Source: an optimization exercise on an open RTL-to-GDS flow (aim: small area and a short achievable clock period). Production flows keep margins and buffers that such runs may drop.
RTL that was checked went through simulation tests only; none was proved equivalent to the original.
The series may have gaps, and a smaller design here may also do less where the tests do not look.
For runs 3 to 8, only the layout was checked, not whether the RTL still works.
No activity file was given, so power comes from the tool's default toggle rates.

--- flow/design.v: outline only ---
// module fpmul_sa: 988 lines
// module fpmul_sb: 492 lines
// module fpmul_fa: 6 lines
// module fpmul_xnor: 5 lines
// module fpmul_or: 5 lines
// module fpmul_sc: 9 lines
// module fpmul_pipe: 27 lines
module fpmul_pipe (clk, oprA, oprB, Result);
  // ...
==> flow/flow/run.sh <==
#!/bin/bash
# The standard layout, except that the port buffers are buf_2 cells rather than the
# clkdlybuf4s50_1 delay cells buffer_ports picks by default.
set -euo pipefail
export BUFFER_PORTS_ARGS="-buffer_cell sky130_fd_sc_hd__buf_2"
bash standard.sh finish > orfs_flow.log 2>&1
==> flow/standard.sh <==
#!/bin/bash
# synth_recipe.tcl (not shown) runs the flow's synth.tcl, then flattens the netlist and writes it again
# the make line also repeats each setting of config.mk as NAME=value (left out here)
make -C /OpenROAD-flow-scripts/flow DESIGN_CONFIG=/design/flow/config.mk WORK_HOME=/design/flow/orfs CLKGATE_MAP_FILE= SYNTH_SCRIPT=/design/flow/synth_recipe.tcl "${@:-finish}"
==> flow/config.mk <==
export PLATFORM = sky130hd
export DESIGN_NAME = fpmul_pipe
export DESIGN_NICKNAME = fpmul_pipe
export VERILOG_FILES = /design/flow/design.v
export SDC_FILE = /design/flow/constraint.sdc
export NUM_CORES = 4
export LEC_CHECK = 0
export CAP_MARGIN = 20
export CORE_MARGIN = 2
export CORE_UTILIZATION = 40
export SETUP_SLACK_MARGIN = 5
export SLEW_MARGIN = 20
export SYNTH_HIERARCHICAL = 1
export SYNTH_MINIMUM_KEEP_SIZE = 0
export TNS_END_PERCENT = 0
==> flow/constraint.sdc <==
create_clock -name core_clock -period 9.5 [get_ports {clk}]
set_input_delay 1.9000 -clock core_clock [delete_from_list [all_inputs] [get_ports {clk}]]
set_output_delay 1.9000 -clock core_clock [all_outputs]
set_load 0.01 [all_outputs]
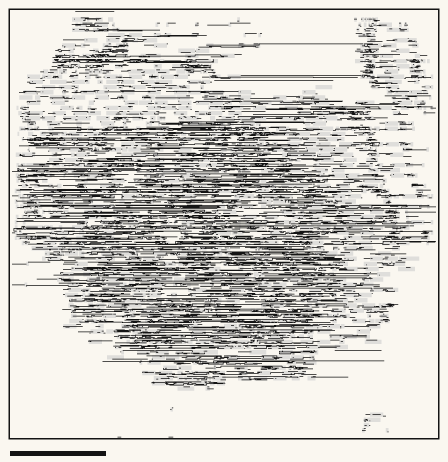
Run 1: M1 wires
The bar under the picture is 50 um long. Cells faint in the background.
wire length on this layer: 23.4 mm
main direction: horizontal
share of all routed wire: 45%

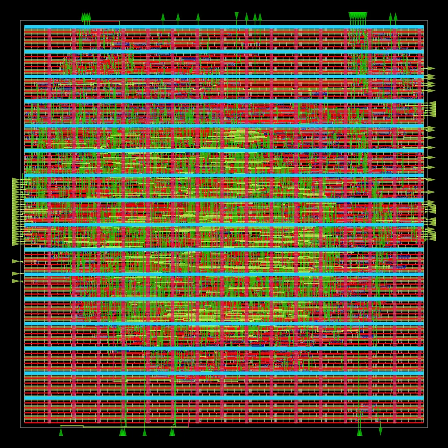
Run 1: finished layout with every layer on
utilization after layout: 41.6%
io pins: 97
row cnt: 80
die width: 224 um
die height: 224 um

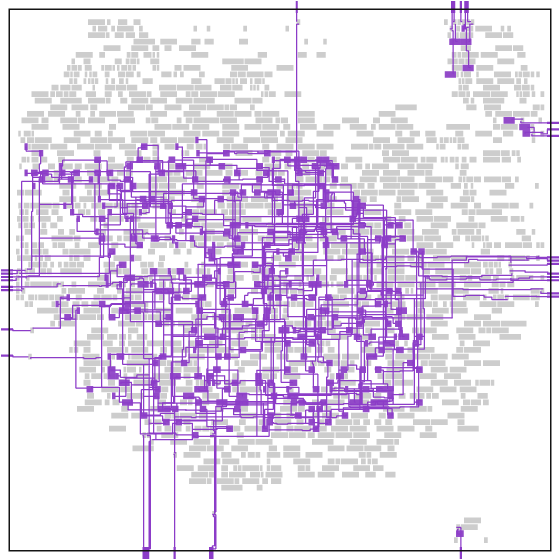
Run 1: I/O nets highlighted
| port | colour | direction | edge | end cells | buffers | wire |
|---|---|---|---|---|---|---|
| oprA | purple | input | 11 right, 8 left, 7 bottom, 6 top | 340 | 32 | 10700 um |

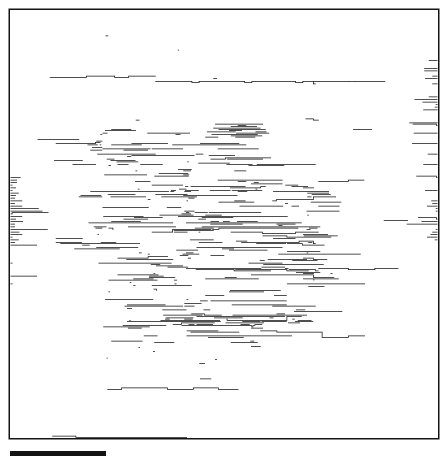
Run 1: M3 wires
The bar under the picture is 50 um long.
nets with wire on the layer: 216
longest straight run: 61.6 um

==> impl_metrics.csv, run 1 <==
group,metric,value,unit
sta,slew-limit-headroom,47.0,%
clock_tree,cts_tree,"done",
finish,seqCellArea,3460,sq um
placed_design,routabilityCongestion,0.879,
critical_path,cp-end-kind,"flip-flop",
critical_path,crit_type,"input port to flip-flop",
finish,fin_cells,2336,
synthesis,synth-seq-area-share,17.9,%
critical_path,critPathMaxFanout,25,
outcome,outcome,"complete, no violations",
synthesis,syn_inst,1869,
detailed_routing,routed_wl,52.4,mm
placed_design,dpl.cell_count,2297,
synthesis,synth_top_area_share,26.7,%
critical_path,rrSetupSlack,5.56,ns
synthesis,yosys-top-cells-count,"xnor2_1, fa_1, a22oi_1, dfxtp_1, buf_4",
sta,hold_viol,0,
hold_path,min_path_type,"flip-flop to flip-flop",
global_route,grt_pass1_wl,80.8,mm
critical_path,worst_setup_path_start_kind,"input port",
placed_design,placed_area,19000,sq um
finish,antenna_cells,0,
sta,setup_viol,0,
detailed_routing,drt-initial-drc-count,1308,
synthesis,synth_edf_count,0,
finish,multi_input_area,14000,sq um
clock_tree,cts_htree_levels,4,
power,power,7.92,mW
synthesis,synth-seq-cells,173,
synthesis,syn_area_per_cell,10.4,sq um
critical_path,crit_required,9.87,ns
flow_run,cap_violations,0,
detailed_routing,drtPass1Iterations,6,
finish,stdcell_area,19800,sq um
die,start_util,40.5,%
detailed_routing,antenna_left,0,
power,peakVddDrop,0.242,mV
clock_tree,holdBufCountCts,0,
sta,period_minus_slack,4.55,ns
die,die-area,50100,sq um
sta,drv_slew,0,
synthesis,yosysWarnings,7,
synthesis,yosys.area.top_type,"fa_1",
power,powerDensity,399,nW/um^2
sta,fin_crit_sh,47.9,%
detailed_routing,wl_per_cell,22.4,um
finish,largest_reg_flops,130,
finish,fillCellCount,4517,
finish,drive_gt1_share,15.1,%
finish,syn_to_final_growth,2.55,%
sta,fmax,220,MHz
synthesis,synth_area_leaders,"fa_1, dfxtp_1, xnor2_1",
-- run 1: power by group --
group          internal (mW)  switching, mW  total [mW]
Combinational           2.63           3.13        5.76
Sequential              1.20          0.183        1.38
Clock                  0.453          0.322       0.775
Total                   4.28           3.64        7.92
-- run 1: per-stage QoR --
| stage | hold slack, ns | worst slack, ns |
|---|---|---|
| 2_1_floorplan | 0.310 | 4.90 |
| 3_3_place_gp | 0.310 | 3.89 |
| 3_5_place_dp | 0.312 | 3.87 |
| 4_1_cts | 0.328 | 4.96 |
| 5_1_grt | 0.333 | 4.91 |
| 6_report | 0.327 | 4.95 |
-- run 1: final cells by class --
type                    count  area share (%)
clock buffers              19            2.23
clock inverters            13            1.02
inverters                  54            1.15
multi-input cells        1341            70.6
flip-flops and latches    173            17.5
well taps                 615            3.88
repair buffers            121            3.66
-- run 1: worst max-delay path: stages --
cell	delay (ns)
buf_2	0.48
nand2b_2	0.62
nor2_1	0.08
a21oi_1	0.23
fa_1	0.48
fa_1	0.41
fa_1	0.45
or2_1	0.26
-- run 1: metal layers --
metal	share of wire, %	track usage [%]	wire length [um]	up-vias
li1	-	-	-	5749
met1	45	30.3	23400	6633
met2	44	32.3	23000	684
met3	9.5	5.18	4970	64
met4	1.9	6.75	1010	0
met5	0	0	0	-
-- run 1: cells in the final DEF (no fill, tap or decap), types with 14 or more instances in the layout --
cell type	n
a21oi_1	54
a22oi_1	219
a22oi_2	24
buf_2	96
buf_4	18
clkbuf_16	17
dfxtp_1	173
fa_1	253
ha_1	67
inv_1	44
mux2_2	24
nand2_1	31
nor2_1	38
o21ai_0	14
or2_1	70
xnor2_1	355
xor2_1	42
-- run 1: cell families after synthesis --
kind of cell	Yosys count	synth area share, %
AO/OA/AOI/OAI	365	14.2
XOR/XNOR	402	18.2
adder cells (fa/ha/maj)	334	31.6
buffers and inverters	367	11.0
flip-flops	173	17.9
multiplexers	25	1.45
other	1	0.0194
AND/OR/NAND/NOR	202	5.68
-- run 1: what timing repair did --
action	4_1_cts	5_1_grt
setup endpoints to repair	90	33
cloned	1	0
gates resized for setup	19	16
pin swaps	2	0
setup buffers	6	0
Run 1, placement density heat map:
22 x 22 tiles, from black (low) to pale yellow (high), 0 to 100% covered.
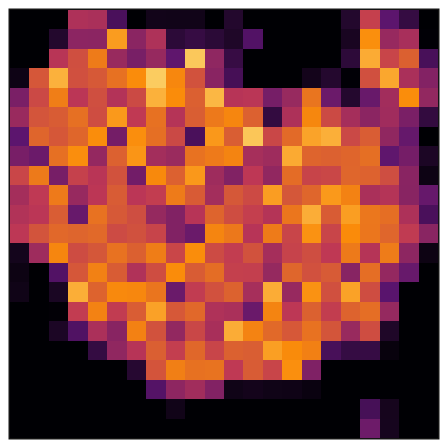

==> run 2, diff against run 1 <==
--- a/flow/config.mk
+++ b/flow/config.mk
@@ -12,4 +12,3 @@
 export SLEW_MARGIN = 20
 export SYNTH_HIERARCHICAL = 1
 export SYNTH_MINIMUM_KEEP_SIZE = 0
-export TNS_END_PERCENT = 0
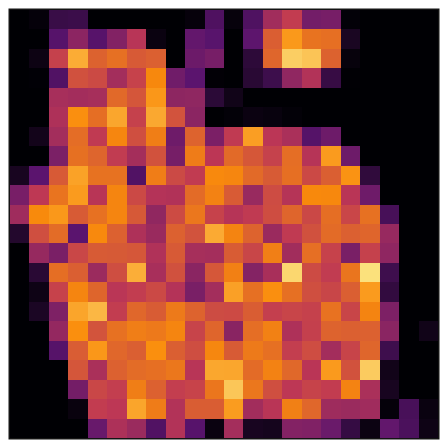
Run 2: placement density heat map
22 x 22 tiles, from black (low) to pale yellow (high), 0 to 100% covered.
tiles over 75% full: 6.8%
emptiest ninth of the die: top right
mean over tiles: 38%

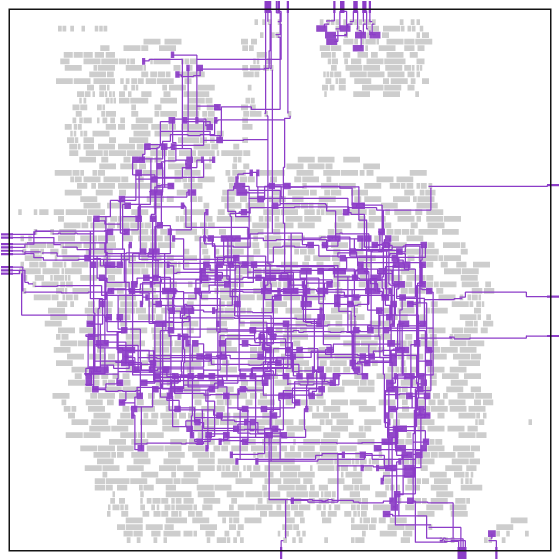
Run 2: I/O nets highlighted
| port | colour | direction | edge | end cells | buffers | wire |
|---|---|---|---|---|---|---|
| oprA | purple | input | 14 top, 9 left, 6 bottom, 3 right | 340 | 32 | 11000 um |

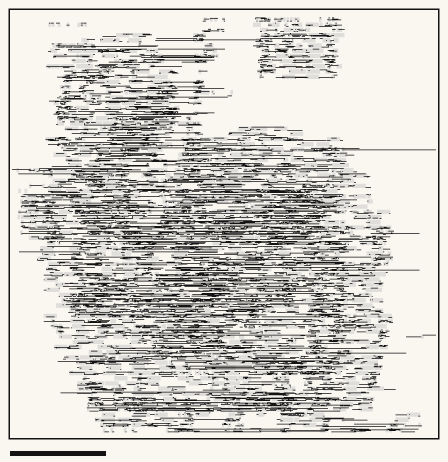
Run 2: M1 wires
The bar under the picture is 50 um long. Cells faint in the background.
main direction: horizontal
nets with wire on the layer: 1912
share of all routed wire: 42%
wire length on this layer: 22.0 mm

==> run 2 against run 1 <==
  * Clock-buffer cell count is 2 higher
  * Sequential power is 4% higher
  * Still clean
  * Critical endpoint is now r1_q[103]
  * First-iteration DRC count is 24% lower
  * Hold slack hardly changed
  * Maximum frequency is 2.3% higher
  * Final area is 0.59% higher
  * Register-to-register slack worse by 0.26 ns
==> impl_metrics.csv, run 2 <==
group,metric,value,unit
outcome,outcome,"complete, no violations",
critical_path,cpPeakStageDelay,0.59,ns
power,peakVddDrop,0.390,mV
flow_run,cap_violations,0,
synthesis,synth_top_area_share,26.7,%
detailed_routing,drtPass1Iterations,5,
finish,largest_reg_flops,130,
sta,tightest_slew,0.870,ns
critical_path,cp_top_family,"adder cells",
finish,antenna_cells,0,
sta,fin_hold_ws,0.327,ns
synthesis,syn_inst,1869,
detailed_routing,routed_wl,52.8,mm
power,switching_power,3.76,mW
sta,setup_viol,0,
power,p_comb_share,73.0,%
critical_path,cpMostUsedCell,"fa_1",
finish,drive_gt1_share,16.2,%
clock_tree,clockBufferDepth,2,
clock_tree,cts_htree_levels,4,
critical_path,crit_type,"input port to flip-flop",
power,power,8.02,mW
power,pwr-share-seq,17.8,%
die,io_pins,97,
critical_path,crit_required,9.88,ns
clock_tree,holdBufCountCts,0,
power,p_clk_share,9.2,%
critical_path,path_cells,"buf_2, ha_4, nor2b_2, inv_4, xnor2_1, fa_1, fa_1, fa_1, or2_1",
detailed_routing,antenna_left,0,
finish,fin_nets,2113,
hold_path,min_path_type,"flip-flop to flip-flop",
synthesis,synth_edf_count,0,
clock_tree,cts.sinks,173,
placed_design,routabilityCongestion,0.834,
die,die_x,224,um
die,start_util,40.5,%
die,die_h,224,um
critical_path,cp-end-kind,"flip-flop",
critical_path,cp.depth,9,
finish,final_cell_mix,"xnor2_1, fa_1, a22oi_1",
critical_path,crit_slowest_cell,"fa_1",
detailed_routing,wl_per_cell,22.5,um
power,powerDensity,402,nW/um^2
power,p_int,4.26,mW
synthesis,syn_area_per_cell,10.4,sq um
finish,final_common_cell,"xnor2_1",
synthesis,synth-seq-cells,173,
critical_path,crit_buf_inv,2,
detailed_routing,drt-initial-drc-count,989,
clock_tree,cts_tree,"done",
synthesis,yosysWarnings,7,
synthesis,synth_area_leaders,"fa_1, dfxtp_1, xnor2_1",
sta,fmax,225,MHz
synthesis,yosys-top-cells-count,"xnor2_1, fa_1, a22oi_1, dfxtp_1, buf_4",
critical_path,critPathMaxFanout,24,
sta,hold_viol,0,
sta,slew-limit-headroom,42.0,%
global_route,grt_pass1_wl,82.5,mm
power,leakage,7.28,nW
critical_path,worst_setup_path_start_kind,"input port",
detailed_routing,via_per_inst,5.59,
synthesis,yosys.area.top_type,"fa_1",
sta,drv_slew,0,
synthesis,syn_area,19300,sq um
synthesis,synth-seq-area-share,17.9,%
finish,syn_to_final_growth,3.16,%
sta,fin_crit_sh,46.8,%
die,die-area,50100,sq um
sta,period_minus_slack,4.45,ns
die,num_rows,80,
power,swShare,46.9,%
critical_path,rrSetupSlack,5.30,ns
[run 2: cell counts after synthesis]
Identical to the previous run, type by type.
[run 2: through the flow]
| stage | area (sq um) | setup WS, ns | util, % | std cells |
|---|---|---|---|---|
| after floorplan | 19800 | 4.93 | - | 1880 |
| after global placement | 19100 | 3.79 | 40.0 | 2297 |
| after detailed placement | 19100 | 3.74 | 40.0 | 2297 |
| after CTS | 19800 | 5.02 | 41.5 | 2333 |
| after global routing | 20000 | 5.00 | 41.8 | 2342 |
| final | 20000 | 5.05 | 41.8 | 2342 |
[run 2: final cells by class]
class | count | area [sq um]
well taps | 615 | 769
fillers | 4491 | 27800
inverters | 54 | 230
clock inverters | 10 | 139
repair buffers | 128 | 783
flip-flops and latches | 173 | 3460
multi-input cells | 1341 | 14100
clock buffers | 21 | 460
[run 2: layer usage]
| layer | vias up | track usage (%) | part of all wire [%] |
|---|---|---|---|
| li1 | 5761 | - | - |
| met1 | 6678 | 28.1 | 42 |
| met2 | 546 | 35.8 | 48 |
| met3 | 110 | 4.72 | 6.8 |
| met4 | 2 | 8.80 | 3.1 |
| met5 | - | 0 | 0.030 |
[run 2: cells by family after synthesis]
logic type / synth area share [%]
compound gates: 14.2
buf+inv: 11.0
xor+xnor: 18.2
flops: 17.9
simple gates: 5.68
mux: 1.45
other cells: 0.0194
fa+ha+maj: 31.6
[run 2: power by group through the flow]
stage                     Clock (mW)  Combinational [mW]  Sequential, mW
after global placement             0                5.71            1.44
after CTS                      0.767                5.89            1.43
after floorplan                    0                6.25            1.37
after global routing           0.789                6.58            1.47
after detailed placement           0                5.82            1.45
final                          0.739                5.86            1.43
[run 2: repair_timing]
action,in CTS,in global routing
setup endpoints to repair,91,26
cloned,1,0
resized for setup,23,9
setup buffers,4,9
pin swaps,2,4
endpoints found under the hold margin,0,0
Run 2, finished layout with every layer on:
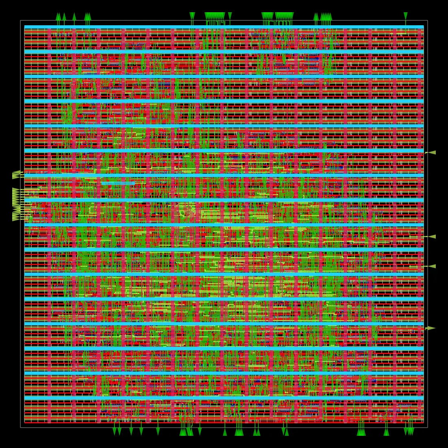

==> run 3, diff against run 2 <==
--- a/flow/design.v
+++ b/flow/design.v
@@ -1271,212 +1271,146 @@
     wire b_130 = b_86 & b_85;
     wire b_131 = b_43 | (b_88 & b_42);
     wire b_132 = b_88 & b_87;
-    wire b_133 = b_2 | (b_47 & b_89);
-    wire b_134 = b_47 & b_90;
-    wire b_135 = b_91 | (b_92 & b_89);
-    wire b_136 = b_92 & b_90;
-    wire b_137 = b_6 | (b_51 & b_93);
-    wire b_138 = b_51 & b_94;
-    wire b_139 = b_95 | (b_96 & b_93);
-    wire b_140 = b_96 & b_94;
-    wire b_141 = b_10 | (b_55 & b_97);
-    wire b_142 = b_55 & b_98;
-    wire b_143 = b_99 | (b_100 & b_97);
-    wire b_144 = b_100 & b_98;
-    wire b_145 = b_14 | (b_59 & b_101);
-    wire b_146 = b_59 & b_102;
-    wire b_147 = b_103 | (b_104 & b_101);
-    wire b_148 = b_104 & b_102;
-    wire b_149 = b_18 | (b_63 & b_105);
-    wire b_150 = b_63 & b_106;
-    wire b_151 = b_107 | (b_108 & b_105);
-    wire b_152 = b_108 & b_106;
-    wire b_153 = b_22 | (b_67 & b_109);
-    wire b_154 = b_67 & b_110;
-    wire b_155 = b_111 | (b_112 & b_109);
-    wire b_156 = b_112 & b_110;
-    wire b_157 = b_26 | (b_71 & b_113);
-    wire b_158 = b_71 & b_114;
-    wire b_159 = b_115 | (b_116 & b_113);
-    wire b_160 = b_116 & b_114;
-    wire b_161 = b_30 | (b_75 & b_117);
-    wire b_162 = b_75 & b_118;
-    wire b_163 = b_119 | (b_120 & b_117);
-    wire b_164 = b_120 & b_118;
-    wire b_165 = b_34 | (b_79 & b_121);
-    wire b_166 = b_79 & b_122;
-    wire b_167 = b_123 | (b_124 & b_121);
-    wire b_168 = b_124 & b_122;
-    wire b_169 = b_38 | (b_83 & b_125);
-    wire b_170 = b_83 & b_126;
-    wire b_171 = b_127 | (b_128 & b_125);
-    wire b_172 = b_128 & b_126;
-    wire b_173 = b_42 | (b_87 & b_129);
-    wire b_174 = b_87 & b_130;
-    wire b_175 = b_131 | (b_132 & b_129);
-    wire b_176 = b_132 & b_130;
-    wire b_177 = b_4 | (b_49 & b_135);
-    wire b_178 = b_49 & b_136;
-    wire b_179 = b_93 | (b_94 & b_135);
-    wire b_180 = b_94 & b_136;
-    wire b_181 = b_137 | (b_138 & b_135);
-    wire b_182 = b_138 & b_136;
-    wire b_183 = b_139 | (b_140 & b_135);
-    wire b_184 = b_140 & b_136;
-    wire b_185 = b_12 | (b_57 & b_143);
-    wire b_186 = b_57 & b_144;
-    wire b_187 = b_101 | (b_102 & b_143);
-    wire b_188 = b_102 & b_144;
-    wire b_189 = b_145 | (b_146 & b_143);
-    wire b_190 = b_146 & b_144;
-    wire b_191 = b_147 | (b_148 & b_143);
-    wire b_192 = b_148 & b_144;
-    wire b_193 = b_20 | (b_65 & b_151);
-    wire b_194 = b_65 & b_152;
-    wire b_195 = b_109 | (b_110 & b_151);
-    wire b_196 = b_110 & b_152;
-    wire b_197 = b_153 | (b_154 & b_151);
-    wire b_198 = b_154 & b_152;
-    wire b_199 = b_155 | (b_156 & b_151);
-    wire b_200 = b_156 & b_152;
-    wire b_201 = b_28 | (b_73 & b_159);
-    wire b_202 = b_73 & b_160;
-    wire b_203 = b_117 | (b_118 & b_159);
-    wire b_204 = b_118 & b_160;
-    wire b_205 = b_161 | (b_162 & b_159);
-    wire b_206 = b_162 & b_160;
-    wire b_207 = b_163 | (b_164 & b_159);
-    wire b_208 = b_164 & b_160;
-    wire b_209 = b_36 | (b_81 & b_167);
-    wire b_210 = b_81 & b_168;
-    wire b_211 = b_125 | (b_126 & b_167);
-    wire b_212 = b_126 & b_168;
-    wire b_213 = b_169 | (b_170 & b_167);
-    wire b_214 = b_170 & b_168;
-    wire b_215 = b_171 | (b_172 & b_167);
-    wire b_216 = b_172 & b_168;
-    wire b_217 = b_8 | (b_53 & b_183);
-    wire b_218 = b_53 & b_184;
-    wire b_219 = b_97 | (b_98 & b_183);
-    wire b_220 = b_98 & b_184;
-    wire b_221 = b_141 | (b_142 & b_183);
-    wire b_222 = b_142 & b_184;
-    wire b_223 = b_143 | (b_144 & b_183);
-    wire b_224 = b_144 & b_184;
-    wire b_225 = b_185 | (b_186 & b_183);
-    wire b_226 = b_186 & b_184;
-    wire b_227 = b_187 | (b_188 & b_183);
-    wire b_228 = b_188 & b_184;
-    wire b_229 = b_189 | (b_190 & b_183);
-    wire b_230 = b_190 & b_184;
-    wire b_231 = b_191 | (b_192 & b_183);
-    wire b_232 = b_192 & b_184;
-    wire b_233 = b_24 | (b_69 & b_199);
-    wire b_234 = b_69 & b_200;
-    wire b_235 = b_113 | (b_114 & b_199);
-    wire b_236 = b_114 & b_200;
-    wire b_237 = b_157 | (b_158 & b_199);
-    wire b_238 = b_158 & b_200;
-    wire b_239 = b_159 | (b_160 & b_199);
-    wire b_240 = b_160 & b_200;
-    wire b_241 = b_201 | (b_202 & b_199);
-    wire b_242 = b_202 & b_200;
-    wire b_243 = b_203 | (b_204 & b_199);
-    wire b_244 = b_204 & b_200;
-    wire b_245 = b_205 | (b_206 & b_199);
-    wire b_246 = b_206 & b_200;
-    wire b_247 = b_207 | (b_208 & b_199);
-    wire b_248 = b_208 & b_200;
-    wire b_249 = b_40 | (b_85 & b_215);
-    wire b_250 = b_85 & b_216;
-    wire b_251 = b_129 | (b_130 & b_215);
-    wire b_252 = b_130 & b_216;
-    wire b_253 = b_173 | (b_174 & b_215);
-    wire b_254 = b_174 & b_216;
-    wire b_255 = b_175 | (b_176 & b_215);
-    wire b_256 = b_176 & b_216;
-    wire b_257 = b_16 | (b_61 & b_231);
-    wire b_258 = b_61 & b_232;
-    wire b_259 = b_105 | (b_106 & b_231);
-    wire b_260 = b_106 & b_232;
-    wire b_261 = b_149 | (b_150 & b_231);
-    wire b_262 = b_150 & b_232;
-    wire b_263 = b_151 | (b_152 & b_231);
-    wire b_264 = b_152 & b_232;
-    wire b_265 = b_193 | (b_194 & b_231);
-    wire b_266 = b_194 & b_232;
-    wire b_267 = b_195 | (b_196 & b_231);
-    wire b_268 = b_196 & b_232;
-    wire b_269 = b_197 | (b_198 & b_231);
-    wire b_270 = b_198 & b_232;
-    wire b_271 = b_199 | (b_200 & b_231);
-    wire b_272 = b_200 & b_232;
-    wire b_273 = b_233 | (b_234 & b_231);
-    wire b_274 = b_234 & b_232;
-    wire b_275 = b_235 | (b_236 & b_231);
-    wire b_276 = b_236 & b_232;
-    wire b_277 = b_237 | (b_238 & b_231);
-    wire b_278 = b_238 & b_232;
-    wire b_279 = b_239 | (b_240 & b_231);
-    wire b_280 = b_240 & b_232;
-    wire b_281 = b_241 | (b_242 & b_231);
-    wire b_282 = b_242 & b_232;
-    wire b_283 = b_243 | (b_244 & b_231);
-    wire b_284 = b_244 & b_232;
-    wire b_285 = b_245 | (b_246 & b_231);
-    wire b_286 = b_246 & b_232;
-    wire b_287 = b_247 | (b_248 & b_231);
-    wire b_288 = b_248 & b_232;
-    wire b_289 = b_32 | (b_77 & b_287);
-    wire b_290 = b_77 & b_288;
-    wire b_291 = b_121 | (b_122 & b_287);
-    wire b_292 = b_122 & b_288;
-    wire b_293 = b_165 | (b_166 & b_287);
-    wire b_294 = b_166 & b_288;
-    wire b_295 = b_167 | (b_168 & b_287);
-    wire b_296 = b_168 & b_288;
-    wire b_297 = b_209 | (b_210 & b_287);
-    wire b_298 = b_210 & b_288;
-    wire b_299 = b_211 | (b_212 & b_287);
-    wire b_300 = b_212 & b_288;
-    wire b_301 = b_213 | (b_214 & b_287);
-    wire b_302 = b_214 & b_288;
-    wire b_303 = b_215 | (b_216 & b_287);
-    wire b_304 = b_216 & b_288;
-    wire b_305 = b_249 | (b_250 & b_287);
-    wire b_306 = b_250 & b_288;
-    wire b_307 = b_251 | (b_252 & b_287);
-    wire b_308 = b_252 & b_288;
-    wire b_309 = b_253 | (b_254 & b_287);
-    wire b_310 = b_254 & b_288;
-    wire b_311 = b_255 | (b_256 & b_287);
-    wire b_312 = b_256 & b_288;
-    wire b_313 = ~(b_64 ^ b_261);
-    wire b_314 = ~(b_65 ^ b_263);
-    wire b_315 = ~(b_66 ^ b_265);
-    wire b_316 = ~(b_67 ^ b_267);
-    wire b_317 = ~(b_68 ^ b_269);
-    wire b_318 = ~(b_69 ^ b_271);
-    wire b_319 = ~(b_70 ^ b_273);
-    wire b_320 = ~(b_71 ^ b_275);
-    wire b_321 = ~(b_72 ^ b_277);
-    wire b_322 = ~(b_73 ^ b_279);
-    wire b_323 = ~(b_74 ^ b_281);
-    wire b_324 = ~(b_75 ^ b_283);
-    wire b_325 = ~(b_76 ^ b_285);
-    wire b_326 = ~(b_77 ^ b_287);
-    wire b_327 = ~(b_78 ^ b_289);
-    wire b_328 = ~(b_79 ^ b_291);
-    wire b_329 = ~(b_80 ^ b_293);
-    wire b_330 = ~(b_81 ^ b_295);
-    wire b_331 = ~(b_82 ^ b_297);
-    wire b_332 = ~(b_83 ^ b_299);
-    wire b_333 = ~(b_84 ^ b_301);
-    wire b_334 = ~(b_85 ^ b_303);
-    wire b_335 = ~(b_86 ^ b_305);
-    wire b_336 = ~(b_87 ^ b_307);
-    wire b_337 = ~(b_88 ^ b_309);
-    assign p2 = {b_337, b_336, b_335, b_334, b_333, b_332, b_331, b_330, b_329, b_328, b_327, b_326, b_325, b_324, b_323, b_322, b_321, b_320, b_319, b_318, b_317, b_316, b_315, b_314, b_313};
+    wire b_133 = b_91 | (b_92 & b_89);
+    wire b_134 = b_92 & b_90;
+    wire b_135 = b_95 | (b_96 & b_93);
+    wire b_136 = b_96 & b_94;
+    wire b_137 = b_99 | (b_100 & b_97);
+    wire b_138 = b_100 & b_98;
+    wire b_139 = b_103 | (b_104 & b_101);
+    wire b_140 = b_104 & b_102;
+    wire b_141 = b_107 | (b_108 & b_105);
+    wire b_142 = b_108 & b_106;
+    wire b_143 = b_111 | (b_112 & b_109);
+    wire b_144 = b_112 & b_110;
+    wire b_145 = b_115 | (b_116 & b_113);
+    wire b_146 = b_116 & b_114;
+    wire b_147 = b_119 | (b_120 & b_117);
+    wire b_148 = b_120 & b_118;
+    wire b_149 = b_123 | (b_124 & b_121);
+    wire b_150 = b_124 & b_122;
+    wire b_151 = b_127 | (b_128 & b_125);
+    wire b_152 = b_128 & b_126;
+    wire b_153 = b_131 | (b_132 & b_129);
+    wire b_154 = b_132 & b_130;
+    wire b_155 = b_135 | (b_136 & b_133);
+    wire b_156 = b_136 & b_134;
+    wire b_157 = b_139 | (b_140 & b_137);
+    wire b_158 = b_140 & b_138;
+    wire b_159 = b_143 | (b_144 & b_141);
+    wire b_160 = b_144 & b_142;
+    wire b_161 = b_147 | (b_148 & b_145);
+    wire b_162 = b_148 & b_146;
+    wire b_163 = b_151 | (b_152 & b_149);
+    wire b_164 = b_152 & b_150;
+    wire b_165 = b_157 | (b_158 & b_155);
+    wire b_166 = b_158 & b_156;
+    wire b_167 = b_161 | (b_162 & b_159);
+    wire b_168 = b_162 & b_160;
+    wire b_169 = b_167 | (b_168 & b_165);
+    wire b_170 = b_168 & b_166;
+    wire b_171 = b_159 | (b_160 & b_165);
+    wire b_172 = b_160 & b_166;
+    wire b_173 = b_163 | (b_164 & b_169);
+    wire b_174 = b_164 & b_170;
+    wire b_175 = b_137 | (b_138 & b_155);
+    wire b_176 = b_138 & b_156;
+    wire b_177 = b_141 | (b_142 & b_165);
+    wire b_178 = b_142 & b_166;
+    wire b_179 = b_145 | (b_146 & b_171);
+    wire b_180 = b_146 & b_172;
+    wire b_181 = b_149 | (b_150 & b_169);
+    wire b_182 = b_150 & b_170;
+    wire b_183 = b_153 | (b_154 & b_173);
+    wire b_184 = b_154 & b_174;
+    wire b_185 = b_93 | (b_94 & b_133);
+    wire b_186 = b_94 & b_134;
+    wire b_187 = b_97 | (b_98 & b_155);
+    wire b_188 = b_98 & b_156;
+    wire b_189 = b_101 | (b_102 & b_175);
+    wire b_190 = b_102 & b_176;
+    wire b_191 = b_105 | (b_106 & b_165);
+    wire b_192 = b_106 & b_166;
+    wire b_193 = b_109 | (b_110 & b_177);
+    wire b_194 = b_110 & b_178;
+    wire b_195 = b_113 | (b_114 & b_171);
+    wire b_196 = b_114 & b_172;
+    wire b_197 = b_117 | (b_118 & b_179);
+    wire b_198 = b_118 & b_180;
+    wire b_199 = b_121 | (b_122 & b_169);
+    wire b_200 = b_122 & b_170;
+    wire b_201 = b_125 | (b_126 & b_181);
+    wire b_202 = b_126 & b_182;
+    wire b_203 = b_129 | (b_130 & b_173);
+    wire b_204 = b_130 & b_174;
+    wire b_205 = b_2 | (b_47 & b_89);
+    wire b_206 = b_47 & b_90;
+    wire b_207 = b_4 | (b_49 & b_133);
+    wire b_208 = b_49 & b_134;
+    wire b_209 = b_6 | (b_51 & b_185);
+    wire b_210 = b_51 & b_186;
+    wire b_211 = b_8 | (b_53 & b_155);
+    wire b_212 = b_53 & b_156;
+    wire b_213 = b_10 | (b_55 & b_187);
+    wire b_214 = b_55 & b_188;
+    wire b_215 = b_12 | (b_57 & b_175);
+    wire b_216 = b_57 & b_176;
+    wire b_217 = b_14 | (b_59 & b_189);
+    wire b_218 = b_59 & b_190;
+    wire b_219 = b_16 | (b_61 & b_165);
+    wire b_220 = b_61 & b_166;
+    wire b_221 = b_18 | (b_63 & b_191);
+    wire b_222 = b_63 & b_192;
+    wire b_223 = b_20 | (b_65 & b_177);
+    wire b_224 = b_65 & b_178;
+    wire b_225 = b_22 | (b_67 & b_193);
+    wire b_226 = b_67 & b_194;
+    wire b_227 = b_24 | (b_69 & b_171);
+    wire b_228 = b_69 & b_172;
+    wire b_229 = b_26 | (b_71 & b_195);
+    wire b_230 = b_71 & b_196;
+    wire b_231 = b_28 | (b_73 & b_179);
+    wire b_232 = b_73 & b_180;
+    wire b_233 = b_30 | (b_75 & b_197);
+    wire b_234 = b_75 & b_198;
+    wire b_235 = b_32 | (b_77 & b_169);
+    wire b_236 = b_77 & b_170;
+    wire b_237 = b_34 | (b_79 & b_199);
+    wire b_238 = b_79 & b_200;
+    wire b_239 = b_36 | (b_81 & b_181);
+    wire b_240 = b_81 & b_182;
+    wire b_241 = b_38 | (b_83 & b_201);
+    wire b_242 = b_83 & b_202;
+    wire b_243 = b_40 | (b_85 & b_173);
+    wire b_244 = b_85 & b_174;
+    wire b_245 = b_42 | (b_87 & b_203);
+    wire b_246 = b_87 & b_204;
+    wire b_247 = ~(b_64 ^ b_221);
+    wire b_248 = ~(b_65 ^ b_177);
+    wire b_249 = ~(b_66 ^ b_223);
+    wire b_250 = ~(b_67 ^ b_193);
+    wire b_251 = ~(b_68 ^ b_225);
+    wire b_252 = ~(b_69 ^ b_171);
+    wire b_253 = ~(b_70 ^ b_227);
+    wire b_254 = ~(b_71 ^ b_195);
+    wire b_255 = ~(b_72 ^ b_229);
+    wire b_256 = ~(b_73 ^ b_179);
+    wire b_257 = ~(b_74 ^ b_231);
+    wire b_258 = ~(b_75 ^ b_197);
+    wire b_259 = ~(b_76 ^ b_233);
+    wire b_260 = ~(b_77 ^ b_169);
+    wire b_261 = ~(b_78 ^ b_235);
+    wire b_262 = ~(b_79 ^ b_199);
+    wire b_263 = ~(b_80 ^ b_237);
+    wire b_264 = ~(b_81 ^ b_181);
+    wire b_265 = ~(b_82 ^ b_239);
+    wire b_266 = ~(b_83 ^ b_201);
+    wire b_267 = ~(b_84 ^ b_241);
+    wire b_268 = ~(b_85 ^ b_173);
+    wire b_269 = ~(b_86 ^ b_243);
+    wire b_270 = ~(b_87 ^ b_203);
+    wire b_271 = ~(b_88 ^ b_245);
+    assign p2 = {b_271, b_270, b_269, b_268, b_267, b_266, b_265, b_264, b_263, b_262, b_261, b_260, b_259, b_258, b_257, b_256, b_255, b_254, b_253, b_252, b_251, b_250, b_249, b_248, b_247};
 endmodule
 module fpmul_fa (A, B, CIN, COUT, SUM);
     input A, B, CIN;
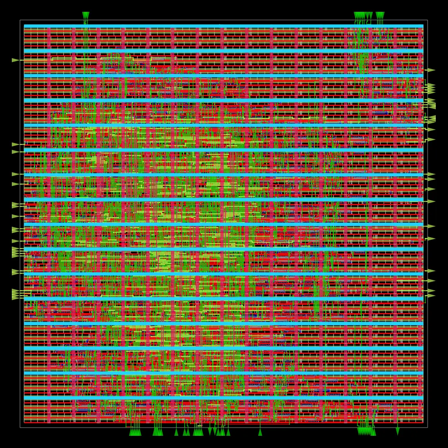
Run 3: finished layout with every layer on
die area: 50000 sq um
utilization after layout: 41.4%
die width: 224 um
die height: 224 um

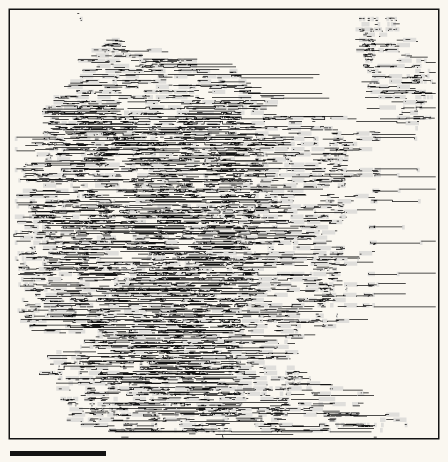
Run 3: M1 wires
The bar under the picture is 50 um long. Cells faint in the background.
nets with wire on the layer: 1874
longest straight run: 79.1 um
share of all routed wire: 43%

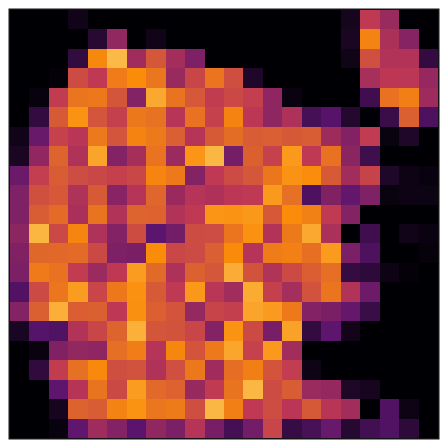
Run 3: placement density heat map
22 x 22 tiles, from black (low) to pale yellow (high), 0 to 100% covered.
fullest tile: 85%
nearly empty tiles: 23%
emptiest ninth of the die: bottom right
mean over tiles: 38%
tiles over 75% full: 7.4%

==> run 3 against run 2 <==
  * Highest routed layer is now met4
  * Non-clock buffer count down 16
  * Final cell count decreased by 1.7%
  * Synthesized cell count down 1.4%
  * Core utilization down 0.42 points
  * Worst setup slack improved by 0.015 ns
  * Sequential share of layout area is 0.21 points higher
  * Clock skew is essentially flat
  * Sequential power is essentially flat
==> impl_metrics.csv, run 3 <==
group,metric,value,unit
critical_path,cp_top_family,"adder cells",
critical_path,crit_type,"input port to flip-flop",
clock_tree,cts_tree,"done",
critical_path,crit_buf_inv,1,
placed_design,dpl.cell_count,2269,
sta,hold_viol,0,
power,powerDensity,382,nW/um^2
finish,syn_to_final_growth,2.15,%
sta,drv_slew,0,
critical_path,cpPeakStageDelay,0.74,ns
synthesis,yosys.area.top_type,"fa_1",
outcome,outcome,"complete, no violations",
die,start_util,40.5,%
synthesis,syn_area,19300,sq um
finish,fin_nets,2081,
detailed_routing,routed_wl,51.9,mm
sta,slew-limit-headroom,48.6,%
power,leakage,7.21,nW
synthesis,syn_area_per_cell,10.5,sq um
detailed_routing,antenna_left,0,
finish,fillCellCount,4589,
detailed_routing,drt-initial-drc-count,1208,
critical_path,cp-end-kind,"flip-flop",
hold_path,min_path_type,"flip-flop to flip-flop",
sta,period_minus_slack,4.43,ns
placed_design,routabilityCongestion,0.930,
finish,final_cell_mix,"xnor2_1, fa_1, a22oi_1",
critical_path,cpMostUsedCell,"fa_1",
synthesis,synth-seq-cells,173,
placed_design,placed_area,19000,sq um
clock_tree,cts_htree_levels,4,
sta,finalWorstSetupSlack,5.07,ns
sta,fin_crit_sh,46.6,%
sta,fmax,226,MHz
critical_path,critPathMaxFanout,24,
synthesis,synth_edf_count,0,
finish,stdcell_area,19700,sq um
power,peakVddDrop,0.166,mV
placed_design,dp_slack,4.00,ns
clock_tree,holdBufCountCts,0,
critical_path,crit_slowest_cell,"ha_2",
finish,fin_cells,2302,
synthesis,yosys-top-cells-count,"xnor2_1, fa_1, a22oi_1, dfxtp_1, buf_4",
finish,final_common_cell,"xnor2_1",
detailed_routing,drtPass1Iterations,5,
global_route,grt_pass1_wl,80.5,mm
global_route,grt.busiest_layer,"met2",
die,num_rows,80,
global_route,met2_usage,32.6,%
global_route,met3_usage,4.87,%
clock_tree,clockBufferDepth,2,
synthesis,synth_area_leaders,"fa_1, dfxtp_1, xnor2_1",
-- run 3: changes by cell type in the layout (fill, tap and decap cells not counted), moves of 4 or more --
cell / before / now
buf_4: 24 / 11
nand2_1: 32 / 26
fa_1: 243 / 254
o21ai_4: 4 / 0
inv_1: 44 / 56
xnor2_1: 354 / 349
nand3_1: 12 / 8
nor2_1: 38 / 29
o21ai_0: 14 / 8
-- run 3: worst register-to-register path: stages, from the launching register on --
cell and delay (ns):
dfxtp_1 0.36, fa_1 0.57, fa_1 0.44, ha_1 0.35, nand3_2 0.16, nor3b_2 0.27, nand2_1 0.22, or3_4 0.38
a31oi_2 0.24, nor2_2 0.13, o22ai_4 0.28, o41ai_2 0.11, fa_1 0.38, xnor2_1 0.18, xnor2_1 0.14
-- run 3: area by class of cell --
cell class	instances	area [sq um]	share of cell area (%)
diodes	1	2.50	0.0127
inverters	66	278	1.41
well taps	615	769	3.90
clock inverters	10	80.1	0.406
multi-input cells	1303	14000	71.1
clock buffers	22	474	2.41
repair buffers	112	633	3.21
flip-flops and latches	173	3460	17.6
-- run 3: where the power goes --
part / total, mW / switching, mW / internal (mW)
Clock: 0.675 / 0.318 / 0.357
Combinational: 5.46 / 2.92 / 2.54
Sequential: 1.40 / 0.196 / 1.20
-- run 3: per-layer routing --
layer / up-vias / share of wire [%]
met5: - / 0
met2: 614 / 45
met4: 0 / 3.8
li1: 5581 / -
met1: 6459 / 43
met3: 116 / 8.7
-- run 3: kinds of logic after synthesis --
family | share of synthesized area (%)
simple gates | 5.37
buf+inv | 11.2
fa+ha+maj | 32.8
other cells | 0.0194
flops | 17.9
compound gates | 13.4
xor+xnor | 17.9
mux | 1.39
-- run 3: repair_timing --
action,4_1_cts,5_1_grt
pin swaps,0,1
resized for setup,22,19
setup endpoints to repair,94,24
Run 3, M3 wires:
The bar under the picture is 50 um long.
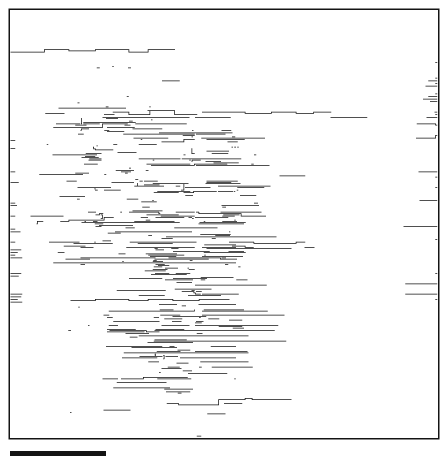

==> run 4: too many edits to list; what changed since run 3 <==
flow/design.v: 1466 -> 1529 lines; modules unchanged: 4
  fpmul_sa: edited, 988 -> 987 lines
  fpmul_sb: edited, 426 -> 490 lines
  fpmul_pipe: edited, 27 -> 27 lines
==> module fpmul_pipe as of run 4 <==
module fpmul_pipe (clk, oprA, oprB, Result);
    input clk;
    input [31:0] oprA, oprB;
    output [31:0] Result;
    wire [116:0] r1_d;
    wire [7:0] e1_d;
    wire s1_d;
    reg [116:0] r1_q;
    reg [7:0] e1_q;
    reg s1_q;
    wire [24:0] p2_d;
    reg [24:0] p2_q;
    reg [7:0] e2_q;
    reg s2_q;
    fpmul_sa u_sa (.oprA(oprA), .oprB(oprB), .r1(r1_d), .e1(e1_d), .s1(s1_d));
    fpmul_sb u_sb (.r1(r1_q), .p2(p2_d));
    fpmul_sc u_sc (.p2(p2_q), .e2(e2_q), .s2(s2_q), .Result(Result));
    always @(posedge clk)
    begin
        r1_q <= r1_d;
        e1_q <= e1_d;
        s1_q <= s1_d;
        p2_q <= p2_d;
        e2_q <= e1_q;
        s2_q <= s1_q;
    end
endmodule
==> flow/flow/run.sh (replaced) <==
#!/bin/bash
# The standard layout, except that the port buffers are buf_4 cells rather than the
# clkdlybuf4s50_1 delay cells buffer_ports picks by default.
set -euo pipefail
export BUFFER_PORTS_ARGS="-buffer_cell sky130_fd_sc_hd__buf_4"
bash standard.sh finish > orfs_flow.log 2>&1
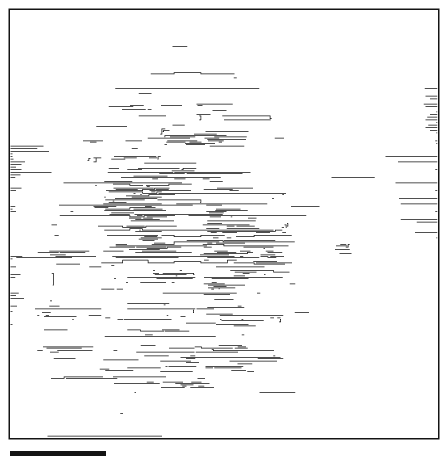
Run 4: M3 wires
The bar under the picture is 50 um long.
DRT Wirelength: 55.7 mm
routed via count: 13200
GR Util met3: 4.70%

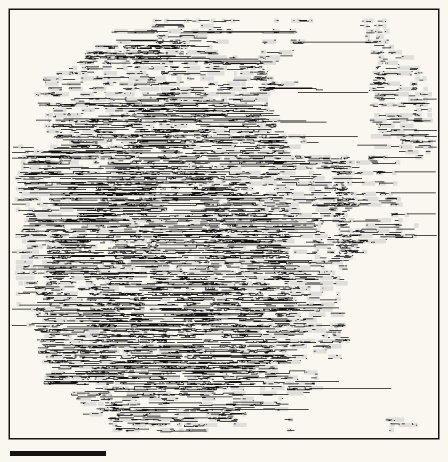
Run 4: M1 wires
The bar under the picture is 50 um long. Cells faint in the background.
share of all routed wire: 42%
longest straight run: 82.3 um
nets with wire on the layer: 1917
main direction: horizontal

==> run 4 against run 3 <==
  * Die area is 1.7% lower
  * Clock power is 14% higher
  * Sequential share of layout area is 2.0 points lower
  * Maximum frequency is 1.9% lower
  * Highest routed layer unchanged
  * Routed wire length is 7.2% higher
  * Synthesized area is 1.7% lower
  * Critical path depth is 3 higher
  * Still clean on timing, DRC and antenna
  * First-iteration DRC count is 9.6% lower
  * Clock skew is 0.0041 ns lower
  * Clock-buffer cell count is 3 lower
  * Largest power group unchanged
==> impl_metrics.csv, run 4 <==
group,metric,value,unit
outcome,outcome,"complete, no violations",
synthesis,yosysWarnings,7,
detailed_routing,wl_per_cell,23.8,um
detailed_routing,drt-initial-drc-count,1092,
detailed_routing,drcViolationCount,0,
global_route,grt_max_degree,30,
sta,period_minus_slack,4.52,ns
placed_design,routabilityCongestion,0.905,
global_route,grt_overflow,0,
critical_path,cpMostUsedCell,"fa_1",
flow_run,cap_violations,0,
sta,finalClockSkew,0.00863,ns
synthesis,yosys.cell_types.count,66,
critical_path,critPathMaxFanout,6,
global_route,grt_pass1_vias,13900,
die,placeableCoreArea,46700,sq um
placed_design,placed_area,19200,sq um
sta,drv_slew,0,
critical_path,cpPeakStageDelay,0.56,ns
critical_path,crit_arrival,4.86,ns
sta,fin_hold_ws,0.326,ns
synthesis,yosys-top-cells-count,"xnor2_1, fa_1, a22oi_1, dfxtp_1, buf_4",
synthesis,synth_area_leaders,"fa_1, dfxtp_1, xnor2_1",
placed_design,dp_hpwl,35.6,mm
placed_design,port_buffers,96,
finish,largest_reg_flops,117,
critical_path,rrSetupSlack,5.63,ns
synthesis,syn_area,19000,sq um
sta,hold_viol,0,
power,switching_power,3.46,mW
finish,fillCellCount,4453,
die,start_util,40.7,%
finish,final_cell_mix,"xnor2_1, fa_1, a22oi_1",
power,p_comb_share,72.7,%
clock_tree,cts.sinks,160,
critical_path,cp_top_family,"adder cells",
synthesis,async_flop_share,0,%
critical_path,path_cells,"buf_4, nand2b_4, o22ai_4, buf_12, buf_4, a22oi_1, xnor2_1, fa_1, fa_1, fa_2, fa_1",
sta,tightest_slew,0.805,ns
hold_path,min_path_type,"flip-flop to flip-flop",
hold_path,holdPathStages,0,
finish,fin_nets,2114,
synthesis,synth-seq-cells,160,
critical_path,worst_setup_path_start_kind,"input port",
synthesis,syn_inst,1841,
sta,rsz0062_at_grt,"yes",
power,powerDensity,369,nW/um^2
global_route,antenna_found_initial,0,
placed_design,dpl.cell_count,2270,
clock_tree,cts_tree,"done",
clock_tree,holdBufCountCts,0,
global_route,grtUsageTotal,22.3,%
power,pwr-share-seq,17.2,%
power,p_int,4.13,mW
critical_path,crit_slowest_cell,"fa_2",
detailed_routing,antenna_left,0,
clock_tree,cts_htree_levels,4,
finish,fin_cells,2336,
finish,drive_gt1_share,20.4,%
sta,fmax,221,MHz
clock_tree,clock_latency,0.46,ns
critical_path,crit_buf_inv,3,
sta,slew-limit-headroom,45.9,%
die,io_pins,97,
critical_path,cp.depth,11,
finish,antenna_cells,0,
critical_path,cp-end-kind,"flip-flop",
clock_tree,path_clk_slew,0.07,ns
power,p_clk_share,10.1,%
synthesis,yosysMostFrequentCell,"xnor2_1",
synthesis,synth_edf_count,0,
clock_tree,cts_root_buf,"clkbuf_16",
global_route,grt_pass1_wl,83.0,mm
critical_path,crit_required,9.84,ns
finish,syn_to_final_growth,8.51,%
finish,final_common_cell,"xnor2_1",
finish,utilization,44.1,%
power,peakVddDrop,0.200,mV
synthesis,synth_top_area_share,27.2,%
critical_path,r2r_cells,11,
detailed_routing,via_per_inst,5.67,
sta,fin_crit_sh,47.5,%
sta,setup_viol,0,
synthesis,synth_ff_type,"dfxtp_1",
synthesis,syn_area_per_cell,10.3,sq um
power,swShare,45.6,%
detailed_routing,drtPass1Iterations,17,
synthesis,yosys.area.top_type,"fa_1",
synthesis,synth-seq-area-share,16.9,%
sta,setup_tns,0,ns
critical_path,crit_type,"input port to flip-flop",
clock_tree,clockBufferDepth,2,
power,leakage,7.53,nW
clock_tree,cts_buffers,17,
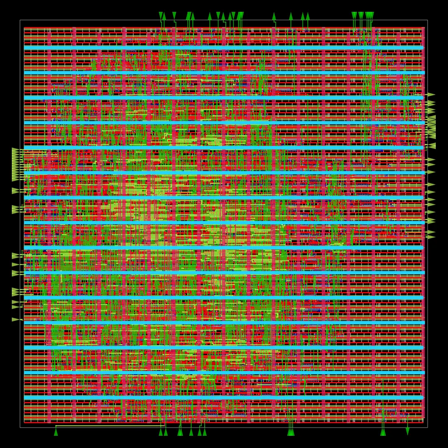
Run 4: finished layout with every layer on
die width: 222 um
die area: 49200 sq um
row cnt: 79
design area: 20600 sq um

## run 4: cell count changes in the layout (fill, tap and decap cells not counted), sizes merged, moves of 6 or more
cell / previous run / this run
buf: 112 / 140
dfxtp: 173 / 160
fa: 269 / 258
inv: 69 / 61
nand2: 26 / 32
nor2: 32 / 39
o21ai: 18 / 26
## run 4: layout make-up
| cell class | count | area [sq um] | share of cell area (%) |
|---|---|---|---|
| clock buffer | 19 | 453 | 2.20 |
| tap | 607 | 759 | 3.69 |
| inverter | 54 | 248 | 1.20 |
| timing repair buffer | 143 | 1340 | 6.50 |
| multi-input combinational | 1340 | 14400 | 69.9 |
| sequential | 160 | 3200 | 15.6 |
| clock inverter | 13 | 198 | 0.960 |
## run 4: cells by family (layout without fill, tap and decap cells)
kind of cell    count (synthesis)  after routing  share of synthesized area (%)
compound gates                365            367                           14.4
fa+ha+maj                     334            334                           32.2
mux                            25             25                           1.48
buf+inv                       354            229                           10.7
xor+xnor                      401            401                           18.5
flops                         160            160                           16.9
simple gates                  201            201                           5.76
other cells                     1             12                         0.0198
## run 4: per-stage QoR
stage	power [mW]	setup WS (ns)
2_1_floorplan	7.14	4.72
3_3_place_gp	6.64	3.79
3_5_place_dp	6.78	3.79
4_1_cts	7.61	5.00
5_1_grt	8.38	4.97
6_report	7.60	4.98
## run 4: power by group through the flow
| stage | sequential, mW | combinational [mW] | clock, mW |
|---|---|---|---|
| 6_report | 1.31 | 5.52 | 0.769 |
| 5_1_grt | 1.34 | 6.22 | 0.816 |
| 4_1_cts | 1.31 | 5.51 | 0.790 |
| 3_5_place_dp | 1.32 | 5.46 | 0 |
| 3_3_place_gp | 1.32 | 5.32 | 0 |
| 2_1_floorplan | 1.27 | 5.87 | 0 |
## run 4: repair_timing
action	in CTS	in global routing
gates resized for setup	43	32
pin swaps	4	24
setup buffers	8	21
endpoints found under the setup margin	76	27
cloned	2	3
## run 4: per-layer routing
metal  global-route usage [%]  part of all wire, %  vias up
li1                         -                    -     5747
met5                        0                    0        -
met3                     4.70                  9.3       99
met1                     29.8                   42     6675
met4                     9.02                  3.2        0
met2                     35.0                   45      719
Run 4, I/O nets highlighted:
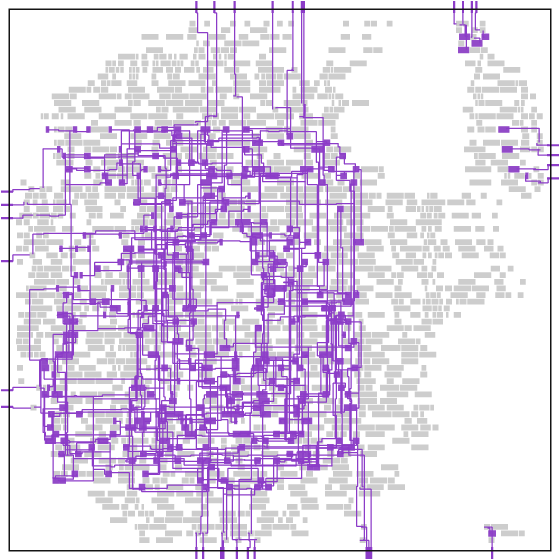

## Run 5: large edit since run 4, in outline
flow/design.v: 1529 -> 1511 lines; modules unchanged: 4
  fpmul_sa: edited, 987 -> 998 lines
  fpmul_sb: edited, 490 -> 461 lines
  fpmul_pipe: edited, 27 -> 27 lines
==> module fpmul_pipe as of run 5 <==
module fpmul_pipe (clk, oprA, oprB, Result);
    input clk;
    input [31:0] oprA, oprB;
    output [31:0] Result;
    wire [109:0] r1_d;
    wire [7:0] e1_d;
    wire s1_d;
    reg [109:0] r1_q;
    reg [7:0] e1_q;
    reg s1_q;
    wire [24:0] p2_d;
    reg [24:0] p2_q;
    reg [7:0] e2_q;
    reg s2_q;
    fpmul_sa u_sa (.oprA(oprA), .oprB(oprB), .r1(r1_d), .e1(e1_d), .s1(s1_d));
    fpmul_sb u_sb (.r1(r1_q), .p2(p2_d));
    fpmul_sc u_sc (.p2(p2_q), .e2(e2_q), .s2(s2_q), .Result(Result));
    always @(posedge clk)
    begin
        r1_q <= r1_d;
        e1_q <= e1_d;
        s1_q <= s1_d;
        p2_q <= p2_d;
        e2_q <= e1_q;
        s2_q <= s1_q;
    end
endmodule
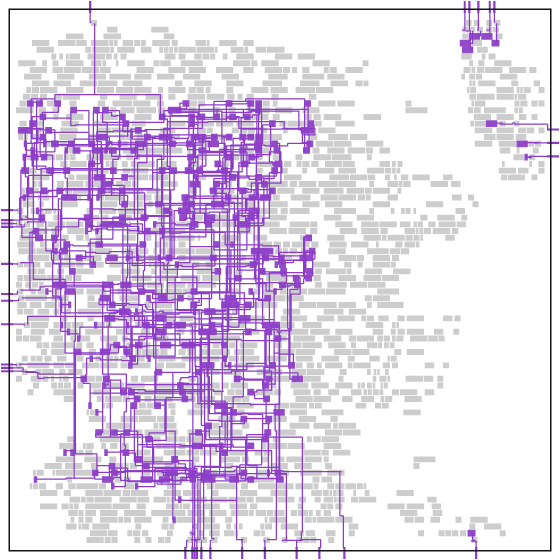
Run 5: I/O nets highlighted
I/O Buffers: 96

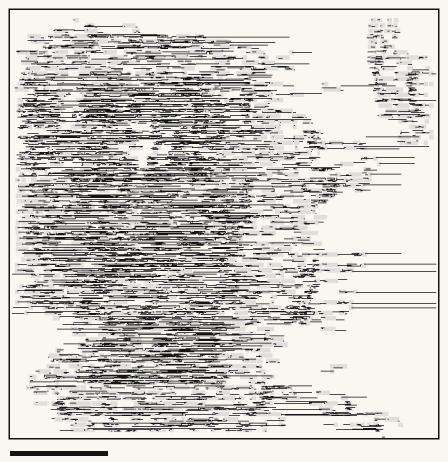
Run 5: M1 wires
The bar under the picture is 50 um long. Cells faint in the background.
routed via count: 13100
met1 Use GR: 31.2%
DRT Wirelength: 55.2 mm

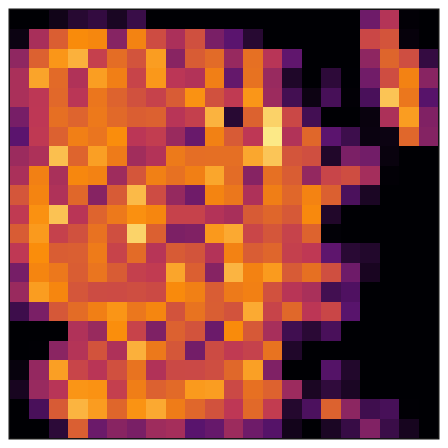
Run 5: placement density heat map
22 x 22 tiles, from black (low) to pale yellow (high), 0 to 100% covered.
emptiest ninth of the die: bottom right
nearly empty tiles: 20%
fullest tile: 95%

==> run 5 against run 4 <==
  * Synthesized area is 2.8% lower
  * Combinational power is 3% lower
  * Maximum frequency increased by 0.86%
  * Critical path depth fell by 3
  * Sequential cell count is 7 lower
  * Global-route usage up 1.1 points
  * Clock skew is 0.013 ns higher
  * Final cell count fell by 1.2%
  * Total power shrank 4.1%
  * Non-clock buffer count is 6 higher
  * Via count shrank 0.72%
  * First-iteration DRC count up 31%
  * Critical endpoint is now r1_q[45]
  * Highest routed layer unchanged
==> impl_metrics.csv, run 5 <==
group,metric,value,unit
outcome,outcome,"complete, no violations",
power,peakVddDrop,0.208,mV
global_route,antenna_found_initial,0,
sta,setup_viol,0,
global_route,grt_pass1_wl,82.6,mm
die,die_h,219,um
hold_path,holdPathStages,0,
die,start_util,40.6,%
clock_tree,path_clk_slew,0.06,ns
sta,tightest_slew,0.774,ns
synthesis,synth_area_leaders,"fa_1, xnor2_1, dfxtp_1",
sta,fin_crit_sh,47.1,%
placed_design,dpl.cell_count,2231,
placed_design,dp_hpwl,35.7,mm
clock_tree,cts_root_buf,"clkbuf_16",
flow_run,cap_violations,0,
sta,rsz0062_at_grt,"no",
sta,slew-limit-headroom,48.2,%
synthesis,syn_area,18400,sq um
synthesis,yosys-top-cells-count,"xnor2_1, fa_1, a22oi_1, dfxtp_1, buf_4",
critical_path,crit_arrival,4.88,ns
finish,drive_gt1_share,23.8,%
finish,seqCellArea,3060,sq um
clock_tree,cts_htree_levels,4,
synthesis,async_flop_share,0,%
finish,final_common_cell,"xnor2_1",
finish,final_cell_mix,"xnor2_1, a22oi_1, fa_1",
power,power,7.28,mW
global_route,grt_max_degree,29,
critical_path,r2r_cells,11,
synthesis,synth-seq-cells,153,
critical_path,crit_type,"input port to flip-flop",
hold_path,min_path_type,"flip-flop to flip-flop",
clock_tree,cts_buffers,17,
die,die_x,219,um
detailed_routing,wl_per_cell,23.9,um
clock_tree,cts.sinks,153,
synthesis,synth_ff_type,"dfxtp_1",
critical_path,rrSetupSlack,6.00,ns
critical_path,cp-end-kind,"flip-flop",
detailed_routing,drtPass1Iterations,5,
clock_tree,cts_tree,"done",
clock_tree,clock_latency,0.47,ns
synthesis,syn_area_per_cell,10.2,sq um
critical_path,crit_required,9.90,ns
finish,syn_to_final_growth,11.0,%
detailed_routing,via_per_inst,5.70,
finish,multi_input_area,14500,sq um
synthesis,yosys.area.top_type,"fa_1",
sta,fin_hold_ws,0.326,ns
finish,fin_nets,2091,
sta,period_minus_slack,4.48,ns
detailed_routing,drcViolationCount,0,
sta,fmax,223,MHz
placed_design,routabilityCongestion,0.900,
sta,hold_viol,0,
synthesis,yosysMostFrequentCell,"xnor2_1",
global_route,grt_pass1_vias,13300,
finish,largest_reg_flops,110,
synthesis,synth_edf_count,0,
synthesis,yosysWarnings,7,
die,placeableCoreArea,45500,sq um
die,io_pins,97,
finish,utilization,45.0,%
power,powerDensity,355,nW/um^2
detailed_routing,antenna_left,0,
sta,setup_tns,0,ns
sta,drv_slew,0,
finish,antenna_cells,0,
power,leakage,7.44,nW
clock_tree,clockBufferDepth,2,
synthesis,syn_inst,1802,
finish,fin_cells,2307,
die,num_rows,78,
synthesis,synth-seq-area-share,16.6,%
critical_path,critPathMaxFanout,28,
synthesis,synth_top_area_share,28.0,%
die,die-area,47900,sq um
global_route,grtUsageTotal,23.3,%
sta,finalClockSkew,0.0217,ns
finish,fillCellCount,4296,
detailed_routing,drt-initial-drc-count,1430,
synthesis,yosys.cell_types.count,59,
critical_path,worst_setup_path_start_kind,"input port",
global_route,grt_overflow,0,
## run 5: kinds of logic (layout without fill, tap and decap cells)
group | count (synthesis) | in the layout | synth area share [%]
xor gates and xnor gates | 399 | 399 | 18.9
buffers and inverters | 339 | 229 | 10.3
AOI/OAI and AO/OA | 359 | 363 | 13.8
and+or+nand+nor | 194 | 194 | 5.79
other | 1 | 12 | 0.0203
adders and majority gates | 333 | 333 | 33.1
muxes | 24 | 24 | 1.47
DFF | 153 | 153 | 16.6
## run 5: layer usage
metal  track usage, %  share of wire [%]  vias to the layer above
li1                 -                  -                     5678
met1             31.2                 42                     6560
met2             35.8                 44                      777
met3             6.61                 11                      130
met4             8.60                3.7                        0
met5                0                  0                        -
## run 5: cell type report
cell class,instances,area share (%)
Inverter,48,1.15
Tap cell,600,3.67
Clock inverter,11,0.666
Sequential cell,153,15.0
Timing Repair Buffer,149,6.39
Clock buffer,21,2.30
Multi-Input combinational cell,1325,70.9
## run 5: metrics by stage
| step | setup slack, ns | cell area, sq um |
|---|---|---|
| after detailed placement | 3.91 | 19200 |
| after global routing | 5.00 | 20500 |
| after global placement | 3.96 | 19200 |
| after CTS | 5.00 | 20200 |
| final | 5.02 | 20500 |
| after floorplan | 4.72 | 19800 |
## run 5: power by group
| part | internal [mW] | total, mW | switching (mW) |
|---|---|---|---|
| combinational | 2.51 | 5.33 | 2.82 |
| clock | 0.411 | 0.704 | 0.293 |
| sequential | 1.08 | 1.24 | 0.168 |
## run 5: critical path, stage by stage
cell and delay [ns]:
buf_12 0.17, ha_4 0.51, a22oi_2 0.15, xnor2_1 0.19
fa_2 0.60, fa_2 0.45, fa_2 0.37, fa_2 0.52
## run 5: repair_timing
item                       in CTS  in global routing
pin swaps                       7                  5
gates resized for setup        38                 23
setup endpoints to repair      85                 22
buffers inserted               18                 22
gates cloned                    4                  0
hold buffers                    0                  0
Run 5, finished layout with every layer on:
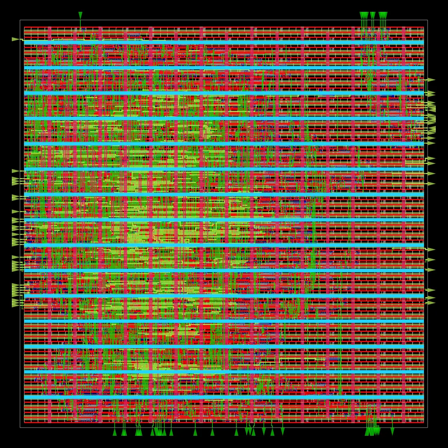

==> run 6: too many edits to list; what changed since run 5 <==
flow/design.v: 1511 -> 1545 lines; modules unchanged: 4
  fpmul_sa: edited, 998 -> 936 lines
  fpmul_sb: edited, 461 -> 557 lines
  fpmul_pipe: edited, 27 -> 27 lines
==> module fpmul_pipe as of run 6 <==
module fpmul_pipe (clk, oprA, oprB, Result);
    input clk;
    input [31:0] oprA, oprB;
    output [31:0] Result;
    wire [146:0] r1_d;
    wire [7:0] e1_d;
    wire s1_d;
    reg [146:0] r1_q;
    reg [7:0] e1_q;
    reg s1_q;
    wire [24:0] p2_d;
    reg [24:0] p2_q;
    reg [7:0] e2_q;
    reg s2_q;
    fpmul_sa u_sa (.oprA(oprA), .oprB(oprB), .r1(r1_d), .e1(e1_d), .s1(s1_d));
    fpmul_sb u_sb (.r1(r1_q), .p2(p2_d));
    fpmul_sc u_sc (.p2(p2_q), .e2(e2_q), .s2(s2_q), .Result(Result));
    always @(posedge clk)
    begin
        r1_q <= r1_d;
        e1_q <= e1_d;
        s1_q <= s1_d;
        p2_q <= p2_d;
        e2_q <= e1_q;
        s2_q <= s1_q;
    end
endmodule
--- a/flow/config.mk
+++ b/flow/config.mk
@@ -9,4 +9,5 @@
 export CORE_MARGIN = 2
 export CORE_UTILIZATION = 40
+export CTS_BUF_LIST = sky130_fd_sc_hd__clkbuf_4 sky130_fd_sc_hd__clkbuf_8
 export SETUP_SLACK_MARGIN = 5
 export SLEW_MARGIN = 20
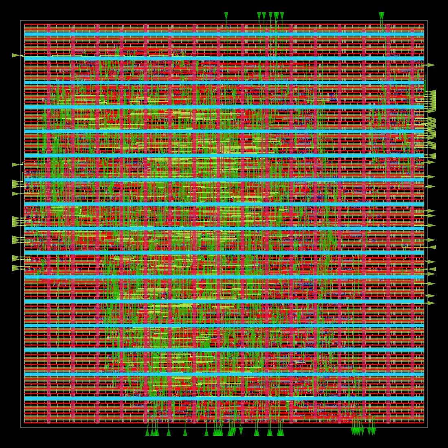
Run 6: finished layout with every layer on
design area: 20200 sq um
row cnt: 82
die width: 228 um
die height: 228 um
utilization after layout: 40.6%

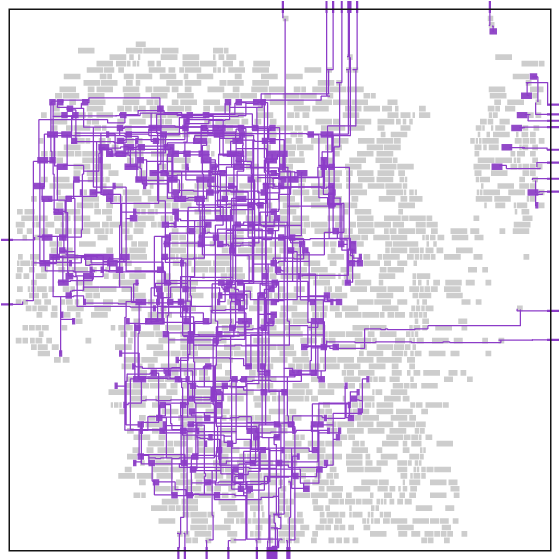
Run 6: I/O nets highlighted
| port | colour | direction | edge | end cells | buffers | wire |
|---|---|---|---|---|---|---|
| oprA | purple | input | 12 bottom, 10 right, 8 top, 2 left | 340 | 32 | 11700 um |

==> run 6 against run 5 <==
  * Still clean on timing, DRC and antenna
  * First-iteration DRC count fell by 18%
  * Clock-buffer cell count is 4 lower
  * Total power up 18%
  * Sequential power up 25%
  * Largest cell class unchanged
  * Largest power group unchanged
==> impl_metrics.csv, run 6 <==
group,metric,value,unit
power,switching_power,4.05,mW
power,peakVddDrop,0.311,mV
power,swShare,47.0,%
synthesis,syn_inst,1904,
detailed_routing,drcViolationCount,0,
synthesis,yosys.area.top_type,"fa_1",
global_route,grt_pass1_vias,13900,
synthesis,yosysWarnings,7,
synthesis,synthAdderAreaFrac,30.6,%
power,pwr-share-seq,18.0,%
hold_path,min_path_type,"flip-flop to flip-flop",
synthesis,yosys-top-cells-count,"xnor2_1, fa_1, a22oi_1, buf_4, dfxtp_1",
clock_tree,cts_htree_levels,4,
synthesis,yosys.cell_types.count,62,
critical_path,worst_setup_path_start_kind,"input port",
finish,largest_reg_flops,147,
detailed_routing,drt-initial-drc-count,1167,
critical_path,cpPeakStageDelay,0.53,ns
sta,rsz0062_at_grt,"no",
clock_tree,clock_latency,0.52,ns
clock_tree,path_clk_slew,0.10,ns
power,p_int,4.57,mW
critical_path,r2r_cells,12,
power,powerDensity,426,nW/um^2
critical_path,cpMostUsedCell,"fa_1",
sta,fin_crit_sh,47.0,%
global_route,antenna_found_initial,0,
synthesis,syn_area,20100,sq um
flow_run,cap_violations,0,
critical_path,rrSetupSlack,5.37,ns
synthesis,synth-simple-area-share,5.69,%
power,leakage,7.39,nW
critical_path,cp-end-kind,"flip-flop",
outcome,outcome,"complete, no violations",
synthesis,synth_edf_count,0,
global_route,grt_pass1_wl,83.2,mm
critical_path,critPathMaxFanout,24,
detailed_routing,antenna_left,0,
finish,fillCellCount,4856,
global_route,grt_max_degree,29,
critical_path,crit_slowest_cell,"fa_1",
sta,fmax,224,MHz
sta,setup_viol,0,
synthesis,synth_xor_area_share,18.1,%
sta,setup_tns,0,ns
clock_tree,cts_root_buf,"clkbuf_8",
sta,drv_slew,0,
synthesis,synth_top_family_by_area,"adder cells",
global_route,grtUsageTotal,20.9,%
hold_path,holdPathStages,0,
sta,finalClockSkew,0.0142,ns
power,p_comb_share,75.0,%
global_route,grt_overflow,0,
synthesis,synth_area_leaders,"fa_1, dfxtp_1, xnor2_1",
detailed_routing,drtPass1Iterations,5,
detailed_routing,routed_wl,53.5,mm
synthesis,synth_ff_type,"dfxtp_1",
critical_path,path_cells,"buf_4, ha_1, nor2b_1, inv_4, xnor2_1, fa_1, fa_1, fa_1",
synthesis,syn_area_per_cell,10.5,sq um
synthesis,yosysMostFrequentCell,"xnor2_1",
detailed_routing,via_per_inst,5.40,
finish,fin_cells,2408,
placed_design,dpl.cell_count,2376,
placed_design,port_buffers,96,
sta,period_minus_slack,4.46,ns
die,start_util,40.2,%
critical_path,crit_required,9.91,ns
finish,multi_input_area,14000,sq um
finish,final_common_cell,"xnor2_1",
sta,tightest_slew,1.08,ns
synthesis,synthMuxAreaShare,1.34,%
synthesis,synth_compound_area_share,13.8,%
detailed_routing,wl_per_cell,22.2,um
clock_tree,cts.sinks,190,
finish,seqCellArea,3800,sq um
critical_path,crit_type,"input port to flip-flop",
die,io_pins,97,
finish,final_cell_mix,"xnor2_1, fa_1, a22oi_1",
placed_design,routabilityCongestion,0.847,
synthesis,synth-seq-cells,190,
placed_design,dp_hpwl,36.5,mm
critical_path,crit_arrival,4.87,ns
die,placeableCoreArea,49900,sq um
die,die-area,52000,sq um
sta,slew-limit-headroom,28.1,%
detailed_routing,num_vias,13000,
clock_tree,cts_tree,"done",
clock_tree,cts_buffers,17,
synthesis,async_flop_share,0,%
synthesis,synth-seq-area-share,19.0,%
synthesis,synth_top_area_share,25.7,%
finish,syn_to_final_growth,0.779,%
finish,drive_gt1_share,15.1,%
clock_tree,holdBufCountCts,0,
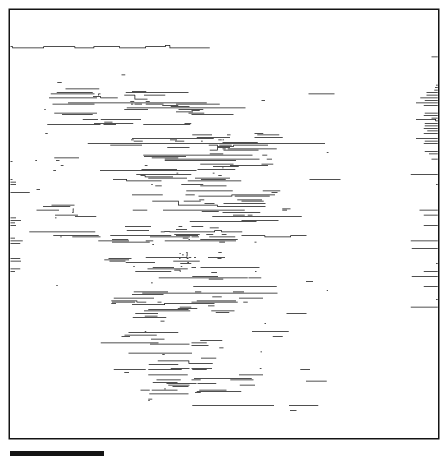
Run 6: M3 wires
The bar under the picture is 50 um long.
wire length on this layer: 4290 um
nets with wire on the layer: 189
share of all routed wire: 8.0%
longest straight run: 126 um
main direction: horizontal

## run 6: cell type report
| class | instances | area share, % |
|---|---|---|
| well taps | 672 | 4.16 |
| multi-input cells | 1340 | 69.3 |
| inverters | 56 | 1.14 |
| clock buffers | 17 | 1.16 |
| repair buffers | 118 | 4.44 |
| flip-flops and latches | 190 | 18.8 |
| clock inverters | 15 | 0.978 |
## run 6: cells by family (layout without fill, tap and decap cells)
| group | after synthesis | count (layout) |
|---|---|---|
| other | 1 | 12 |
| buffers and inverters | 385 | 206 |
| AOI/OAI and AO/OA | 353 | 353 |
| muxes | 24 | 24 |
| xor gates and xnor gates | 405 | 405 |
| DFF | 190 | 190 |
| and+or+nand+nor | 210 | 210 |
| adders and majority gates | 336 | 336 |
## run 6: layer usage
metal / track usage [%] / wire, um / vias to the layer above
li1: - / - / 5768
met1: 27.6 / 22900 / 6546
met2: 33.4 / 24600 / 580
met3: 4.65 / 4290 / 106
met4: 8.37 / 1660 / 0
met5: 0 / 0 / -
## run 6: repair_timing
action,in CTS,in global routing
setup buffers,0,0
pin swaps,0,0
endpoints found under the setup margin,41,28
gates resized for setup,7,16
## run 6: critical path, delay by kind of cell
family | cells | cell delay (ns)
xor gates and xnor gates | 1 | 0.35
buffers and inverters | 2 | 0.49
and+or+nand+nor | 1 | 0.49
adders and majority gates | 4 | 1.62
## run 6: through the flow
stage          instance area (sq um)  setup slack, ns  power [mW]  utilization [%]  hold slack [ns]
6_report                       20200             5.04        8.62             40.6            0.335
5_1_grt                        20200             5.03        9.59             40.6            0.344
4_1_cts                        20200             5.00        8.70             40.5            0.338
3_5_place_dp                   19700             4.06        8.06             39.6            0.312
3_3_place_gp                   19700             4.08        7.92             39.6            0.310
2_1_floorplan                  20100             5.01        8.43                -            0.310
## run 6: power by group through the flow
stage | Clock (mW) | Sequential (mW) | Combinational (mW)
floorplan | 0 | 1.50 | 6.93
CTS | 0.623 | 1.55 | 6.53
global route | 0.652 | 1.60 | 7.35
finish | 0.600 | 1.55 | 6.47
global placement | 0 | 1.57 | 6.35
detailed placement | 0 | 1.57 | 6.49
Run 6, M1 wires:
The bar under the picture is 50 um long. Cells faint in the background.
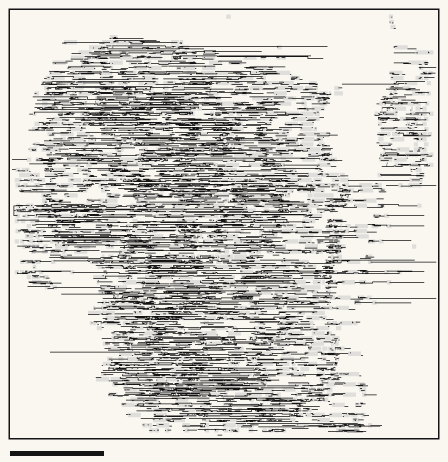

==> run 7: too many edits to list; what changed since run 6 <==
flow/design.v: 1545 -> 1496 lines; modules unchanged: 4
  fpmul_sa: edited, 936 -> 928 lines
  fpmul_sb: edited, 557 -> 516 lines
  fpmul_pipe: edited, 27 -> 27 lines
==> module fpmul_pipe as of run 7 <==
module fpmul_pipe (clk, oprA, oprB, Result);
    input clk;
    input [31:0] oprA, oprB;
    output [31:0] Result;
    wire [138:0] r1_d;
    wire [7:0] e1_d;
    wire s1_d;
    reg [138:0] r1_q;
    reg [7:0] e1_q;
    reg s1_q;
    wire [24:0] p2_d;
    reg [24:0] p2_q;
    reg [7:0] e2_q;
    reg s2_q;
    fpmul_sa u_sa (.oprA(oprA), .oprB(oprB), .r1(r1_d), .e1(e1_d), .s1(s1_d));
    fpmul_sb u_sb (.r1(r1_q), .p2(p2_d));
    fpmul_sc u_sc (.p2(p2_q), .e2(e2_q), .s2(s2_q), .Result(Result));
    always @(posedge clk)
    begin
        r1_q <= r1_d;
        e1_q <= e1_d;
        s1_q <= s1_d;
        p2_q <= p2_d;
        e2_q <= e1_q;
        s2_q <= s1_q;
    end
endmodule
==> flow/flow/run.sh (replaced) <==
#!/bin/bash
# The standard layout, except that the port buffers are buf_2 cells rather than the
# clkdlybuf4s50_1 delay cells buffer_ports picks by default.
set -euo pipefail
export BUFFER_PORTS_ARGS="-buffer_cell sky130_fd_sc_hd__buf_2"
bash standard.sh finish > orfs_flow.log 2>&1
--- a/flow/config.mk
+++ b/flow/config.mk
@@ -9,5 +9,4 @@
 export CORE_MARGIN = 2
 export CORE_UTILIZATION = 40
-export CTS_BUF_LIST = sky130_fd_sc_hd__clkbuf_4 sky130_fd_sc_hd__clkbuf_8
 export SETUP_SLACK_MARGIN = 5
 export SLEW_MARGIN = 20
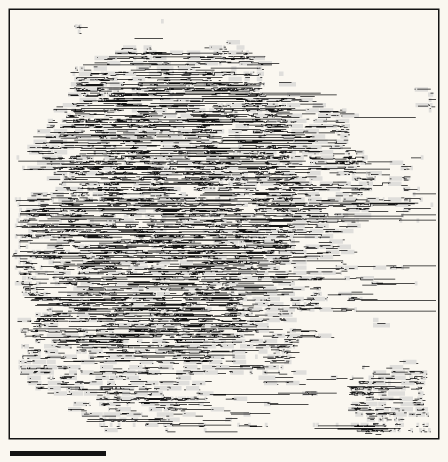
Run 7: M1 wires
The bar under the picture is 50 um long. Cells faint in the background.
nets with wire on the layer: 1818
wire length on this layer: 22.5 mm

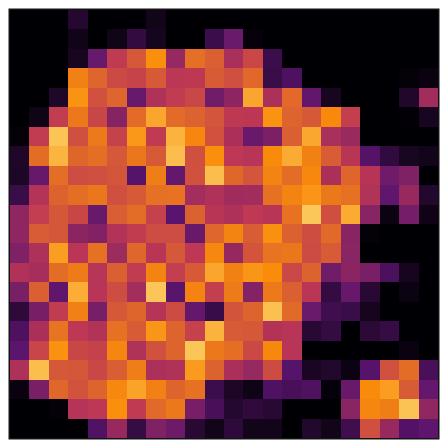
Run 7: placement density heat map
22 x 22 tiles, from black (low) to pale yellow (high), 0 to 100% covered.
densest ninth of the die: middle
tiles over 75% full: 7.0%
mean over tiles: 38%
emptiest ninth of the die: top right
fullest tile: 88%
nearly empty tiles: 22%

==> run 7 against run 6 <==
  * Sequential power decreased by 6%
  * First-iteration DRC count increased by 8.7%
  * Routed wire length decreased by 2.4%
  * Maximum frequency increased by 0.44%
  * Worst setup slack improved by 0.020 ns
  * Sequential share of layout area increased by 0.11 points
  * Combinational power decreased by about 20%
  * Core utilization increased by 0.63 points
  * Via count decreased by 3.3%
  * Largest power group unchanged
==> impl_metrics.csv, run 7 <==
group,metric,value,unit
finish,final_common_cell,"xnor2_1",
synthesis,synth_area_leaders,"fa_1, dfxtp_1, xnor2_1",
sta,finalClockSkew,0.0133,ns
synthesis,syn_area,19000,sq um
sta,drv_slew,0,
power,leakage,7.21,nW
placed_design,dp_hpwl,35.6,mm
detailed_routing,num_vias,12600,
die,placeableCoreArea,46800,sq um
sta,tightest_slew,0.854,ns
finish,fin_nets,2026,
synthesis,yosysMostFrequentCell,"xnor2_1",
die,io_pins,97,
clock_tree,path_clk_slew,0.07,ns
outcome,outcome,"complete, no violations",
synthesis,synth-seq-area-share,19.2,%
power,powerDensity,380,nW/um^2
global_route,grt_overflow,0,
sta,fmax,225,MHz
clock_tree,cts.sinks,182,
clock_tree,cts_htree_levels,4,
critical_path,worst_setup_path_start_kind,"input port",
die,die_x,222,um
detailed_routing,met2WireLength,23.2,mm
critical_path,cp-end-kind,"flip-flop",
synthesis,syn_inst,1787,
sta,fin_crit_sh,46.8,%
sta,setup_tns,0,ns
critical_path,crit_required,9.88,ns
detailed_routing,via_per_inst,5.61,
die,die_h,222,um
detailed_routing,drt-initial-drc-count,1268,
global_route,grt_max_degree,30,
detailed_routing,wl_met3,5.12,mm
clock_tree,clockBufferDepth,2,
sta,hold_viol,0,
flow_run,cap_violations,0,
critical_path,r2r_cells,14,
synthesis,async_flop_share,0,%
finish,drive_gt1_share,14.9,%
critical_path,crit_type,"input port to flip-flop",
detailed_routing,drtPass1Iterations,7,
die,die-area,49300,sq um
finish,fin_cells,2238,
placed_design,dpl.cell_count,2203,
detailed_routing,routed_wl,52.2,mm
critical_path,critPathMaxFanout,24,
finish,syn_to_final_growth,1.23,%
global_route,grt_pass1_wl,80.1,mm
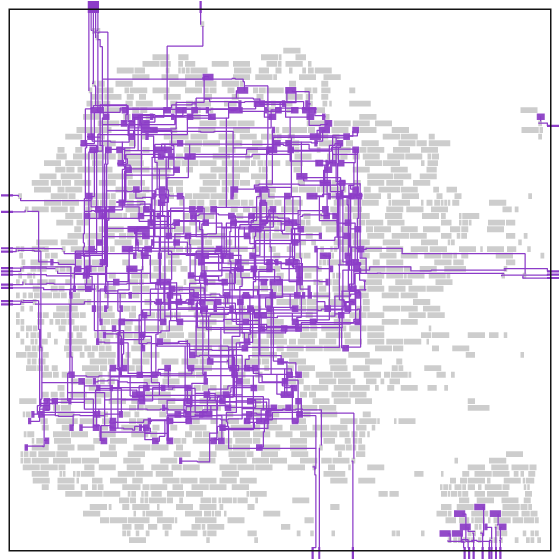
Run 7: I/O nets highlighted
| port | colour | direction | edge | end cells | buffers | wire |
|---|---|---|---|---|---|---|
| oprA | purple | input | 11 left, 11 bottom, 6 top, 4 right | 340 | 32 | 11100 um |

==> run 7: final cells by class <==
cell class | instances | area [sq um]
Multi-Input combinational cell | 1230 | 13300
Clock inverter | 11 | 98.8
Timing Repair Buffer | 121 | 731
Fill cell | 4473 | 27500
Sequential cell | 182 | 3640
Inverter | 65 | 264
Antenna cell | 1 | 2.50
Clock buffer | 21 | 460
Tap cell | 607 | 759
==> run 7: repair_timing <==
action | in CTS | in global routing
pin swaps | 0 | 3
hold endpoints to repair | 0 | 0
gates cloned | 0 | 1
buffers inserted | 0 | 1
endpoints found under the setup margin | 56 | 20
gates resized for setup | 26 | 16
==> run 7: per-stage QoR <==
step / hold WS (ns) / power, mW / utilization [%] / setup slack [ns] / area (sq um)
after detailed placement: 0.316 / 6.67 / 39.6 / 4.08 / 18500
final: 0.329 / 7.31 / 41.2 / 5.06 / 19300
after CTS: 0.332 / 7.41 / 41.0 / 5.01 / 19100
after global routing: 0.338 / 8.19 / 41.2 / 5.01 / 19300
after floorplan: 0.310 / 7.02 / - / 4.99 / 19100
after global placement: 0.311 / 6.51 / 39.6 / 4.11 / 18500
==> run 7: per-layer routing <==
layer | vias up | global-route usage (%)
li1 | 5413 | -
met4 | 2 | 8.37
met3 | 105 | 5.78
met1 | 6392 | 29.7
met2 | 654 | 32.2
met5 | - | 0
==> run 7: logic make-up (layout without fill, tap and decap cells) <==
kind of cell    Yosys count  in the layout  share of synthesized area, %
buf+inv                 386            218                          11.7
xor+xnor                357            357                          16.4
compound gates          346            346                          13.7
fa+ha+maj               345            345                          33.3
flops                   182            182                          19.2
simple gates            146            146                          4.20
mux                      24             24                          1.41
other cells               1             13                        0.0197
==> run 7: critical path, stage by stage <==
cell and delay [ns]:
buf_2 0.15, ha_1 0.16, nor2b_1 0.04, buf_4 0.17, inv_2 0.62, xnor2_1 0.21, fa_1 0.64, fa_1 0.46
fa_1 0.44
==> run 7: power breakdown <==
part / internal (mW) / total, mW / switching (mW) / leakage, nW
logic: 2.35 / 5.15 / 2.80 / 5.41
registers: 1.25 / 1.46 / 0.208 / 1.54
clock network: 0.373 / 0.699 / 0.326 / 0.270
total: 3.97 / 7.31 / 3.34 / 7.21
Run 7, finished layout with every layer on:
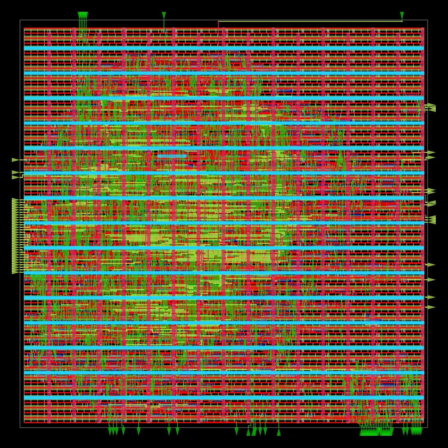

## Run 8: large edit since run 7, in outline
flow/design.v: 1496 -> 1458 lines; modules unchanged: 4
  fpmul_sa: edited, 928 -> 987 lines
  fpmul_sb: edited, 516 -> 419 lines
  fpmul_pipe: edited, 27 -> 27 lines
==> module fpmul_pipe as of run 8 <==
module fpmul_pipe (clk, oprA, oprB, Result);
    input clk;
    input [31:0] oprA, oprB;
    output [31:0] Result;
    wire [107:0] r1_d;
    wire [7:0] e1_d;
    wire s1_d;
    reg [107:0] r1_q;
    reg [7:0] e1_q;
    reg s1_q;
    wire [24:0] p2_d;
    reg [24:0] p2_q;
    reg [7:0] e2_q;
    reg s2_q;
    fpmul_sa u_sa (.oprA(oprA), .oprB(oprB), .r1(r1_d), .e1(e1_d), .s1(s1_d));
    fpmul_sb u_sb (.r1(r1_q), .p2(p2_d));
    fpmul_sc u_sc (.p2(p2_q), .e2(e2_q), .s2(s2_q), .Result(Result));
    always @(posedge clk)
    begin
        r1_q <= r1_d;
        e1_q <= e1_d;
        s1_q <= s1_d;
        p2_q <= p2_d;
        e2_q <= e1_q;
        s2_q <= s1_q;
    end
endmodule
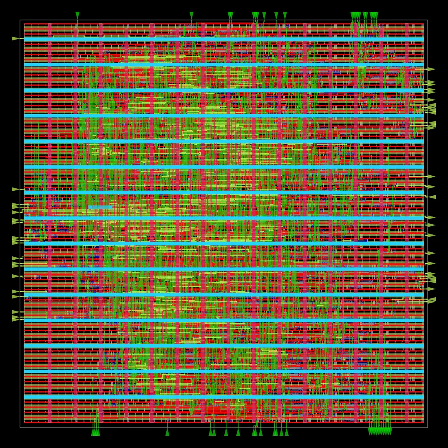
Run 8: finished layout with every layer on
die height: 217 um
die area: 47100 sq um

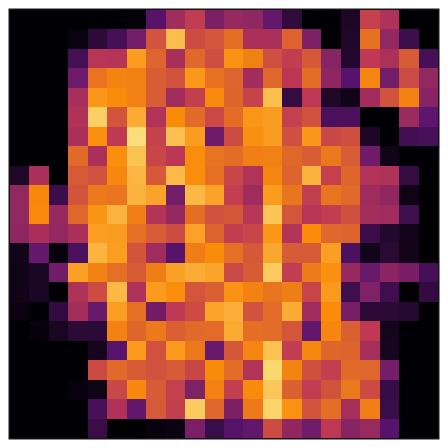
Run 8: placement density heat map
22 x 22 tiles, from black (low) to pale yellow (high), 0 to 100% covered.
mean over tiles: 43%
tiles over 75% full: 13%
emptiest ninth of the die: bottom left
fullest tile: 93%

==> run 8 against run 7 <==
  * Clock-buffer cell count unchanged
  * Final cell count up 2.9%
  * Clock skew down 0.0027 ns
  * Critical endpoint is now r1_q[36]
  * Synthesized cell count down 2.5%
  * Global-route usage up 2.5 points
  * Worst setup slack worse by 0.078 ns
  * Non-clock buffer count up 78
  * Synthesized area down 4.7%
  * Core utilization up 5.2 points
  * Still clean
  * Highest routed layer unchanged
  * Maximum frequency down 1.7%
  * Final area up 8.5%
  * Combinational power down 9.5%
==> impl_metrics.csv, run 8 <==
group,metric,value,unit
power,p_int,3.60,mW
synthesis,yosys.area.top_type,"fa_1",
critical_path,crit_slowest_cell,"buf_2",
synthesis,yosysWarnings,7,
power,power,6.57,mW
die,num_rows,78,
synthesis,synth_edf_count,0,
critical_path,rrSetupSlack,6.05,ns
detailed_routing,drtPass1Iterations,7,
placed_design,port_buffers,96,
finish,drive_gt1_share,28.7,%
clock_tree,cts.sinks,151,
global_route,antenna_found_initial,1,
detailed_routing,antenna_left,0,
placed_design,dpl.cell_count,2168,
die,start_util,40.2,%
sta,finalClockSkew,0.0106,ns
finish,fin_cells,2302,
synthesis,yosys.cell_types.count,56,
critical_path,worst_setup_path_start_kind,"input port",
power,switching_power,2.97,mW
detailed_routing,via_per_inst,5.78,
finish,fin_nets,2098,
finish,antenna_cells,0,
power,p_comb_share,70.9,%
detailed_routing,wl_per_cell,25.3,um
placed_design,routabilityCongestion,0.867,
finish,largest_reg_flops,108,
synthesis,synth-seq-cells,151,
clock_tree,cts_tree,"done",
die,placeableCoreArea,45100,sq um
sta,drv_slew,0,
synthesis,syn_area,18100,sq um
clock_tree,clockBufferDepth,2,
sta,hold_viol,0,
clock_tree,path_clk_slew,0.06,ns
sta,tightest_slew,0.786,ns
critical_path,crit_type,"input port to flip-flop",
power,peakVddDrop,0.145,mV
global_route,grtUsageTotal,24.1,%
synthesis,yosys-top-cells-count,"xnor2_1, fa_1, a22oi_1, dfxtp_1, buf_4",
outcome,outcome,"complete, no violations",
detailed_routing,routed_wl,58.1,mm
critical_path,crit_arrival,4.91,ns
power,powerDensity,315,nW/um^2
synthesis,synth_ff_type,"dfxtp_1",
hold_path,holdPathStages,0,
clock_tree,cts_root_buf,"clkbuf_16",
finish,stdcell_area,20900,sq um
critical_path,cp-end-kind,"flip-flop",
global_route,grt_pass1_wl,84.4,mm
power,swShare,45.2,%
die,io_pins,97,
finish,final_cell_mix,"xnor2_1, a22oi_1, fa_1",
synthesis,synth_top_area_share,29.8,%
critical_path,r2r_cells,10,
global_route,grt_pass1_vias,13500,
sta,setup_tns,0,ns
placed_design,placed_area,18600,sq um
placed_design,dp_hpwl,35.4,mm
global_route,grt_overflow,0,
synthesis,synth_area_leaders,"fa_1, dfxtp_1, xnor2_1",
power,leakage,7.84,nW
flow_run,cap_violations,0,
finish,final_common_cell,"xnor2_1",
synthesis,syn_inst,1742,
clock_tree,cts_htree_levels,4,
synthesis,async_flop_share,0,%
detailed_routing,num_vias,13300,
sta,fin_crit_sh,47.6,%
sta,setup_viol,0,
synthesis,yosysMostFrequentCell,"xnor2_1",
detailed_routing,drt-initial-drc-count,1424,
critical_path,cpPeakStageDelay,0.58,ns
synthesis,syn_area_per_cell,10.4,sq um
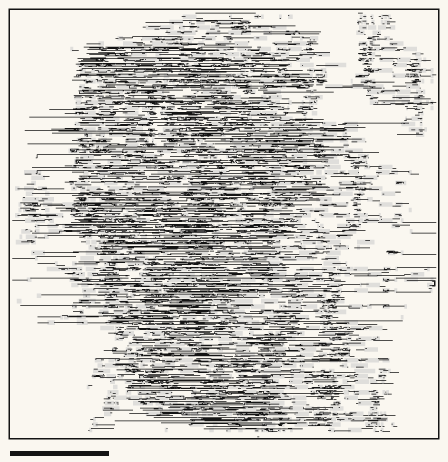
Run 8: M1 wires
The bar under the picture is 50 um long. Cells faint in the background.
share of all routed wire: 40%
nets with wire on the layer: 1913
main direction: horizontal
longest straight run: 80.5 um
wire length on this layer: 23.5 mm

run 8: changes by cell type in the layout (fill, tap and decap cells not counted), moves of 26 or more:
cell	previous run	this run
dfxtp_1	182	151
xnor2_2	4	39
fa_2	1	77
a22oi_2	19	46
buf_4	20	63
a22oi_1	223	197
fa_1	269	193
xnor2_1	314	276
run 8: through the flow:
stage	hold slack (ns)	setup slack (ns)	utilization, %
3_5_place_dp	0.313	3.42	41.3
3_3_place_gp	0.311	3.44	41.3
6_report	0.325	4.98	46.3
2_1_floorplan	0.310	4.71	-
5_1_grt	0.330	4.94	46.3
4_1_cts	0.327	4.99	44.2
run 8: power groups by stage:
stage / Clock [mW] / Sequential, mW / Combinational, mW
2_1_floorplan: 0 / 1.18 / 4.92
3_3_place_gp: 0 / 1.22 / 4.37
4_1_cts: 0.719 / 1.21 / 4.57
5_1_grt: 0.746 / 1.25 / 5.21
3_5_place_dp: 0 / 1.23 / 4.49
6_report: 0.702 / 1.21 / 4.66
run 8: layout make-up:
cell class	instances	area, sq um	share of cell area (%)
Clock buffer	21	450	2.16
Sequential cell	151	3020	14.5
Multi-Input combinational cell	1256	14400	69.0
Tap cell	600	751	3.59
Timing Repair Buffer	199	1800	8.61
Inverter	64	298	1.43
Clock inverter	11	150	0.719
run 8: layer usage:
metal	global-route usage (%)	vias to the layer above	routed length, um
li1	-	5595	-
met1	31.3	6791	23500
met2	39.4	767	27100
met3	4.71	147	5440
met4	9.77	2	2120
met5	0	-	11
run 8: worst max-delay path, delay by kind of cell:
family | cells | cell delay, ns
compound gates | 1 | 0.24
fa+ha+maj | 4 | 1.97
buf+inv | 1 | 0.58
xor+xnor | 1 | 0.19
run 8: cell families after synthesis:
logic type / count (synthesis) / share of synthesized area, %
muxes: 23 / 1.43
and+or+nand+nor: 155 / 4.73
buffers and inverters: 353 / 10.9
adders and majority gates: 345 / 35.0
AOI/OAI and AO/OA: 356 / 14.0
xor gates and xnor gates: 358 / 17.3
other: 1 / 0.0207
DFF: 151 / 16.7
run 8: repair_timing:
item                                    4_1_cts  5_1_grt
cloned                                        6        6
gates resized for setup                      53       88
pin swaps                                    20       69
buffers inserted                             42       48
endpoints found under the setup margin       93       26
hold buffers                                  0        0
Run 8, M3 wires:
The bar under the picture is 50 um long.
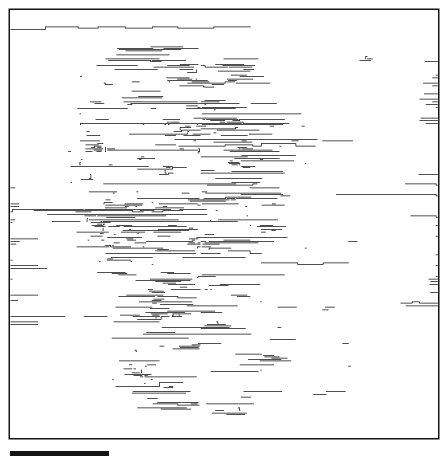

## Run 9: large edit since run 8, in outline
flow/design.v: 1458 -> 1478 lines; modules unchanged: 4
  fpmul_sa: edited, 987 -> 947 lines
  fpmul_sb: edited, 419 -> 479 lines
  fpmul_pipe: edited, 27 -> 27 lines
==> module fpmul_pipe as of run 9 <==
module fpmul_pipe (clk, oprA, oprB, Result);
    input clk;
    input [31:0] oprA, oprB;
    output [31:0] Result;
    wire [127:0] r1_d;
    wire [7:0] e1_d;
    wire s1_d;
    reg [127:0] r1_q;
    reg [7:0] e1_q;
    reg s1_q;
    wire [24:0] p2_d;
    reg [24:0] p2_q;
    reg [7:0] e2_q;
    reg s2_q;
    fpmul_sa u_sa (.oprA(oprA), .oprB(oprB), .r1(r1_d), .e1(e1_d), .s1(s1_d));
    fpmul_sb u_sb (.r1(r1_q), .p2(p2_d));
    fpmul_sc u_sc (.p2(p2_q), .e2(e2_q), .s2(s2_q), .Result(Result));
    always @(posedge clk)
    begin
        r1_q <= r1_d;
        e1_q <= e1_d;
        s1_q <= s1_d;
        p2_q <= p2_d;
        e2_q <= e1_q;
        s2_q <= s1_q;
    end
endmodule
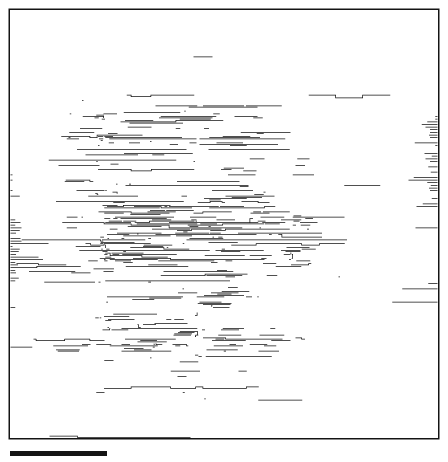
Run 9: M3 wires
The bar under the picture is 50 um long.
longest straight run: 82.1 um
nets with wire on the layer: 205

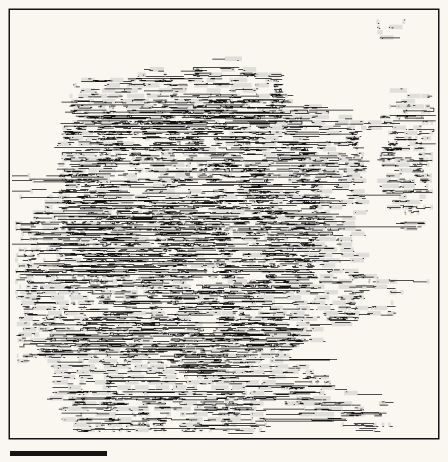
Run 9: M1 wires
The bar under the picture is 50 um long. Cells faint in the background.
routed via count: 12600
DRT Wirelength: 53.0 mm
met1 Use GR: 29.4%

==> run 9 against run 8 <==
  * Sequential share of layout area is 3.5 points higher
  * Sequential power is 14% higher
  * Worst setup slack better by 0.027 ns
  * Final cell count is 3.9% lower
  * Critical path type unchanged
  * Die area is 2.4% higher
  * Critical endpoint is now r1_q[110]
  * Non-clock buffer count is 86 lower
  * Register-to-register slack worse by 0.79 ns
  * Routed wire length is 8.9% lower
  * Core utilization is 4.5 points lower
==> impl_metrics.csv, run 9 <==
group,metric,value,unit
outcome,outcome,"complete, no violations",
detailed_routing,drcViolationCount,0,
detailed_routing,wl_per_cell,23.9,um
die,die-area,48200,sq um
synthesis,synth_area_leaders,"fa_1, dfxtp_1, xnor2_1",
die,start_util,40.8,%
sta,finalWorstSetupSlack,5.01,ns
hold_path,holdPathStages,0,
synthesis,synth-seq-cells,171,
die,io_pins,97,
sta,fin_hold_ws,0.327,ns
clock_tree,path_clk_slew,0.06,ns
synthesis,yosys.cell_types.count,55,
die,num_rows,78,
finish,drive_gt1_share,14.6,%
placed_design,placed_area,18200,sq um
finish,fin_nets,2011,
sta,rsz0062_at_grt,"no",
finish,final_common_cell,"xnor2_1",
clock_tree,cts_root_buf,"clkbuf_16",
clock_tree,clockBufferDepth,2,
clock_tree,cts.sinks,171,
clock_tree,cts_htree_levels,4,
critical_path,path_cells,"buf_6, nand2_1, o22ai_4, buf_12, a22oi_2, xnor2_1, fa_1, fa_1, fa_1",
placed_design,dp_hpwl,35.8,mm
finish,final_cell_mix,"xnor2_1, fa_1, a22oi_1",
sta,hold_viol,0,
critical_path,critPathMaxFanout,28,
power,leakage,7.12,nW
sta,fmax,223,MHz
critical_path,cpPeakStageDelay,0.59,ns
clock_tree,holdBufCountCts,0,
flow_run,cap_violations,0,
synthesis,syn_inst,1767,
sta,finalClockSkew,0.0179,ns
critical_path,crit_slowest_cell,"fa_1",
placed_design,dp_slack,3.75,ns
critical_path,cp-end-kind,"flip-flop",
sta,drv_slew,0,
sta,setup_tns,0,ns
critical_path,cp_top_family,"adder cells",
die,placeableCoreArea,45600,sq um
global_route,grt_pass1_vias,13400,
synthesis,syn_area_per_cell,10.5,sq um
placed_design,port_buffers,96,
sta,setup_viol,0,
placed_design,routabilityCongestion,0.880,
sta,slew-limit-headroom,43.5,%
clock_tree,cts_tree,"done",
die,die_x,219,um
synthesis,yosysWarnings,7,
detailed_routing,via_per_inst,5.71,
global_route,antenna_found_initial,1,
detailed_routing,antenna_left,0,
synthesis,yosysMostFrequentCell,"xnor2_1",
critical_path,cpMostUsedCell,"fa_1",
hold_path,min_path_type,"flip-flop to flip-flop",
finish,syn_to_final_growth,2.66,%
detailed_routing,drt-initial-drc-count,1206,
synthesis,async_flop_share,0,%
detailed_routing,drtPass1Iterations,6,
synthesis,yosys-top-cells-count,"xnor2_1, fa_1, a22oi_1, dfxtp_1, buf_4",
sta,tightest_slew,0.848,ns
critical_path,crit_arrival,4.85,ns
global_route,grtUsageTotal,22.9,%
synthesis,synth_edf_count,0,
global_route,grt_max_degree,29,
finish,stdcell_area,19100,sq um
critical_path,r2r_cells,12,
clock_tree,cts_buffers,17,
global_route,grt_overflow,0,
synthesis,synth_ff_type,"dfxtp_1",
synthesis,syn_area,18600,sq um
critical_path,crit_required,9.85,ns
critical_path,rrSetupSlack,5.26,ns
critical_path,crit_buf_inv,2,
sta,fin_crit_sh,47.3,%
global_route,grt_pass1_wl,81.5,mm
critical_path,cp.depth,9,
synthesis,synth-seq-area-share,18.4,%
finish,largest_reg_flops,128,
sta,period_minus_slack,4.49,ns
synthesis,synth_top_area_share,29.1,%
synthesis,yosys.area.top_type,"fa_1",
critical_path,crit_type,"input port to flip-flop",
critical_path,worst_setup_path_start_kind,"input port",
die,die_h,219,um
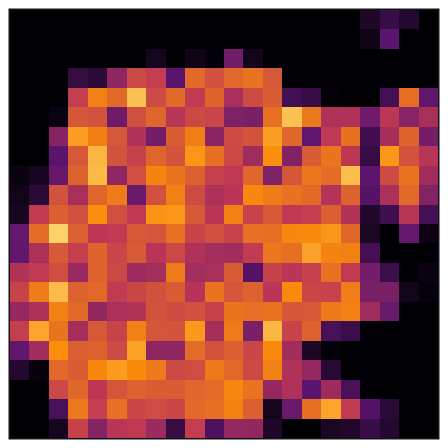
Run 9: placement density heat map
22 x 22 tiles, from black (low) to pale yellow (high), 0 to 100% covered.
fullest tile: 90%
tiles over 75% full: 5.0%
nearly empty tiles: 25%
mean over tiles: 38%

## run 9: cell types whose count changed after synthesis, sizes merged, moves of 2 or more
cell   previous run  this run
buf             204       224
dfxtp           151       171
a31oi             7         1
nand2            35        29
a31o              0         4
a21oi            47        50
nand4             8         5
o31ai             4         1
a21o             10         8
nor2             33        31
nor3              5         3
## run 9: metrics by stage
stage	util (%)	total power, mW	std cells
2_1_floorplan	-	6.66	1778
3_3_place_gp	40.0	6.21	2179
3_5_place_dp	40.0	6.36	2179
4_1_cts	41.7	7.16	2211
5_1_grt	41.8	7.89	2211
6_report	41.8	7.10	2212
## run 9: logic make-up after synthesis
| family | share of synthesized area (%) |
|---|---|
| AO/OA/AOI/OAI | 13.5 |
| XOR/XNOR | 16.9 |
| adder cells (fa/ha/maj) | 34.2 |
| buffers and inverters | 11.4 |
| flip-flops | 18.4 |
| multiplexers | 1.39 |
| other | 0.0202 |
| AND/OR/NAND/NOR | 4.14 |
## run 9: timing repair
action	CTS	global route
pin swaps	2	0
buffers inserted	3	0
setup endpoints to repair	99	39
cloned	1	0
gates resized for setup	30	14
## run 9: layer usage
metal / vias up / track usage (%) / part of all wire (%)
li1: 5384 / - / -
met1: 6409 / 29.4 / 40
met2: 723 / 36.1 / 47
met3: 112 / 6.22 / 9.8
met4: 0 / 10.5 / 3.4
met5: - / 0 / 0
## run 9: where the power goes
group,switching [mW],internal (mW)
Sequential,0.194,1.18
Combinational,2.74,2.24
Clock,0.303,0.439
Total,3.23,3.86
## run 9: cell type report
type                    instances  area [sq um]  share of cell area, %
inverters                      63           264                   1.38
flip-flops and latches        171          3420                   18.0
well taps                     600           751                   3.94
repair buffers                113           652                   3.42
clock inverters                 8           146                  0.768
diodes                          1          2.50                 0.0131
clock buffers                  20           447                   2.34
multi-input cells            1236         13400                   70.2
Run 9, I/O nets highlighted:
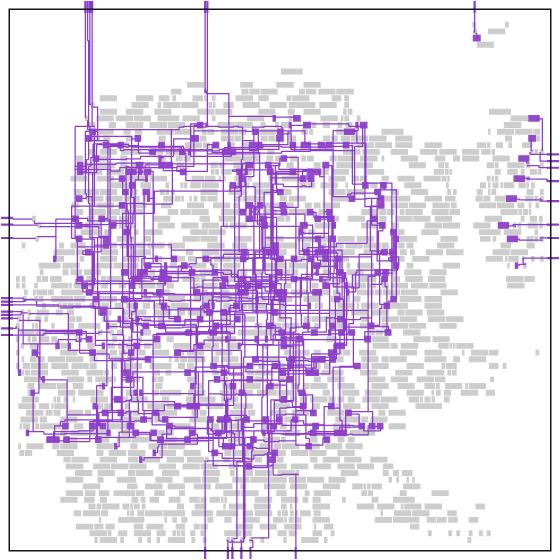

==> run 10, diff against run 9 <==
--- a/flow/design.v
+++ b/flow/design.v
@@ -1,6 +1,6 @@
 module fpmul_sa (oprA, oprB, r1, e1, s1);
     input [31:0] oprA, oprB;
-    output [127:0] r1;
+    output [130:0] r1;
     output [7:0] e1;
     output s1;
     wire [23:0] ma = {1'b1, oprA[22:0]};
@@ -869,10 +869,6 @@
     fpmul_fa a_fa185 (.A(a_C121), .B(a_S123), .CIN(a_C122), .COUT(a_C185), .SUM(a_S185));
     wire a_S186, a_C186;
     fpmul_fa a_fa186 (.A(a_C123), .B(a_S125), .CIN(a_C124), .COUT(a_C186), .SUM(a_S186));
-    wire a_S201, a_C201;
-    fpmul_fa a_fa201 (.A(a_C153), .B(a_S155), .CIN(a_C154), .COUT(a_C201), .SUM(a_S201));
-    wire a_S202, a_C202;
-    fpmul_fa a_fa202 (.A(a_C155), .B(a_S157), .CIN(a_C156), .COUT(a_C202), .SUM(a_S202));
     wire a_S203, a_C203;
     fpmul_fa a_fa203 (.A(a_C157), .B(a_S159), .CIN(a_S160), .COUT(a_C203), .SUM(a_S203));
     wire a_S204, a_C204;
@@ -922,8 +918,6 @@
     fpmul_fa a_fa221 (.A(a_S112), .B(a_C178), .CIN(a_S179), .COUT(a_C221), .SUM(a_S221));
     wire a_S222, a_C222;
     fpmul_fa a_fa222 (.A(a_S114), .B(a_C179), .CIN(a_S180), .COUT(a_C222), .SUM(a_S222));
-    wire a_S250, a_C250;
-    fpmul_fa a_fa250 (.A(a_S170), .B(a_C207), .CIN(a_S208), .COUT(a_C250), .SUM(a_S250));
     wire a_S251, a_C251;
     fpmul_fa a_fa251 (.A(a_C170), .B(a_S209), .CIN(a_C208), .COUT(a_C251), .SUM(a_S251));
     wire a_S252, a_C252;
@@ -943,10 +937,10 @@
     wire a_399 = (a_33 & a_HS38) | (a_33 & a_398) | (a_HS38 & a_398);
     wire a_400 = (a_HC38 & a_HS39) | (a_HC38 & a_399) | (a_HS39 & a_399);
     wire a_401 = (a_HC39 & a_S214) | (a_HC39 & a_400) | (a_S214 & a_400);
-    assign r1 = {a_401, a_395, a_C256, a_S256, a_C255, a_S255, a_C254, a_S254, a_C253, a_S253, a_C252, a_S252, a_C251, a_S251, a_C250, a_S250, a_C222, a_S222, a_C221, a_S221, a_C220, a_S220, a_C219, a_S219, a_C218, a_S218, a_C217, a_S217, a_C216, a_S216, a_C215, a_S215, a_C214, a_C206, a_S207, a_S168, a_S206, a_C205, a_S166, a_S205, a_C204, a_S164, a_C203, a_S204, a_C160, a_S203, a_C202, a_C158, a_S202, a_C201, a_S158, a_S201, a_S156, a_S154, a_S152, a_S150, a_S148, a_S146, a_S144, a_S142, a_S140, a_S138, a_S136, a_S134, a_S132, a_S130, a_C186, a_S128, a_S186, a_C185, a_S126, a_S185, a_C184, a_S124, a_S184, a_C183, a_S122, a_S183, a_C182, a_S120, a_S182, a_C181, a_S118, a_S181, a_C180, a_S116, a_C152, a_C151, a_S153, a_C150, a_S151, a_C149, a_C148, a_S149, a_C147, a_C146, a_S147, a_C145, a_C144, a_S145, a_C143, a_C142, a_S143, a_C141, a_C140, a_S141, a_C139, a_S139, a_C138, a_C137, a_C136, a_S137, a_C135, a_C134, a_S135, a_C133, a_C132, a_S133, a_C131, a_C130, a_S131, a_C129, a_C128, a_S129, a_C127, a_C126, a_S127, a_C125};
+    assign r1 = {a_401, a_395, a_C256, a_S256, a_C255, a_S255, a_C254, a_S254, a_C253, a_S253, a_C252, a_S252, a_C251, a_S251, a_C222, a_S222, a_C221, a_S221, a_C220, a_S220, a_C219, a_S219, a_C218, a_S218, a_C217, a_S217, a_C216, a_S216, a_C215, a_S215, a_C214, a_S208, a_C207, a_S170, a_C206, a_S207, a_S168, a_S206, a_C205, a_S166, a_S205, a_C204, a_S164, a_C203, a_S204, a_C160, a_S203, a_C158, a_S158, a_S156, a_S154, a_S152, a_S150, a_S148, a_S146, a_S144, a_S142, a_S140, a_S138, a_S136, a_S134, a_S132, a_S130, a_C186, a_S128, a_S186, a_C185, a_S126, a_S185, a_C184, a_S124, a_S184, a_C183, a_S122, a_S183, a_C182, a_S120, a_S182, a_C181, a_S118, a_S181, a_C180, a_S116, a_C156, a_S157, a_C155, a_C154, a_S155, a_C153, a_C152, a_C151, a_S153, a_C150, a_S151, a_C149, a_C148, a_S149, a_C147, a_C146, a_S147, a_C145, a_C144, a_S145, a_C143, a_C142, a_S143, a_C141, a_C140, a_S141, a_C139, a_S139, a_C138, a_C137, a_C136, a_S137, a_C135, a_C134, a_S135, a_C133, a_C132, a_S133, a_C131, a_C130, a_S131, a_C129, a_C128, a_S129, a_C127, a_C126, a_S127, a_C125};
 endmodule
 module fpmul_sb (r1, p2);
-    input [127:0] r1;
+    input [130:0] r1;
     output [24:0] p2;
     wire a_C125 = r1[0];
     wire a_S127 = r1[1];
@@ -990,92 +984,95 @@
     wire a_S153 = r1[39];
     wire a_C151 = r1[40];
     wire a_C152 = r1[41];
-    wire a_S116 = r1[42];
-    wire a_C180 = r1[43];
-    wire a_S181 = r1[44];
-    wire a_S118 = r1[45];
-    wire a_C181 = r1[46];
-    wire a_S182 = r1[47];
-    wire a_S120 = r1[48];
-    wire a_C182 = r1[49];
-    wire a_S183 = r1[50];
-    wire a_S122 = r1[51];
-    wire a_C183 = r1[52];
-    wire a_S184 = r1[53];
-    wire a_S124 = r1[54];
-    wire a_C184 = r1[55];
-    wire a_S185 = r1[56];
-    wire a_S126 = r1[57];
-    wire a_C185 = r1[58];
-    wire a_S186 = r1[59];
-    wire a_S128 = r1[60];
-    wire a_C186 = r1[61];
-    wire a_S130 = r1[62];
-    wire a_S132 = r1[63];
-    wire a_S134 = r1[64];
-    wire a_S136 = r1[65];
-    wire a_S138 = r1[66];
-    wire a_S140 = r1[67];
-    wire a_S142 = r1[68];
-    wire a_S144 = r1[69];
-    wire a_S146 = r1[70];
-    wire a_S148 = r1[71];
-    wire a_S150 = r1[72];
-    wire a_S152 = r1[73];
-    wire a_S154 = r1[74];
-    wire a_S156 = r1[75];
-    wire a_S201 = r1[76];
-    wire a_S158 = r1[77];
-    wire a_C201 = r1[78];
-    wire a_S202 = r1[79];
-    wire a_C158 = r1[80];
-    wire a_C202 = r1[81];
-    wire a_S203 = r1[82];
-    wire a_C160 = r1[83];
-    wire a_S204 = r1[84];
-    wire a_C203 = r1[85];
-    wire a_S164 = r1[86];
-    wire a_C204 = r1[87];
-    wire a_S205 = r1[88];
-    wire a_S166 = r1[89];
-    wire a_C205 = r1[90];
-    wire a_S206 = r1[91];
-    wire a_S168 = r1[92];
-    wire a_S207 = r1[93];
-    wire a_C206 = r1[94];
-    wire a_C214 = r1[95];
-    wire a_S215 = r1[96];
-    wire a_C215 = r1[97];
-    wire a_S216 = r1[98];
-    wire a_C216 = r1[99];
-    wire a_S217 = r1[100];
-    wire a_C217 = r1[101];
-    wire a_S218 = r1[102];
-    wire a_C218 = r1[103];
-    wire a_S219 = r1[104];
-    wire a_C219 = r1[105];
-    wire a_S220 = r1[106];
-    wire a_C220 = r1[107];
-    wire a_S221 = r1[108];
-    wire a_C221 = r1[109];
-    wire a_S222 = r1[110];
-    wire a_C222 = r1[111];
-    wire a_S250 = r1[112];
-    wire a_C250 = r1[113];
-    wire a_S251 = r1[114];
-    wire a_C251 = r1[115];
-    wire a_S252 = r1[116];
-    wire a_C252 = r1[117];
-    wire a_S253 = r1[118];
-    wire a_C253 = r1[119];
-    wire a_S254 = r1[120];
-    wire a_C254 = r1[121];
-    wire a_S255 = r1[122];
-    wire a_C255 = r1[123];
-    wire a_S256 = r1[124];
-    wire a_C256 = r1[125];
-    wire a_395 = r1[126];
-    wire a_401 = r1[127];
+    wire a_C153 = r1[42];
+    wire a_S155 = r1[43];
+    wire a_C154 = r1[44];
+    wire a_C155 = r1[45];
+    wire a_S157 = r1[46];
+    wire a_C156 = r1[47];
+    wire a_S116 = r1[48];
+    wire a_C180 = r1[49];
+    wire a_S181 = r1[50];
+    wire a_S118 = r1[51];
+    wire a_C181 = r1[52];
+    wire a_S182 = r1[53];
+    wire a_S120 = r1[54];
+    wire a_C182 = r1[55];
+    wire a_S183 = r1[56];
+    wire a_S122 = r1[57];
+    wire a_C183 = r1[58];
+    wire a_S184 = r1[59];
+    wire a_S124 = r1[60];
+    wire a_C184 = r1[61];
+    wire a_S185 = r1[62];
+    wire a_S126 = r1[63];
+    wire a_C185 = r1[64];
+    wire a_S186 = r1[65];
+    wire a_S128 = r1[66];
+    wire a_C186 = r1[67];
+    wire a_S130 = r1[68];
+    wire a_S132 = r1[69];
+    wire a_S134 = r1[70];
+    wire a_S136 = r1[71];
+    wire a_S138 = r1[72];
+    wire a_S140 = r1[73];
+    wire a_S142 = r1[74];
+    wire a_S144 = r1[75];
+    wire a_S146 = r1[76];
+    wire a_S148 = r1[77];
+    wire a_S150 = r1[78];
+    wire a_S152 = r1[79];
+    wire a_S154 = r1[80];
+    wire a_S156 = r1[81];
+    wire a_S158 = r1[82];
+    wire a_C158 = r1[83];
+    wire a_S203 = r1[84];
+    wire a_C160 = r1[85];
+    wire a_S204 = r1[86];
+    wire a_C203 = r1[87];
+    wire a_S164 = r1[88];
+    wire a_C204 = r1[89];
+    wire a_S205 = r1[90];
+    wire a_S166 = r1[91];
+    wire a_C205 = r1[92];
+    wire a_S206 = r1[93];
+    wire a_S168 = r1[94];
+    wire a_S207 = r1[95];
+    wire a_C206 = r1[96];
+    wire a_S170 = r1[97];
+    wire a_C207 = r1[98];
+    wire a_S208 = r1[99];
+    wire a_C214 = r1[100];
+    wire a_S215 = r1[101];
+    wire a_C215 = r1[102];
+    wire a_S216 = r1[103];
+    wire a_C216 = r1[104];
+    wire a_S217 = r1[105];
+    wire a_C217 = r1[106];
+    wire a_S218 = r1[107];
+    wire a_C218 = r1[108];
+    wire a_S219 = r1[109];
+    wire a_C219 = r1[110];
+    wire a_S220 = r1[111];
+    wire a_C220 = r1[112];
+    wire a_S221 = r1[113];
+    wire a_C221 = r1[114];
+    wire a_S222 = r1[115];
+    wire a_C222 = r1[116];
+    wire a_S251 = r1[117];
+    wire a_C251 = r1[118];
+    wire a_S252 = r1[119];
+    wire a_C252 = r1[120];
+    wire a_S253 = r1[121];
+    wire a_C253 = r1[122];
+    wire a_S254 = r1[123];
+    wire a_C254 = r1[124];
+    wire a_S255 = r1[125];
+    wire a_C255 = r1[126];
+    wire a_S256 = r1[127];
+    wire a_C256 = r1[128];
+    wire a_395 = r1[129];
+    wire a_401 = r1[130];
     wire a_S187, a_C187;
     fpmul_fa a_fa187 (.A(a_C125), .B(a_S127), .CIN(a_C126), .COUT(a_C187), .SUM(a_S187));
     wire a_S188, a_C188;
@@ -1104,6 +1101,10 @@
     fpmul_fa a_fa199 (.A(a_C149), .B(a_S151), .CIN(a_C150), .COUT(a_C199), .SUM(a_S199));
     wire a_S200, a_C200;
     fpmul_fa a_fa200 (.A(a_S153), .B(a_C151), .CIN(a_C152), .COUT(a_C200), .SUM(a_S200));
+    wire a_S201, a_C201;
+    fpmul_fa a_fa201 (.A(a_C153), .B(a_S155), .CIN(a_C154), .COUT(a_C201), .SUM(a_S201));
+    wire a_S202, a_C202;
+    fpmul_fa a_fa202 (.A(a_C155), .B(a_S157), .CIN(a_C156), .COUT(a_C202), .SUM(a_S202));
     wire a_S223, a_C223;
     fpmul_fa a_fa223 (.A(a_S116), .B(a_C180), .CIN(a_S181), .COUT(a_C223), .SUM(a_S223));
     wire a_S224, a_C224;
@@ -1158,6 +1159,8 @@
     fpmul_fa a_fa248 (.A(a_S166), .B(a_C205), .CIN(a_S206), .COUT(a_C248), .SUM(a_S248));
     wire a_S249, a_C249;
     fpmul_fa a_fa249 (.A(a_S168), .B(a_S207), .CIN(a_C206), .COUT(a_C249), .SUM(a_S249));
+    wire a_S250, a_C250;
+    fpmul_fa a_fa250 (.A(a_S170), .B(a_C207), .CIN(a_S208), .COUT(a_C250), .SUM(a_S250));
     wire b_0 = a_C214 & a_S215;
     wire b_1 = a_C215 & a_S216;
     wire b_2 = a_C216 & a_S217;
@@ -1453,10 +1456,10 @@
     input clk;
     input [31:0] oprA, oprB;
     output [31:0] Result;
-    wire [127:0] r1_d;
+    wire [130:0] r1_d;
     wire [7:0] e1_d;
     wire s1_d;
-    reg [127:0] r1_q;
+    reg [130:0] r1_q;
     reg [7:0] e1_q;
     reg s1_q;
     wire [24:0] p2_d;
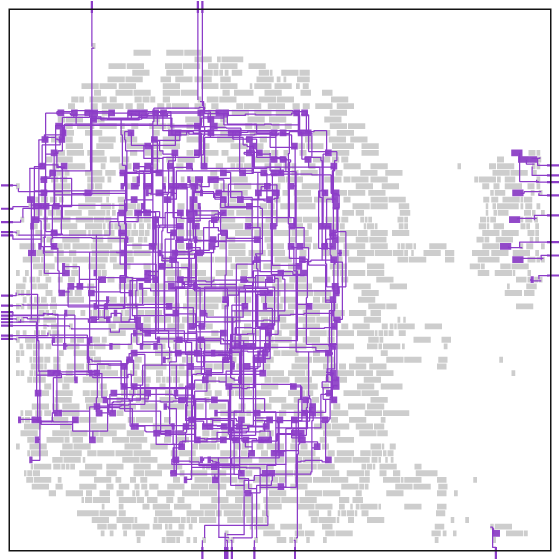
Run 10: I/O nets highlighted

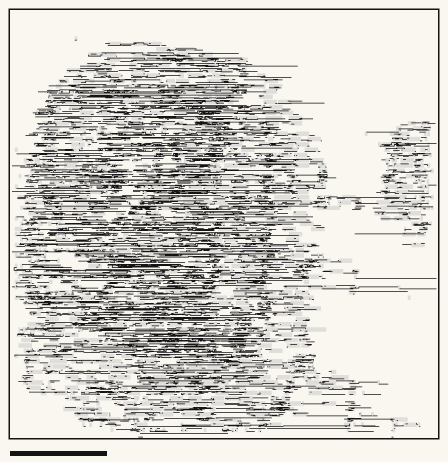
Run 10: M1 wires
The bar under the picture is 50 um long. Cells faint in the background.
main direction: horizontal
longest straight run: 88.3 um
nets with wire on the layer: 1791
share of all routed wire: 40%

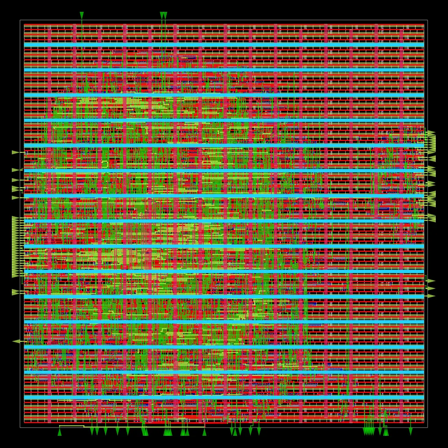
Run 10: finished layout with every layer on
die area: 48400 sq um
row cnt: 79

==> run 10 against run 9 <==
  * Hold slack about the same
  * Largest power group unchanged
  * Clock power increased by 0.9%
  * Worst setup slack improved by 0.040 ns
  * Critical endpoint is now r1_q[84]
  * Sequential cell count increased by 3
==> impl_metrics.csv, run 10 <==
group,metric,value,unit
detailed_routing,drt-initial-drc-count,1200,
die,die_x,220,um
die,die_h,220,um
synthesis,async_flop_share,0,%
die,placeableCoreArea,46400,sq um
detailed_routing,drtPass1Iterations,5,
power,peakVddDrop,0.215,mV
sta,fin_crit_sh,46.9,%
finish,fin_cells,2226,
finish,final_cell_mix,"xnor2_1, fa_1, a22oi_1",
sta,rsz0062_at_grt,"no",
critical_path,crit_slowest_cell,"fa_1",
synthesis,yosys.cell_types.count,56,
sta,hold_viol,0,
global_route,antenna_found_initial,0,
sta,setup_tns,0,ns
placed_design,dp_hpwl,34.8,mm
die,start_util,40.3,%
synthesis,yosys.area.top_type,"fa_1",
die,io_pins,97,
critical_path,critPathMaxFanout,24,
critical_path,rrSetupSlack,5.33,ns
clock_tree,cts_buffers,17,
power,leakage,7.11,nW
critical_path,crit_arrival,4.82,ns
clock_tree,cts_htree_levels,4,
sta,setup_viol,0,
synthesis,yosysMostFrequentCell,"xnor2_1",
outcome,outcome,"complete, no violations",
critical_path,r2r_cells,12,
detailed_routing,drcViolationCount,0,
flow_run,cap_violations,0,
detailed_routing,num_vias,12600,
sta,slew-limit-headroom,45.3,%
clock_tree,clock_latency,0.49,ns
power,powerDensity,372,nW/um^2
placed_design,routabilityCongestion,0.883,
critical_path,cpPeakStageDelay,0.50,ns
clock_tree,holdBufCountCts,0,
clock_tree,cts_root_buf,"clkbuf_16",
synthesis,syn_area_per_cell,10.5,sq um
sta,period_minus_slack,4.45,ns
sta,finalClockSkew,0.00670,ns
sta,tightest_slew,0.812,ns
placed_design,dpl.cell_count,2193,
finish,fin_nets,2016,
placed_design,dp_slack,4.00,ns
synthesis,synth-seq-area-share,18.7,%
global_route,grtUsageTotal,22.1,%
clock_tree,path_clk_slew,0.07,ns
finish,syn_to_final_growth,1.68,%
critical_path,cp-end-kind,"flip-flop",
detailed_routing,wl_per_cell,23.1,um
finish,fillCellCount,4415,
detailed_routing,routed_wl,51.5,mm
synthesis,synth-seq-cells,174,
global_route,grt_pass1_vias,13300,
global_route,grt_overflow,0,
finish,drive_gt1_share,13.2,%
clock_tree,cts_tree,"done",
synthesis,syn_area,18700,sq um
finish,final_common_cell,"xnor2_1",
critical_path,crit_required,9.86,ns
sta,drv_slew,0,
placed_design,port_buffers,96,
synthesis,yosysWarnings,7,
finish,largest_reg_flops,131,
sta,finalWorstSetupSlack,5.05,ns
synthesis,synth_edf_count,0,
sta,fmax,225,MHz
critical_path,path_cells,"buf_2, nand3b_1, o21ai_2, buf_4, a21oi_1, xnor2_1, fa_1, fa_1, fa_1, fa_1",
global_route,grt_max_degree,29,
hold_path,holdPathStages,0,
clock_tree,clockBufferDepth,2,
finish,utilization,41.0,%
synthesis,synth_ff_type,"dfxtp_1",
critical_path,worst_setup_path_start_kind,"input port",
critical_path,cpMostUsedCell,"fa_1",
detailed_routing,antenna_left,0,
clock_tree,cts.sinks,174,
critical_path,crit_type,"input port to flip-flop",
global_route,grt_pass1_wl,79.1,mm
synthesis,synth_top_area_share,28.9,%
synthesis,synth_area_leaders,"fa_1, dfxtp_1, xnor2_1",
detailed_routing,via_per_inst,5.64,
hold_path,min_path_type,"flip-flop to flip-flop",
finish,antenna_cells,0,
synthesis,yosys-top-cells-count,"xnor2_1, fa_1, a22oi_1, dfxtp_1, buf_4",
synthesis,syn_inst,1775,
==> run 10: changes by cell type in the layout (fill, tap and decap cells not counted), moves of 4 or more <==
cell,previous run,this run
fa_1,261,269
fa_2,9,1
o21ai_1,2,9
o21ai_2,6,1
ha_4,8,4
nand2b_1,9,13
nor2b_2,4,8
nor2b_4,5,1
==> run 10: cells by family (layout without fill, tap and decap cells) <==
| kind of cell | count (synthesis) | after routing | share of synthesized area, % |
|---|---|---|---|
| xor gates and xnor gates | 358 | 358 | 16.8 |
| buffers and inverters | 376 | 208 | 11.5 |
| adders and majority gates | 346 | 346 | 34.0 |
| DFF | 174 | 174 | 18.7 |
| and+or+nand+nor | 147 | 147 | 4.19 |
| AOI/OAI and AO/OA | 350 | 351 | 13.4 |
| other | 1 | 12 | 0.0201 |
| muxes | 23 | 23 | 1.39 |
==> run 10: area by class of cell <==
class                           count  area [sq um]  share of cell area [%]
Multi-Input combinational cell   1237         13200                    69.7
Clock inverter                      8           129                   0.679
Sequential cell                   174          3480                    18.3
Clock buffer                       23           488                    2.57
Inverter                           64           265                    1.40
Timing Repair Buffer              113           627                    3.30
Tap cell                          607           759                    4.00
==> run 10: report_power, final <==
group | internal (mW) | switching (mW)
Clock | 0.441 | 0.309
Sequential | 1.21 | 0.202
Combinational | 2.23 | 2.68
==> run 10: what timing repair did <==
item                       CTS  global route
cloned                       1             0
setup buffers                0             1
setup endpoints to repair   89            47
gates resized for setup     25            10
pin swaps                    1             1
==> run 10: metrics by stage <==
| stage | hold slack [ns] | cell area, sq um | power (mW) |
|---|---|---|---|
| finish | 0.327 | 19000 | 7.06 |
| global placement | 0.310 | 18200 | 6.26 |
| CTS | 0.327 | 18900 | 7.16 |
| detailed placement | 0.313 | 18200 | 6.36 |
| global route | 0.331 | 19000 | 7.90 |
| floorplan | 0.310 | 18800 | 6.81 |
==> run 10: routing by layer <==
| metal | wire length, um | vias to the layer above | global-route usage, % |
|---|---|---|---|
| met5 | 0 | - | 0.208 |
| met4 | 1510 | 0 | 8.70 |
| met3 | 5180 | 109 | 6.71 |
| met2 | 24000 | 649 | 34.9 |
| met1 | 20800 | 6415 | 28.2 |
| li1 | - | 5392 | - |
==> run 10: critical path: cells and delay by family <==
kind                       cells  cell delay, ns
adders and majority gates      4            1.82
buffers and inverters          2            0.51
AOI/OAI and AO/OA              2            0.20
and+or+nand+nor                1            0.19
xor gates and xnor gates       1            0.17
Run 10, placement density heat map:
22 x 22 tiles, from black (low) to pale yellow (high), 0 to 100% covered.
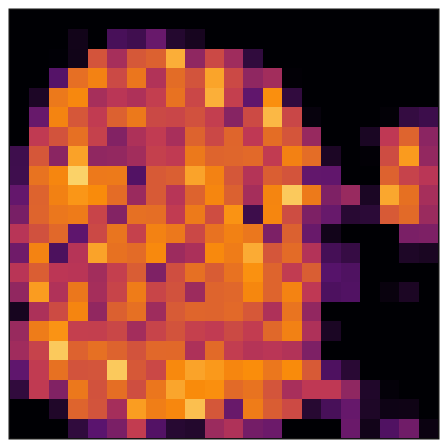

==> run 11, diff against run 10 <==
--- a/flow/config.mk
+++ b/flow/config.mk
@@ -8,6 +8,7 @@
 export CAP_MARGIN = 20
 export CORE_MARGIN = 2
 export CORE_UTILIZATION = 40
+export CTS_BUF_LIST = sky130_fd_sc_hd__clkbuf_4 sky130_fd_sc_hd__clkbuf_8
 export SETUP_SLACK_MARGIN = 5
 export SLEW_MARGIN = 20
 export SYNTH_HIERARCHICAL = 1
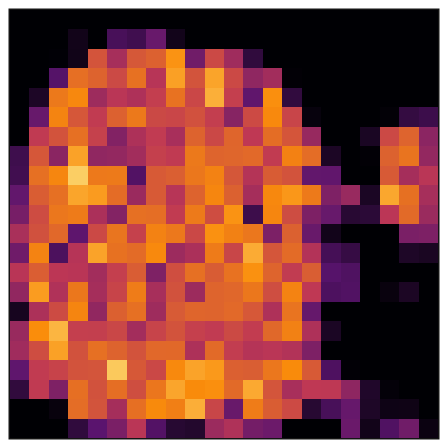
Run 11: placement density heat map
22 x 22 tiles, from black (low) to pale yellow (high), 0 to 100% covered.
fullest tile: 90%
tiles over 75% full: 5.6%
mean over tiles: 37%

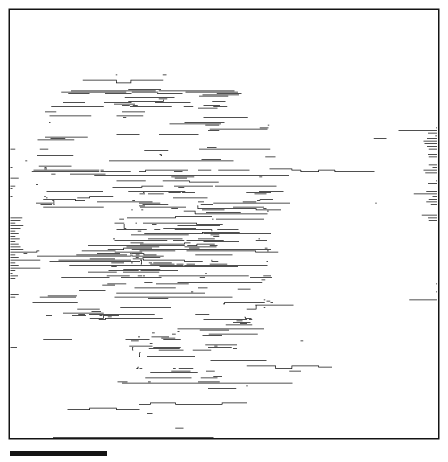
Run 11: M3 wires
The bar under the picture is 50 um long.
wire length on this layer: 4920 um
nets with wire on the layer: 196
main direction: horizontal
share of all routed wire: 9.6%
longest straight run: 99.8 um

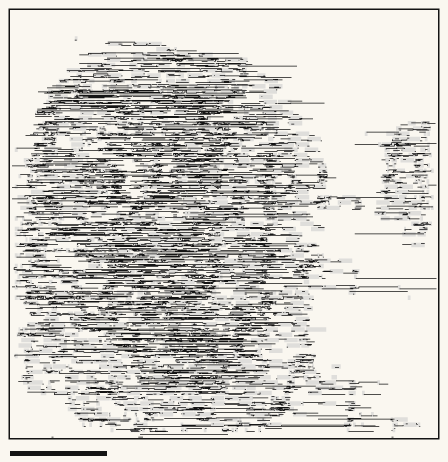
Run 11: M1 wires
The bar under the picture is 50 um long. Cells faint in the background.
wire length on this layer: 21.0 mm
share of all routed wire: 41%
nets with wire on the layer: 1788
main direction: horizontal
longest straight run: 77.7 um

==> run 11 against run 10 <==
  * Die area stayed put
  * Final area shrank 1.1%
  * Clock skew is 0.0069 ns higher
  * Routed wire length fell by 0.29%
  * Maximum frequency is 0.29% lower
  * Sequential power about the same
  * Critical path type unchanged
  * Global-route usage hardly changed
  * Sequential share of layout area increased by 0.20 points
==> impl_metrics.csv, run 11 <==
group,metric,value,unit
outcome,outcome,"complete, no violations",
global_route,grt_max_degree,29,
critical_path,crit_arrival,4.89,ns
sta,fin_crit_sh,47.0,%
clock_tree,cts_htree_levels,4,
die,io_pins,97,
synthesis,synth_compound_area_share,13.4,%
detailed_routing,num_vias,12500,
synthesis,yosysWarnings,7,
synthesis,yosysMostFrequentCell,"xnor2_1",
critical_path,rrSetupSlack,5.33,ns
clock_tree,clock_latency,0.56,ns
synthesis,synth-seq-area-share,18.7,%
critical_path,worst_setup_path_start_kind,"input port",
finish,final_common_cell,"xnor2_1",
power,powerDensity,367,nW/um^2
synthesis,synth_top_area_share,28.9,%
clock_tree,cts_tree,"done",
sta,tightest_slew,0.825,ns
sta,setup_tns,0,ns
die,placeableCoreArea,46400,sq um
sta,drv_slew,0,
finish,utilization,40.5,%
global_route,grtUsageTotal,22.1,%
detailed_routing,drt-initial-drc-count,1104,
detailed_routing,routed_wl,51.3,mm
synthesis,yosys.cell_types.count,56,
synthesis,synth_ff_type,"dfxtp_1",
finish,final_cell_mix,"xnor2_1, fa_1, a22oi_1",
hold_path,holdPathStages,0,
clock_tree,clockBufferDepth,2,
clock_tree,holdBufCountCts,0,
synthesis,async_flop_share,0,%
synthesis,syn_area,18700,sq um
die,start_util,40.3,%
synthesis,synthMuxAreaShare,1.39,%
finish,stdcell_area,18800,sq um
global_route,grt_pass1_vias,13300,
synthesis,yosys.area.top_type,"fa_1",
placed_design,port_buffers,96,
critical_path,cpPeakStageDelay,0.80,ns
die,die-area,48400,sq um
critical_path,critPathMaxFanout,24,
finish,largest_reg_flops,131,
detailed_routing,drcViolationCount,0,
critical_path,cp-end-kind,"flip-flop",
sta,rsz0062_at_grt,"no",
clock_tree,cts.sinks,174,
detailed_routing,wl_per_cell,23.0,um
synthesis,synth_xor_area_share,16.8,%
synthesis,syn_inst,1775,
clock_tree,path_clk_slew,0.08,ns
critical_path,path_cells,"buf_2, ha_2, nand2_1, xor2_1, fa_1, fa_1, fa_1",
critical_path,crit_slowest_cell,"ha_2",
critical_path,cp.depth,7,
synthesis,synth_area_leaders,"fa_1, dfxtp_1, xnor2_1",
power,power,6.89,mW
finish,syn_to_final_growth,0.583,%
placed_design,dp_hpwl,34.8,mm
die,die_x,220,um
die,die_h,220,um
sta,period_minus_slack,4.47,ns
critical_path,cpMostUsedCell,"fa_1",
power,leakage,7.03,nW
hold_path,min_path_type,"flip-flop to flip-flop",
critical_path,crit_required,9.93,ns
sta,finalWorstSetupSlack,5.03,ns
sta,slew-limit-headroom,44.4,%
synthesis,yosys-top-cells-count,"xnor2_1, fa_1, a22oi_1, dfxtp_1, buf_4",
critical_path,crit_buf_inv,1,
flow_run,cap_violations,0,
clock_tree,cts_root_buf,"clkbuf_8",
detailed_routing,antenna_left,0,
detailed_routing,met2WireLength,23.7,mm
synthesis,synth_edf_count,0,
global_route,antenna_found_initial,0,
power,peakVddDrop,0.216,mV
placed_design,placed_area,18200,sq um
detailed_routing,top_layer,"met4",
die,num_rows,79,
finish,fin_cells,2227,
detailed_routing,met1_length,21.0,mm
sta,fin_hold_ws,0.332,ns
critical_path,r2r_cells,12,
detailed_routing,drtPass1Iterations,6,
global_route,grt_overflow,0,
critical_path,cp_top_family,"adder cells",
global_route,grt_pass1_wl,79.1,mm
synthesis,synth-seq-cells,174,
placed_design,routabilityCongestion,0.883,
finish,fin_nets,2016,
sta,setup_viol,0,
synthesis,syn_area_per_cell,10.5,sq um
sta,hold_viol,0,
placed_design,dp_slack,4.00,ns
sta,fmax,224,MHz
placed_design,dpl.cell_count,2193,
finish,drive_gt1_share,13.3,%
detailed_routing,wl_met3,4.92,mm
synthesis,synthAdderAreaFrac,34.0,%
critical_path,crit_type,"input port to flip-flop",
clock_tree,cts_buffers,17,
synthesis,synth-simple-area-share,4.19,%
synthesis,synth_top_family_by_area,"adder cells",
## run 11: layout make-up
class	instances	area [sq um]
antenna	1	2.50
clock buffer	23	304
clock inverter	8	129
fill	4436	27600
inverter	64	265
multi-input combinational	1237	13200
sequential	174	3480
tap	607	759
timing repair buffer	113	623
## run 11: power by group
group          switching, mW  internal [mW]
Sequential             0.202           1.20
Clock                  0.286          0.294
Combinational           2.68           2.22
Total                   3.17           3.72
## run 11: routing by layer
metal / vias up / global-route usage [%]
met3: 126 / 6.60
li1: 5387 / -
met1: 6386 / 28.2
met5: - / 0.208
met4: 0 / 9.08
met2: 635 / 34.7
## run 11: repair_timing
| item | CTS | global route |
|---|---|---|
| pin swaps | 1 | 1 |
| gates resized for setup | 19 | 14 |
| setup endpoints to repair | 76 | 47 |
| setup buffers | 0 | 1 |
| cloned | 1 | 0 |
## run 11: kinds of logic (layout without fill, tap and decap cells)
kind of cell	after synthesis	count (layout)
other	1	13
adder cells (fa/ha/maj)	346	346
AO/OA/AOI/OAI	350	351
XOR/XNOR	358	358
multiplexers	23	23
AND/OR/NAND/NOR	147	147
flip-flops	174	174
buffers and inverters	376	208
## run 11: worst reg2reg max path, cell delays in order (launching register included)
cell and delay (ns):
dfxtp_1 0.33, fa_1 0.55, fa_1 0.44, ha_1 0.33, nand3_1 0.10, nor3_1 0.55
o211a_1 0.26, o2bb2ai_1 0.25, o31ai_2 0.17, o21ai_1 0.28, a21boi_0 0.22, fa_1 0.42
xor2_1 0.17

==> separate check: timing with driven ports <==
No port has a modelled driver above. Below, the same layouts with a new extraction and two added sets of constraints. Step 1 (the two cells are an assumption about what drives the block):
set clk [get_ports {clk}]
set_driving_cell -lib_cell sky130_fd_sc_hd__clkbuf_16 $clk
set_driving_cell -lib_cell sky130_fd_sc_hd__buf_2 [delete_from_list [all_inputs] $clk]
Step 2 adds t to the input delays and takes it off the output delays; t is the mean of the earliest and latest rising clock arrival at the registers after step 1. Input paths then give back, and output paths get back, about the clock's delay inside the block. a / b / c = ideal / step 1 / step 2; a / b = the first two.
run	t (ns)	setup slack, ns	latest minus earliest clock arrival (ns)
run 1	0.526	4.953 / 4.968 / 4.443	0.016 / 0.017
run 2	0.546	5.053 / 5.051 / 4.506	0.018 / 0.019
run 3	0.540	5.068 / 5.107 / 4.567	0.014 / 0.014
run 4	0.514	4.983 / 5.018 / 4.504	0.012 / 0.011
run 5	0.516	5.021 / 5.034 / 4.519	0.022 / 0.021
run 6	0.575	5.038 / 5.072 / 4.497	0.016 / 0.016
run 7	0.548	5.058 / 5.091 / 4.543	0.013 / 0.013
run 8	0.508	4.980 / 4.969 / 4.461	0.014 / 0.014
run 9	0.538	5.007 / 4.965 / 4.427	0.019 / 0.019
run 10	0.534	5.047 / 5.082 / 4.548	0.012 / 0.012
run 11	0.597	5.034 / 5.067 / 4.469	0.019 / 0.019
After both steps every run listed still meets setup and hold. For run 9, which loses most, drivers alone change the setup slack by -0.042 ns; drivers and shift together by -0.580 ns.
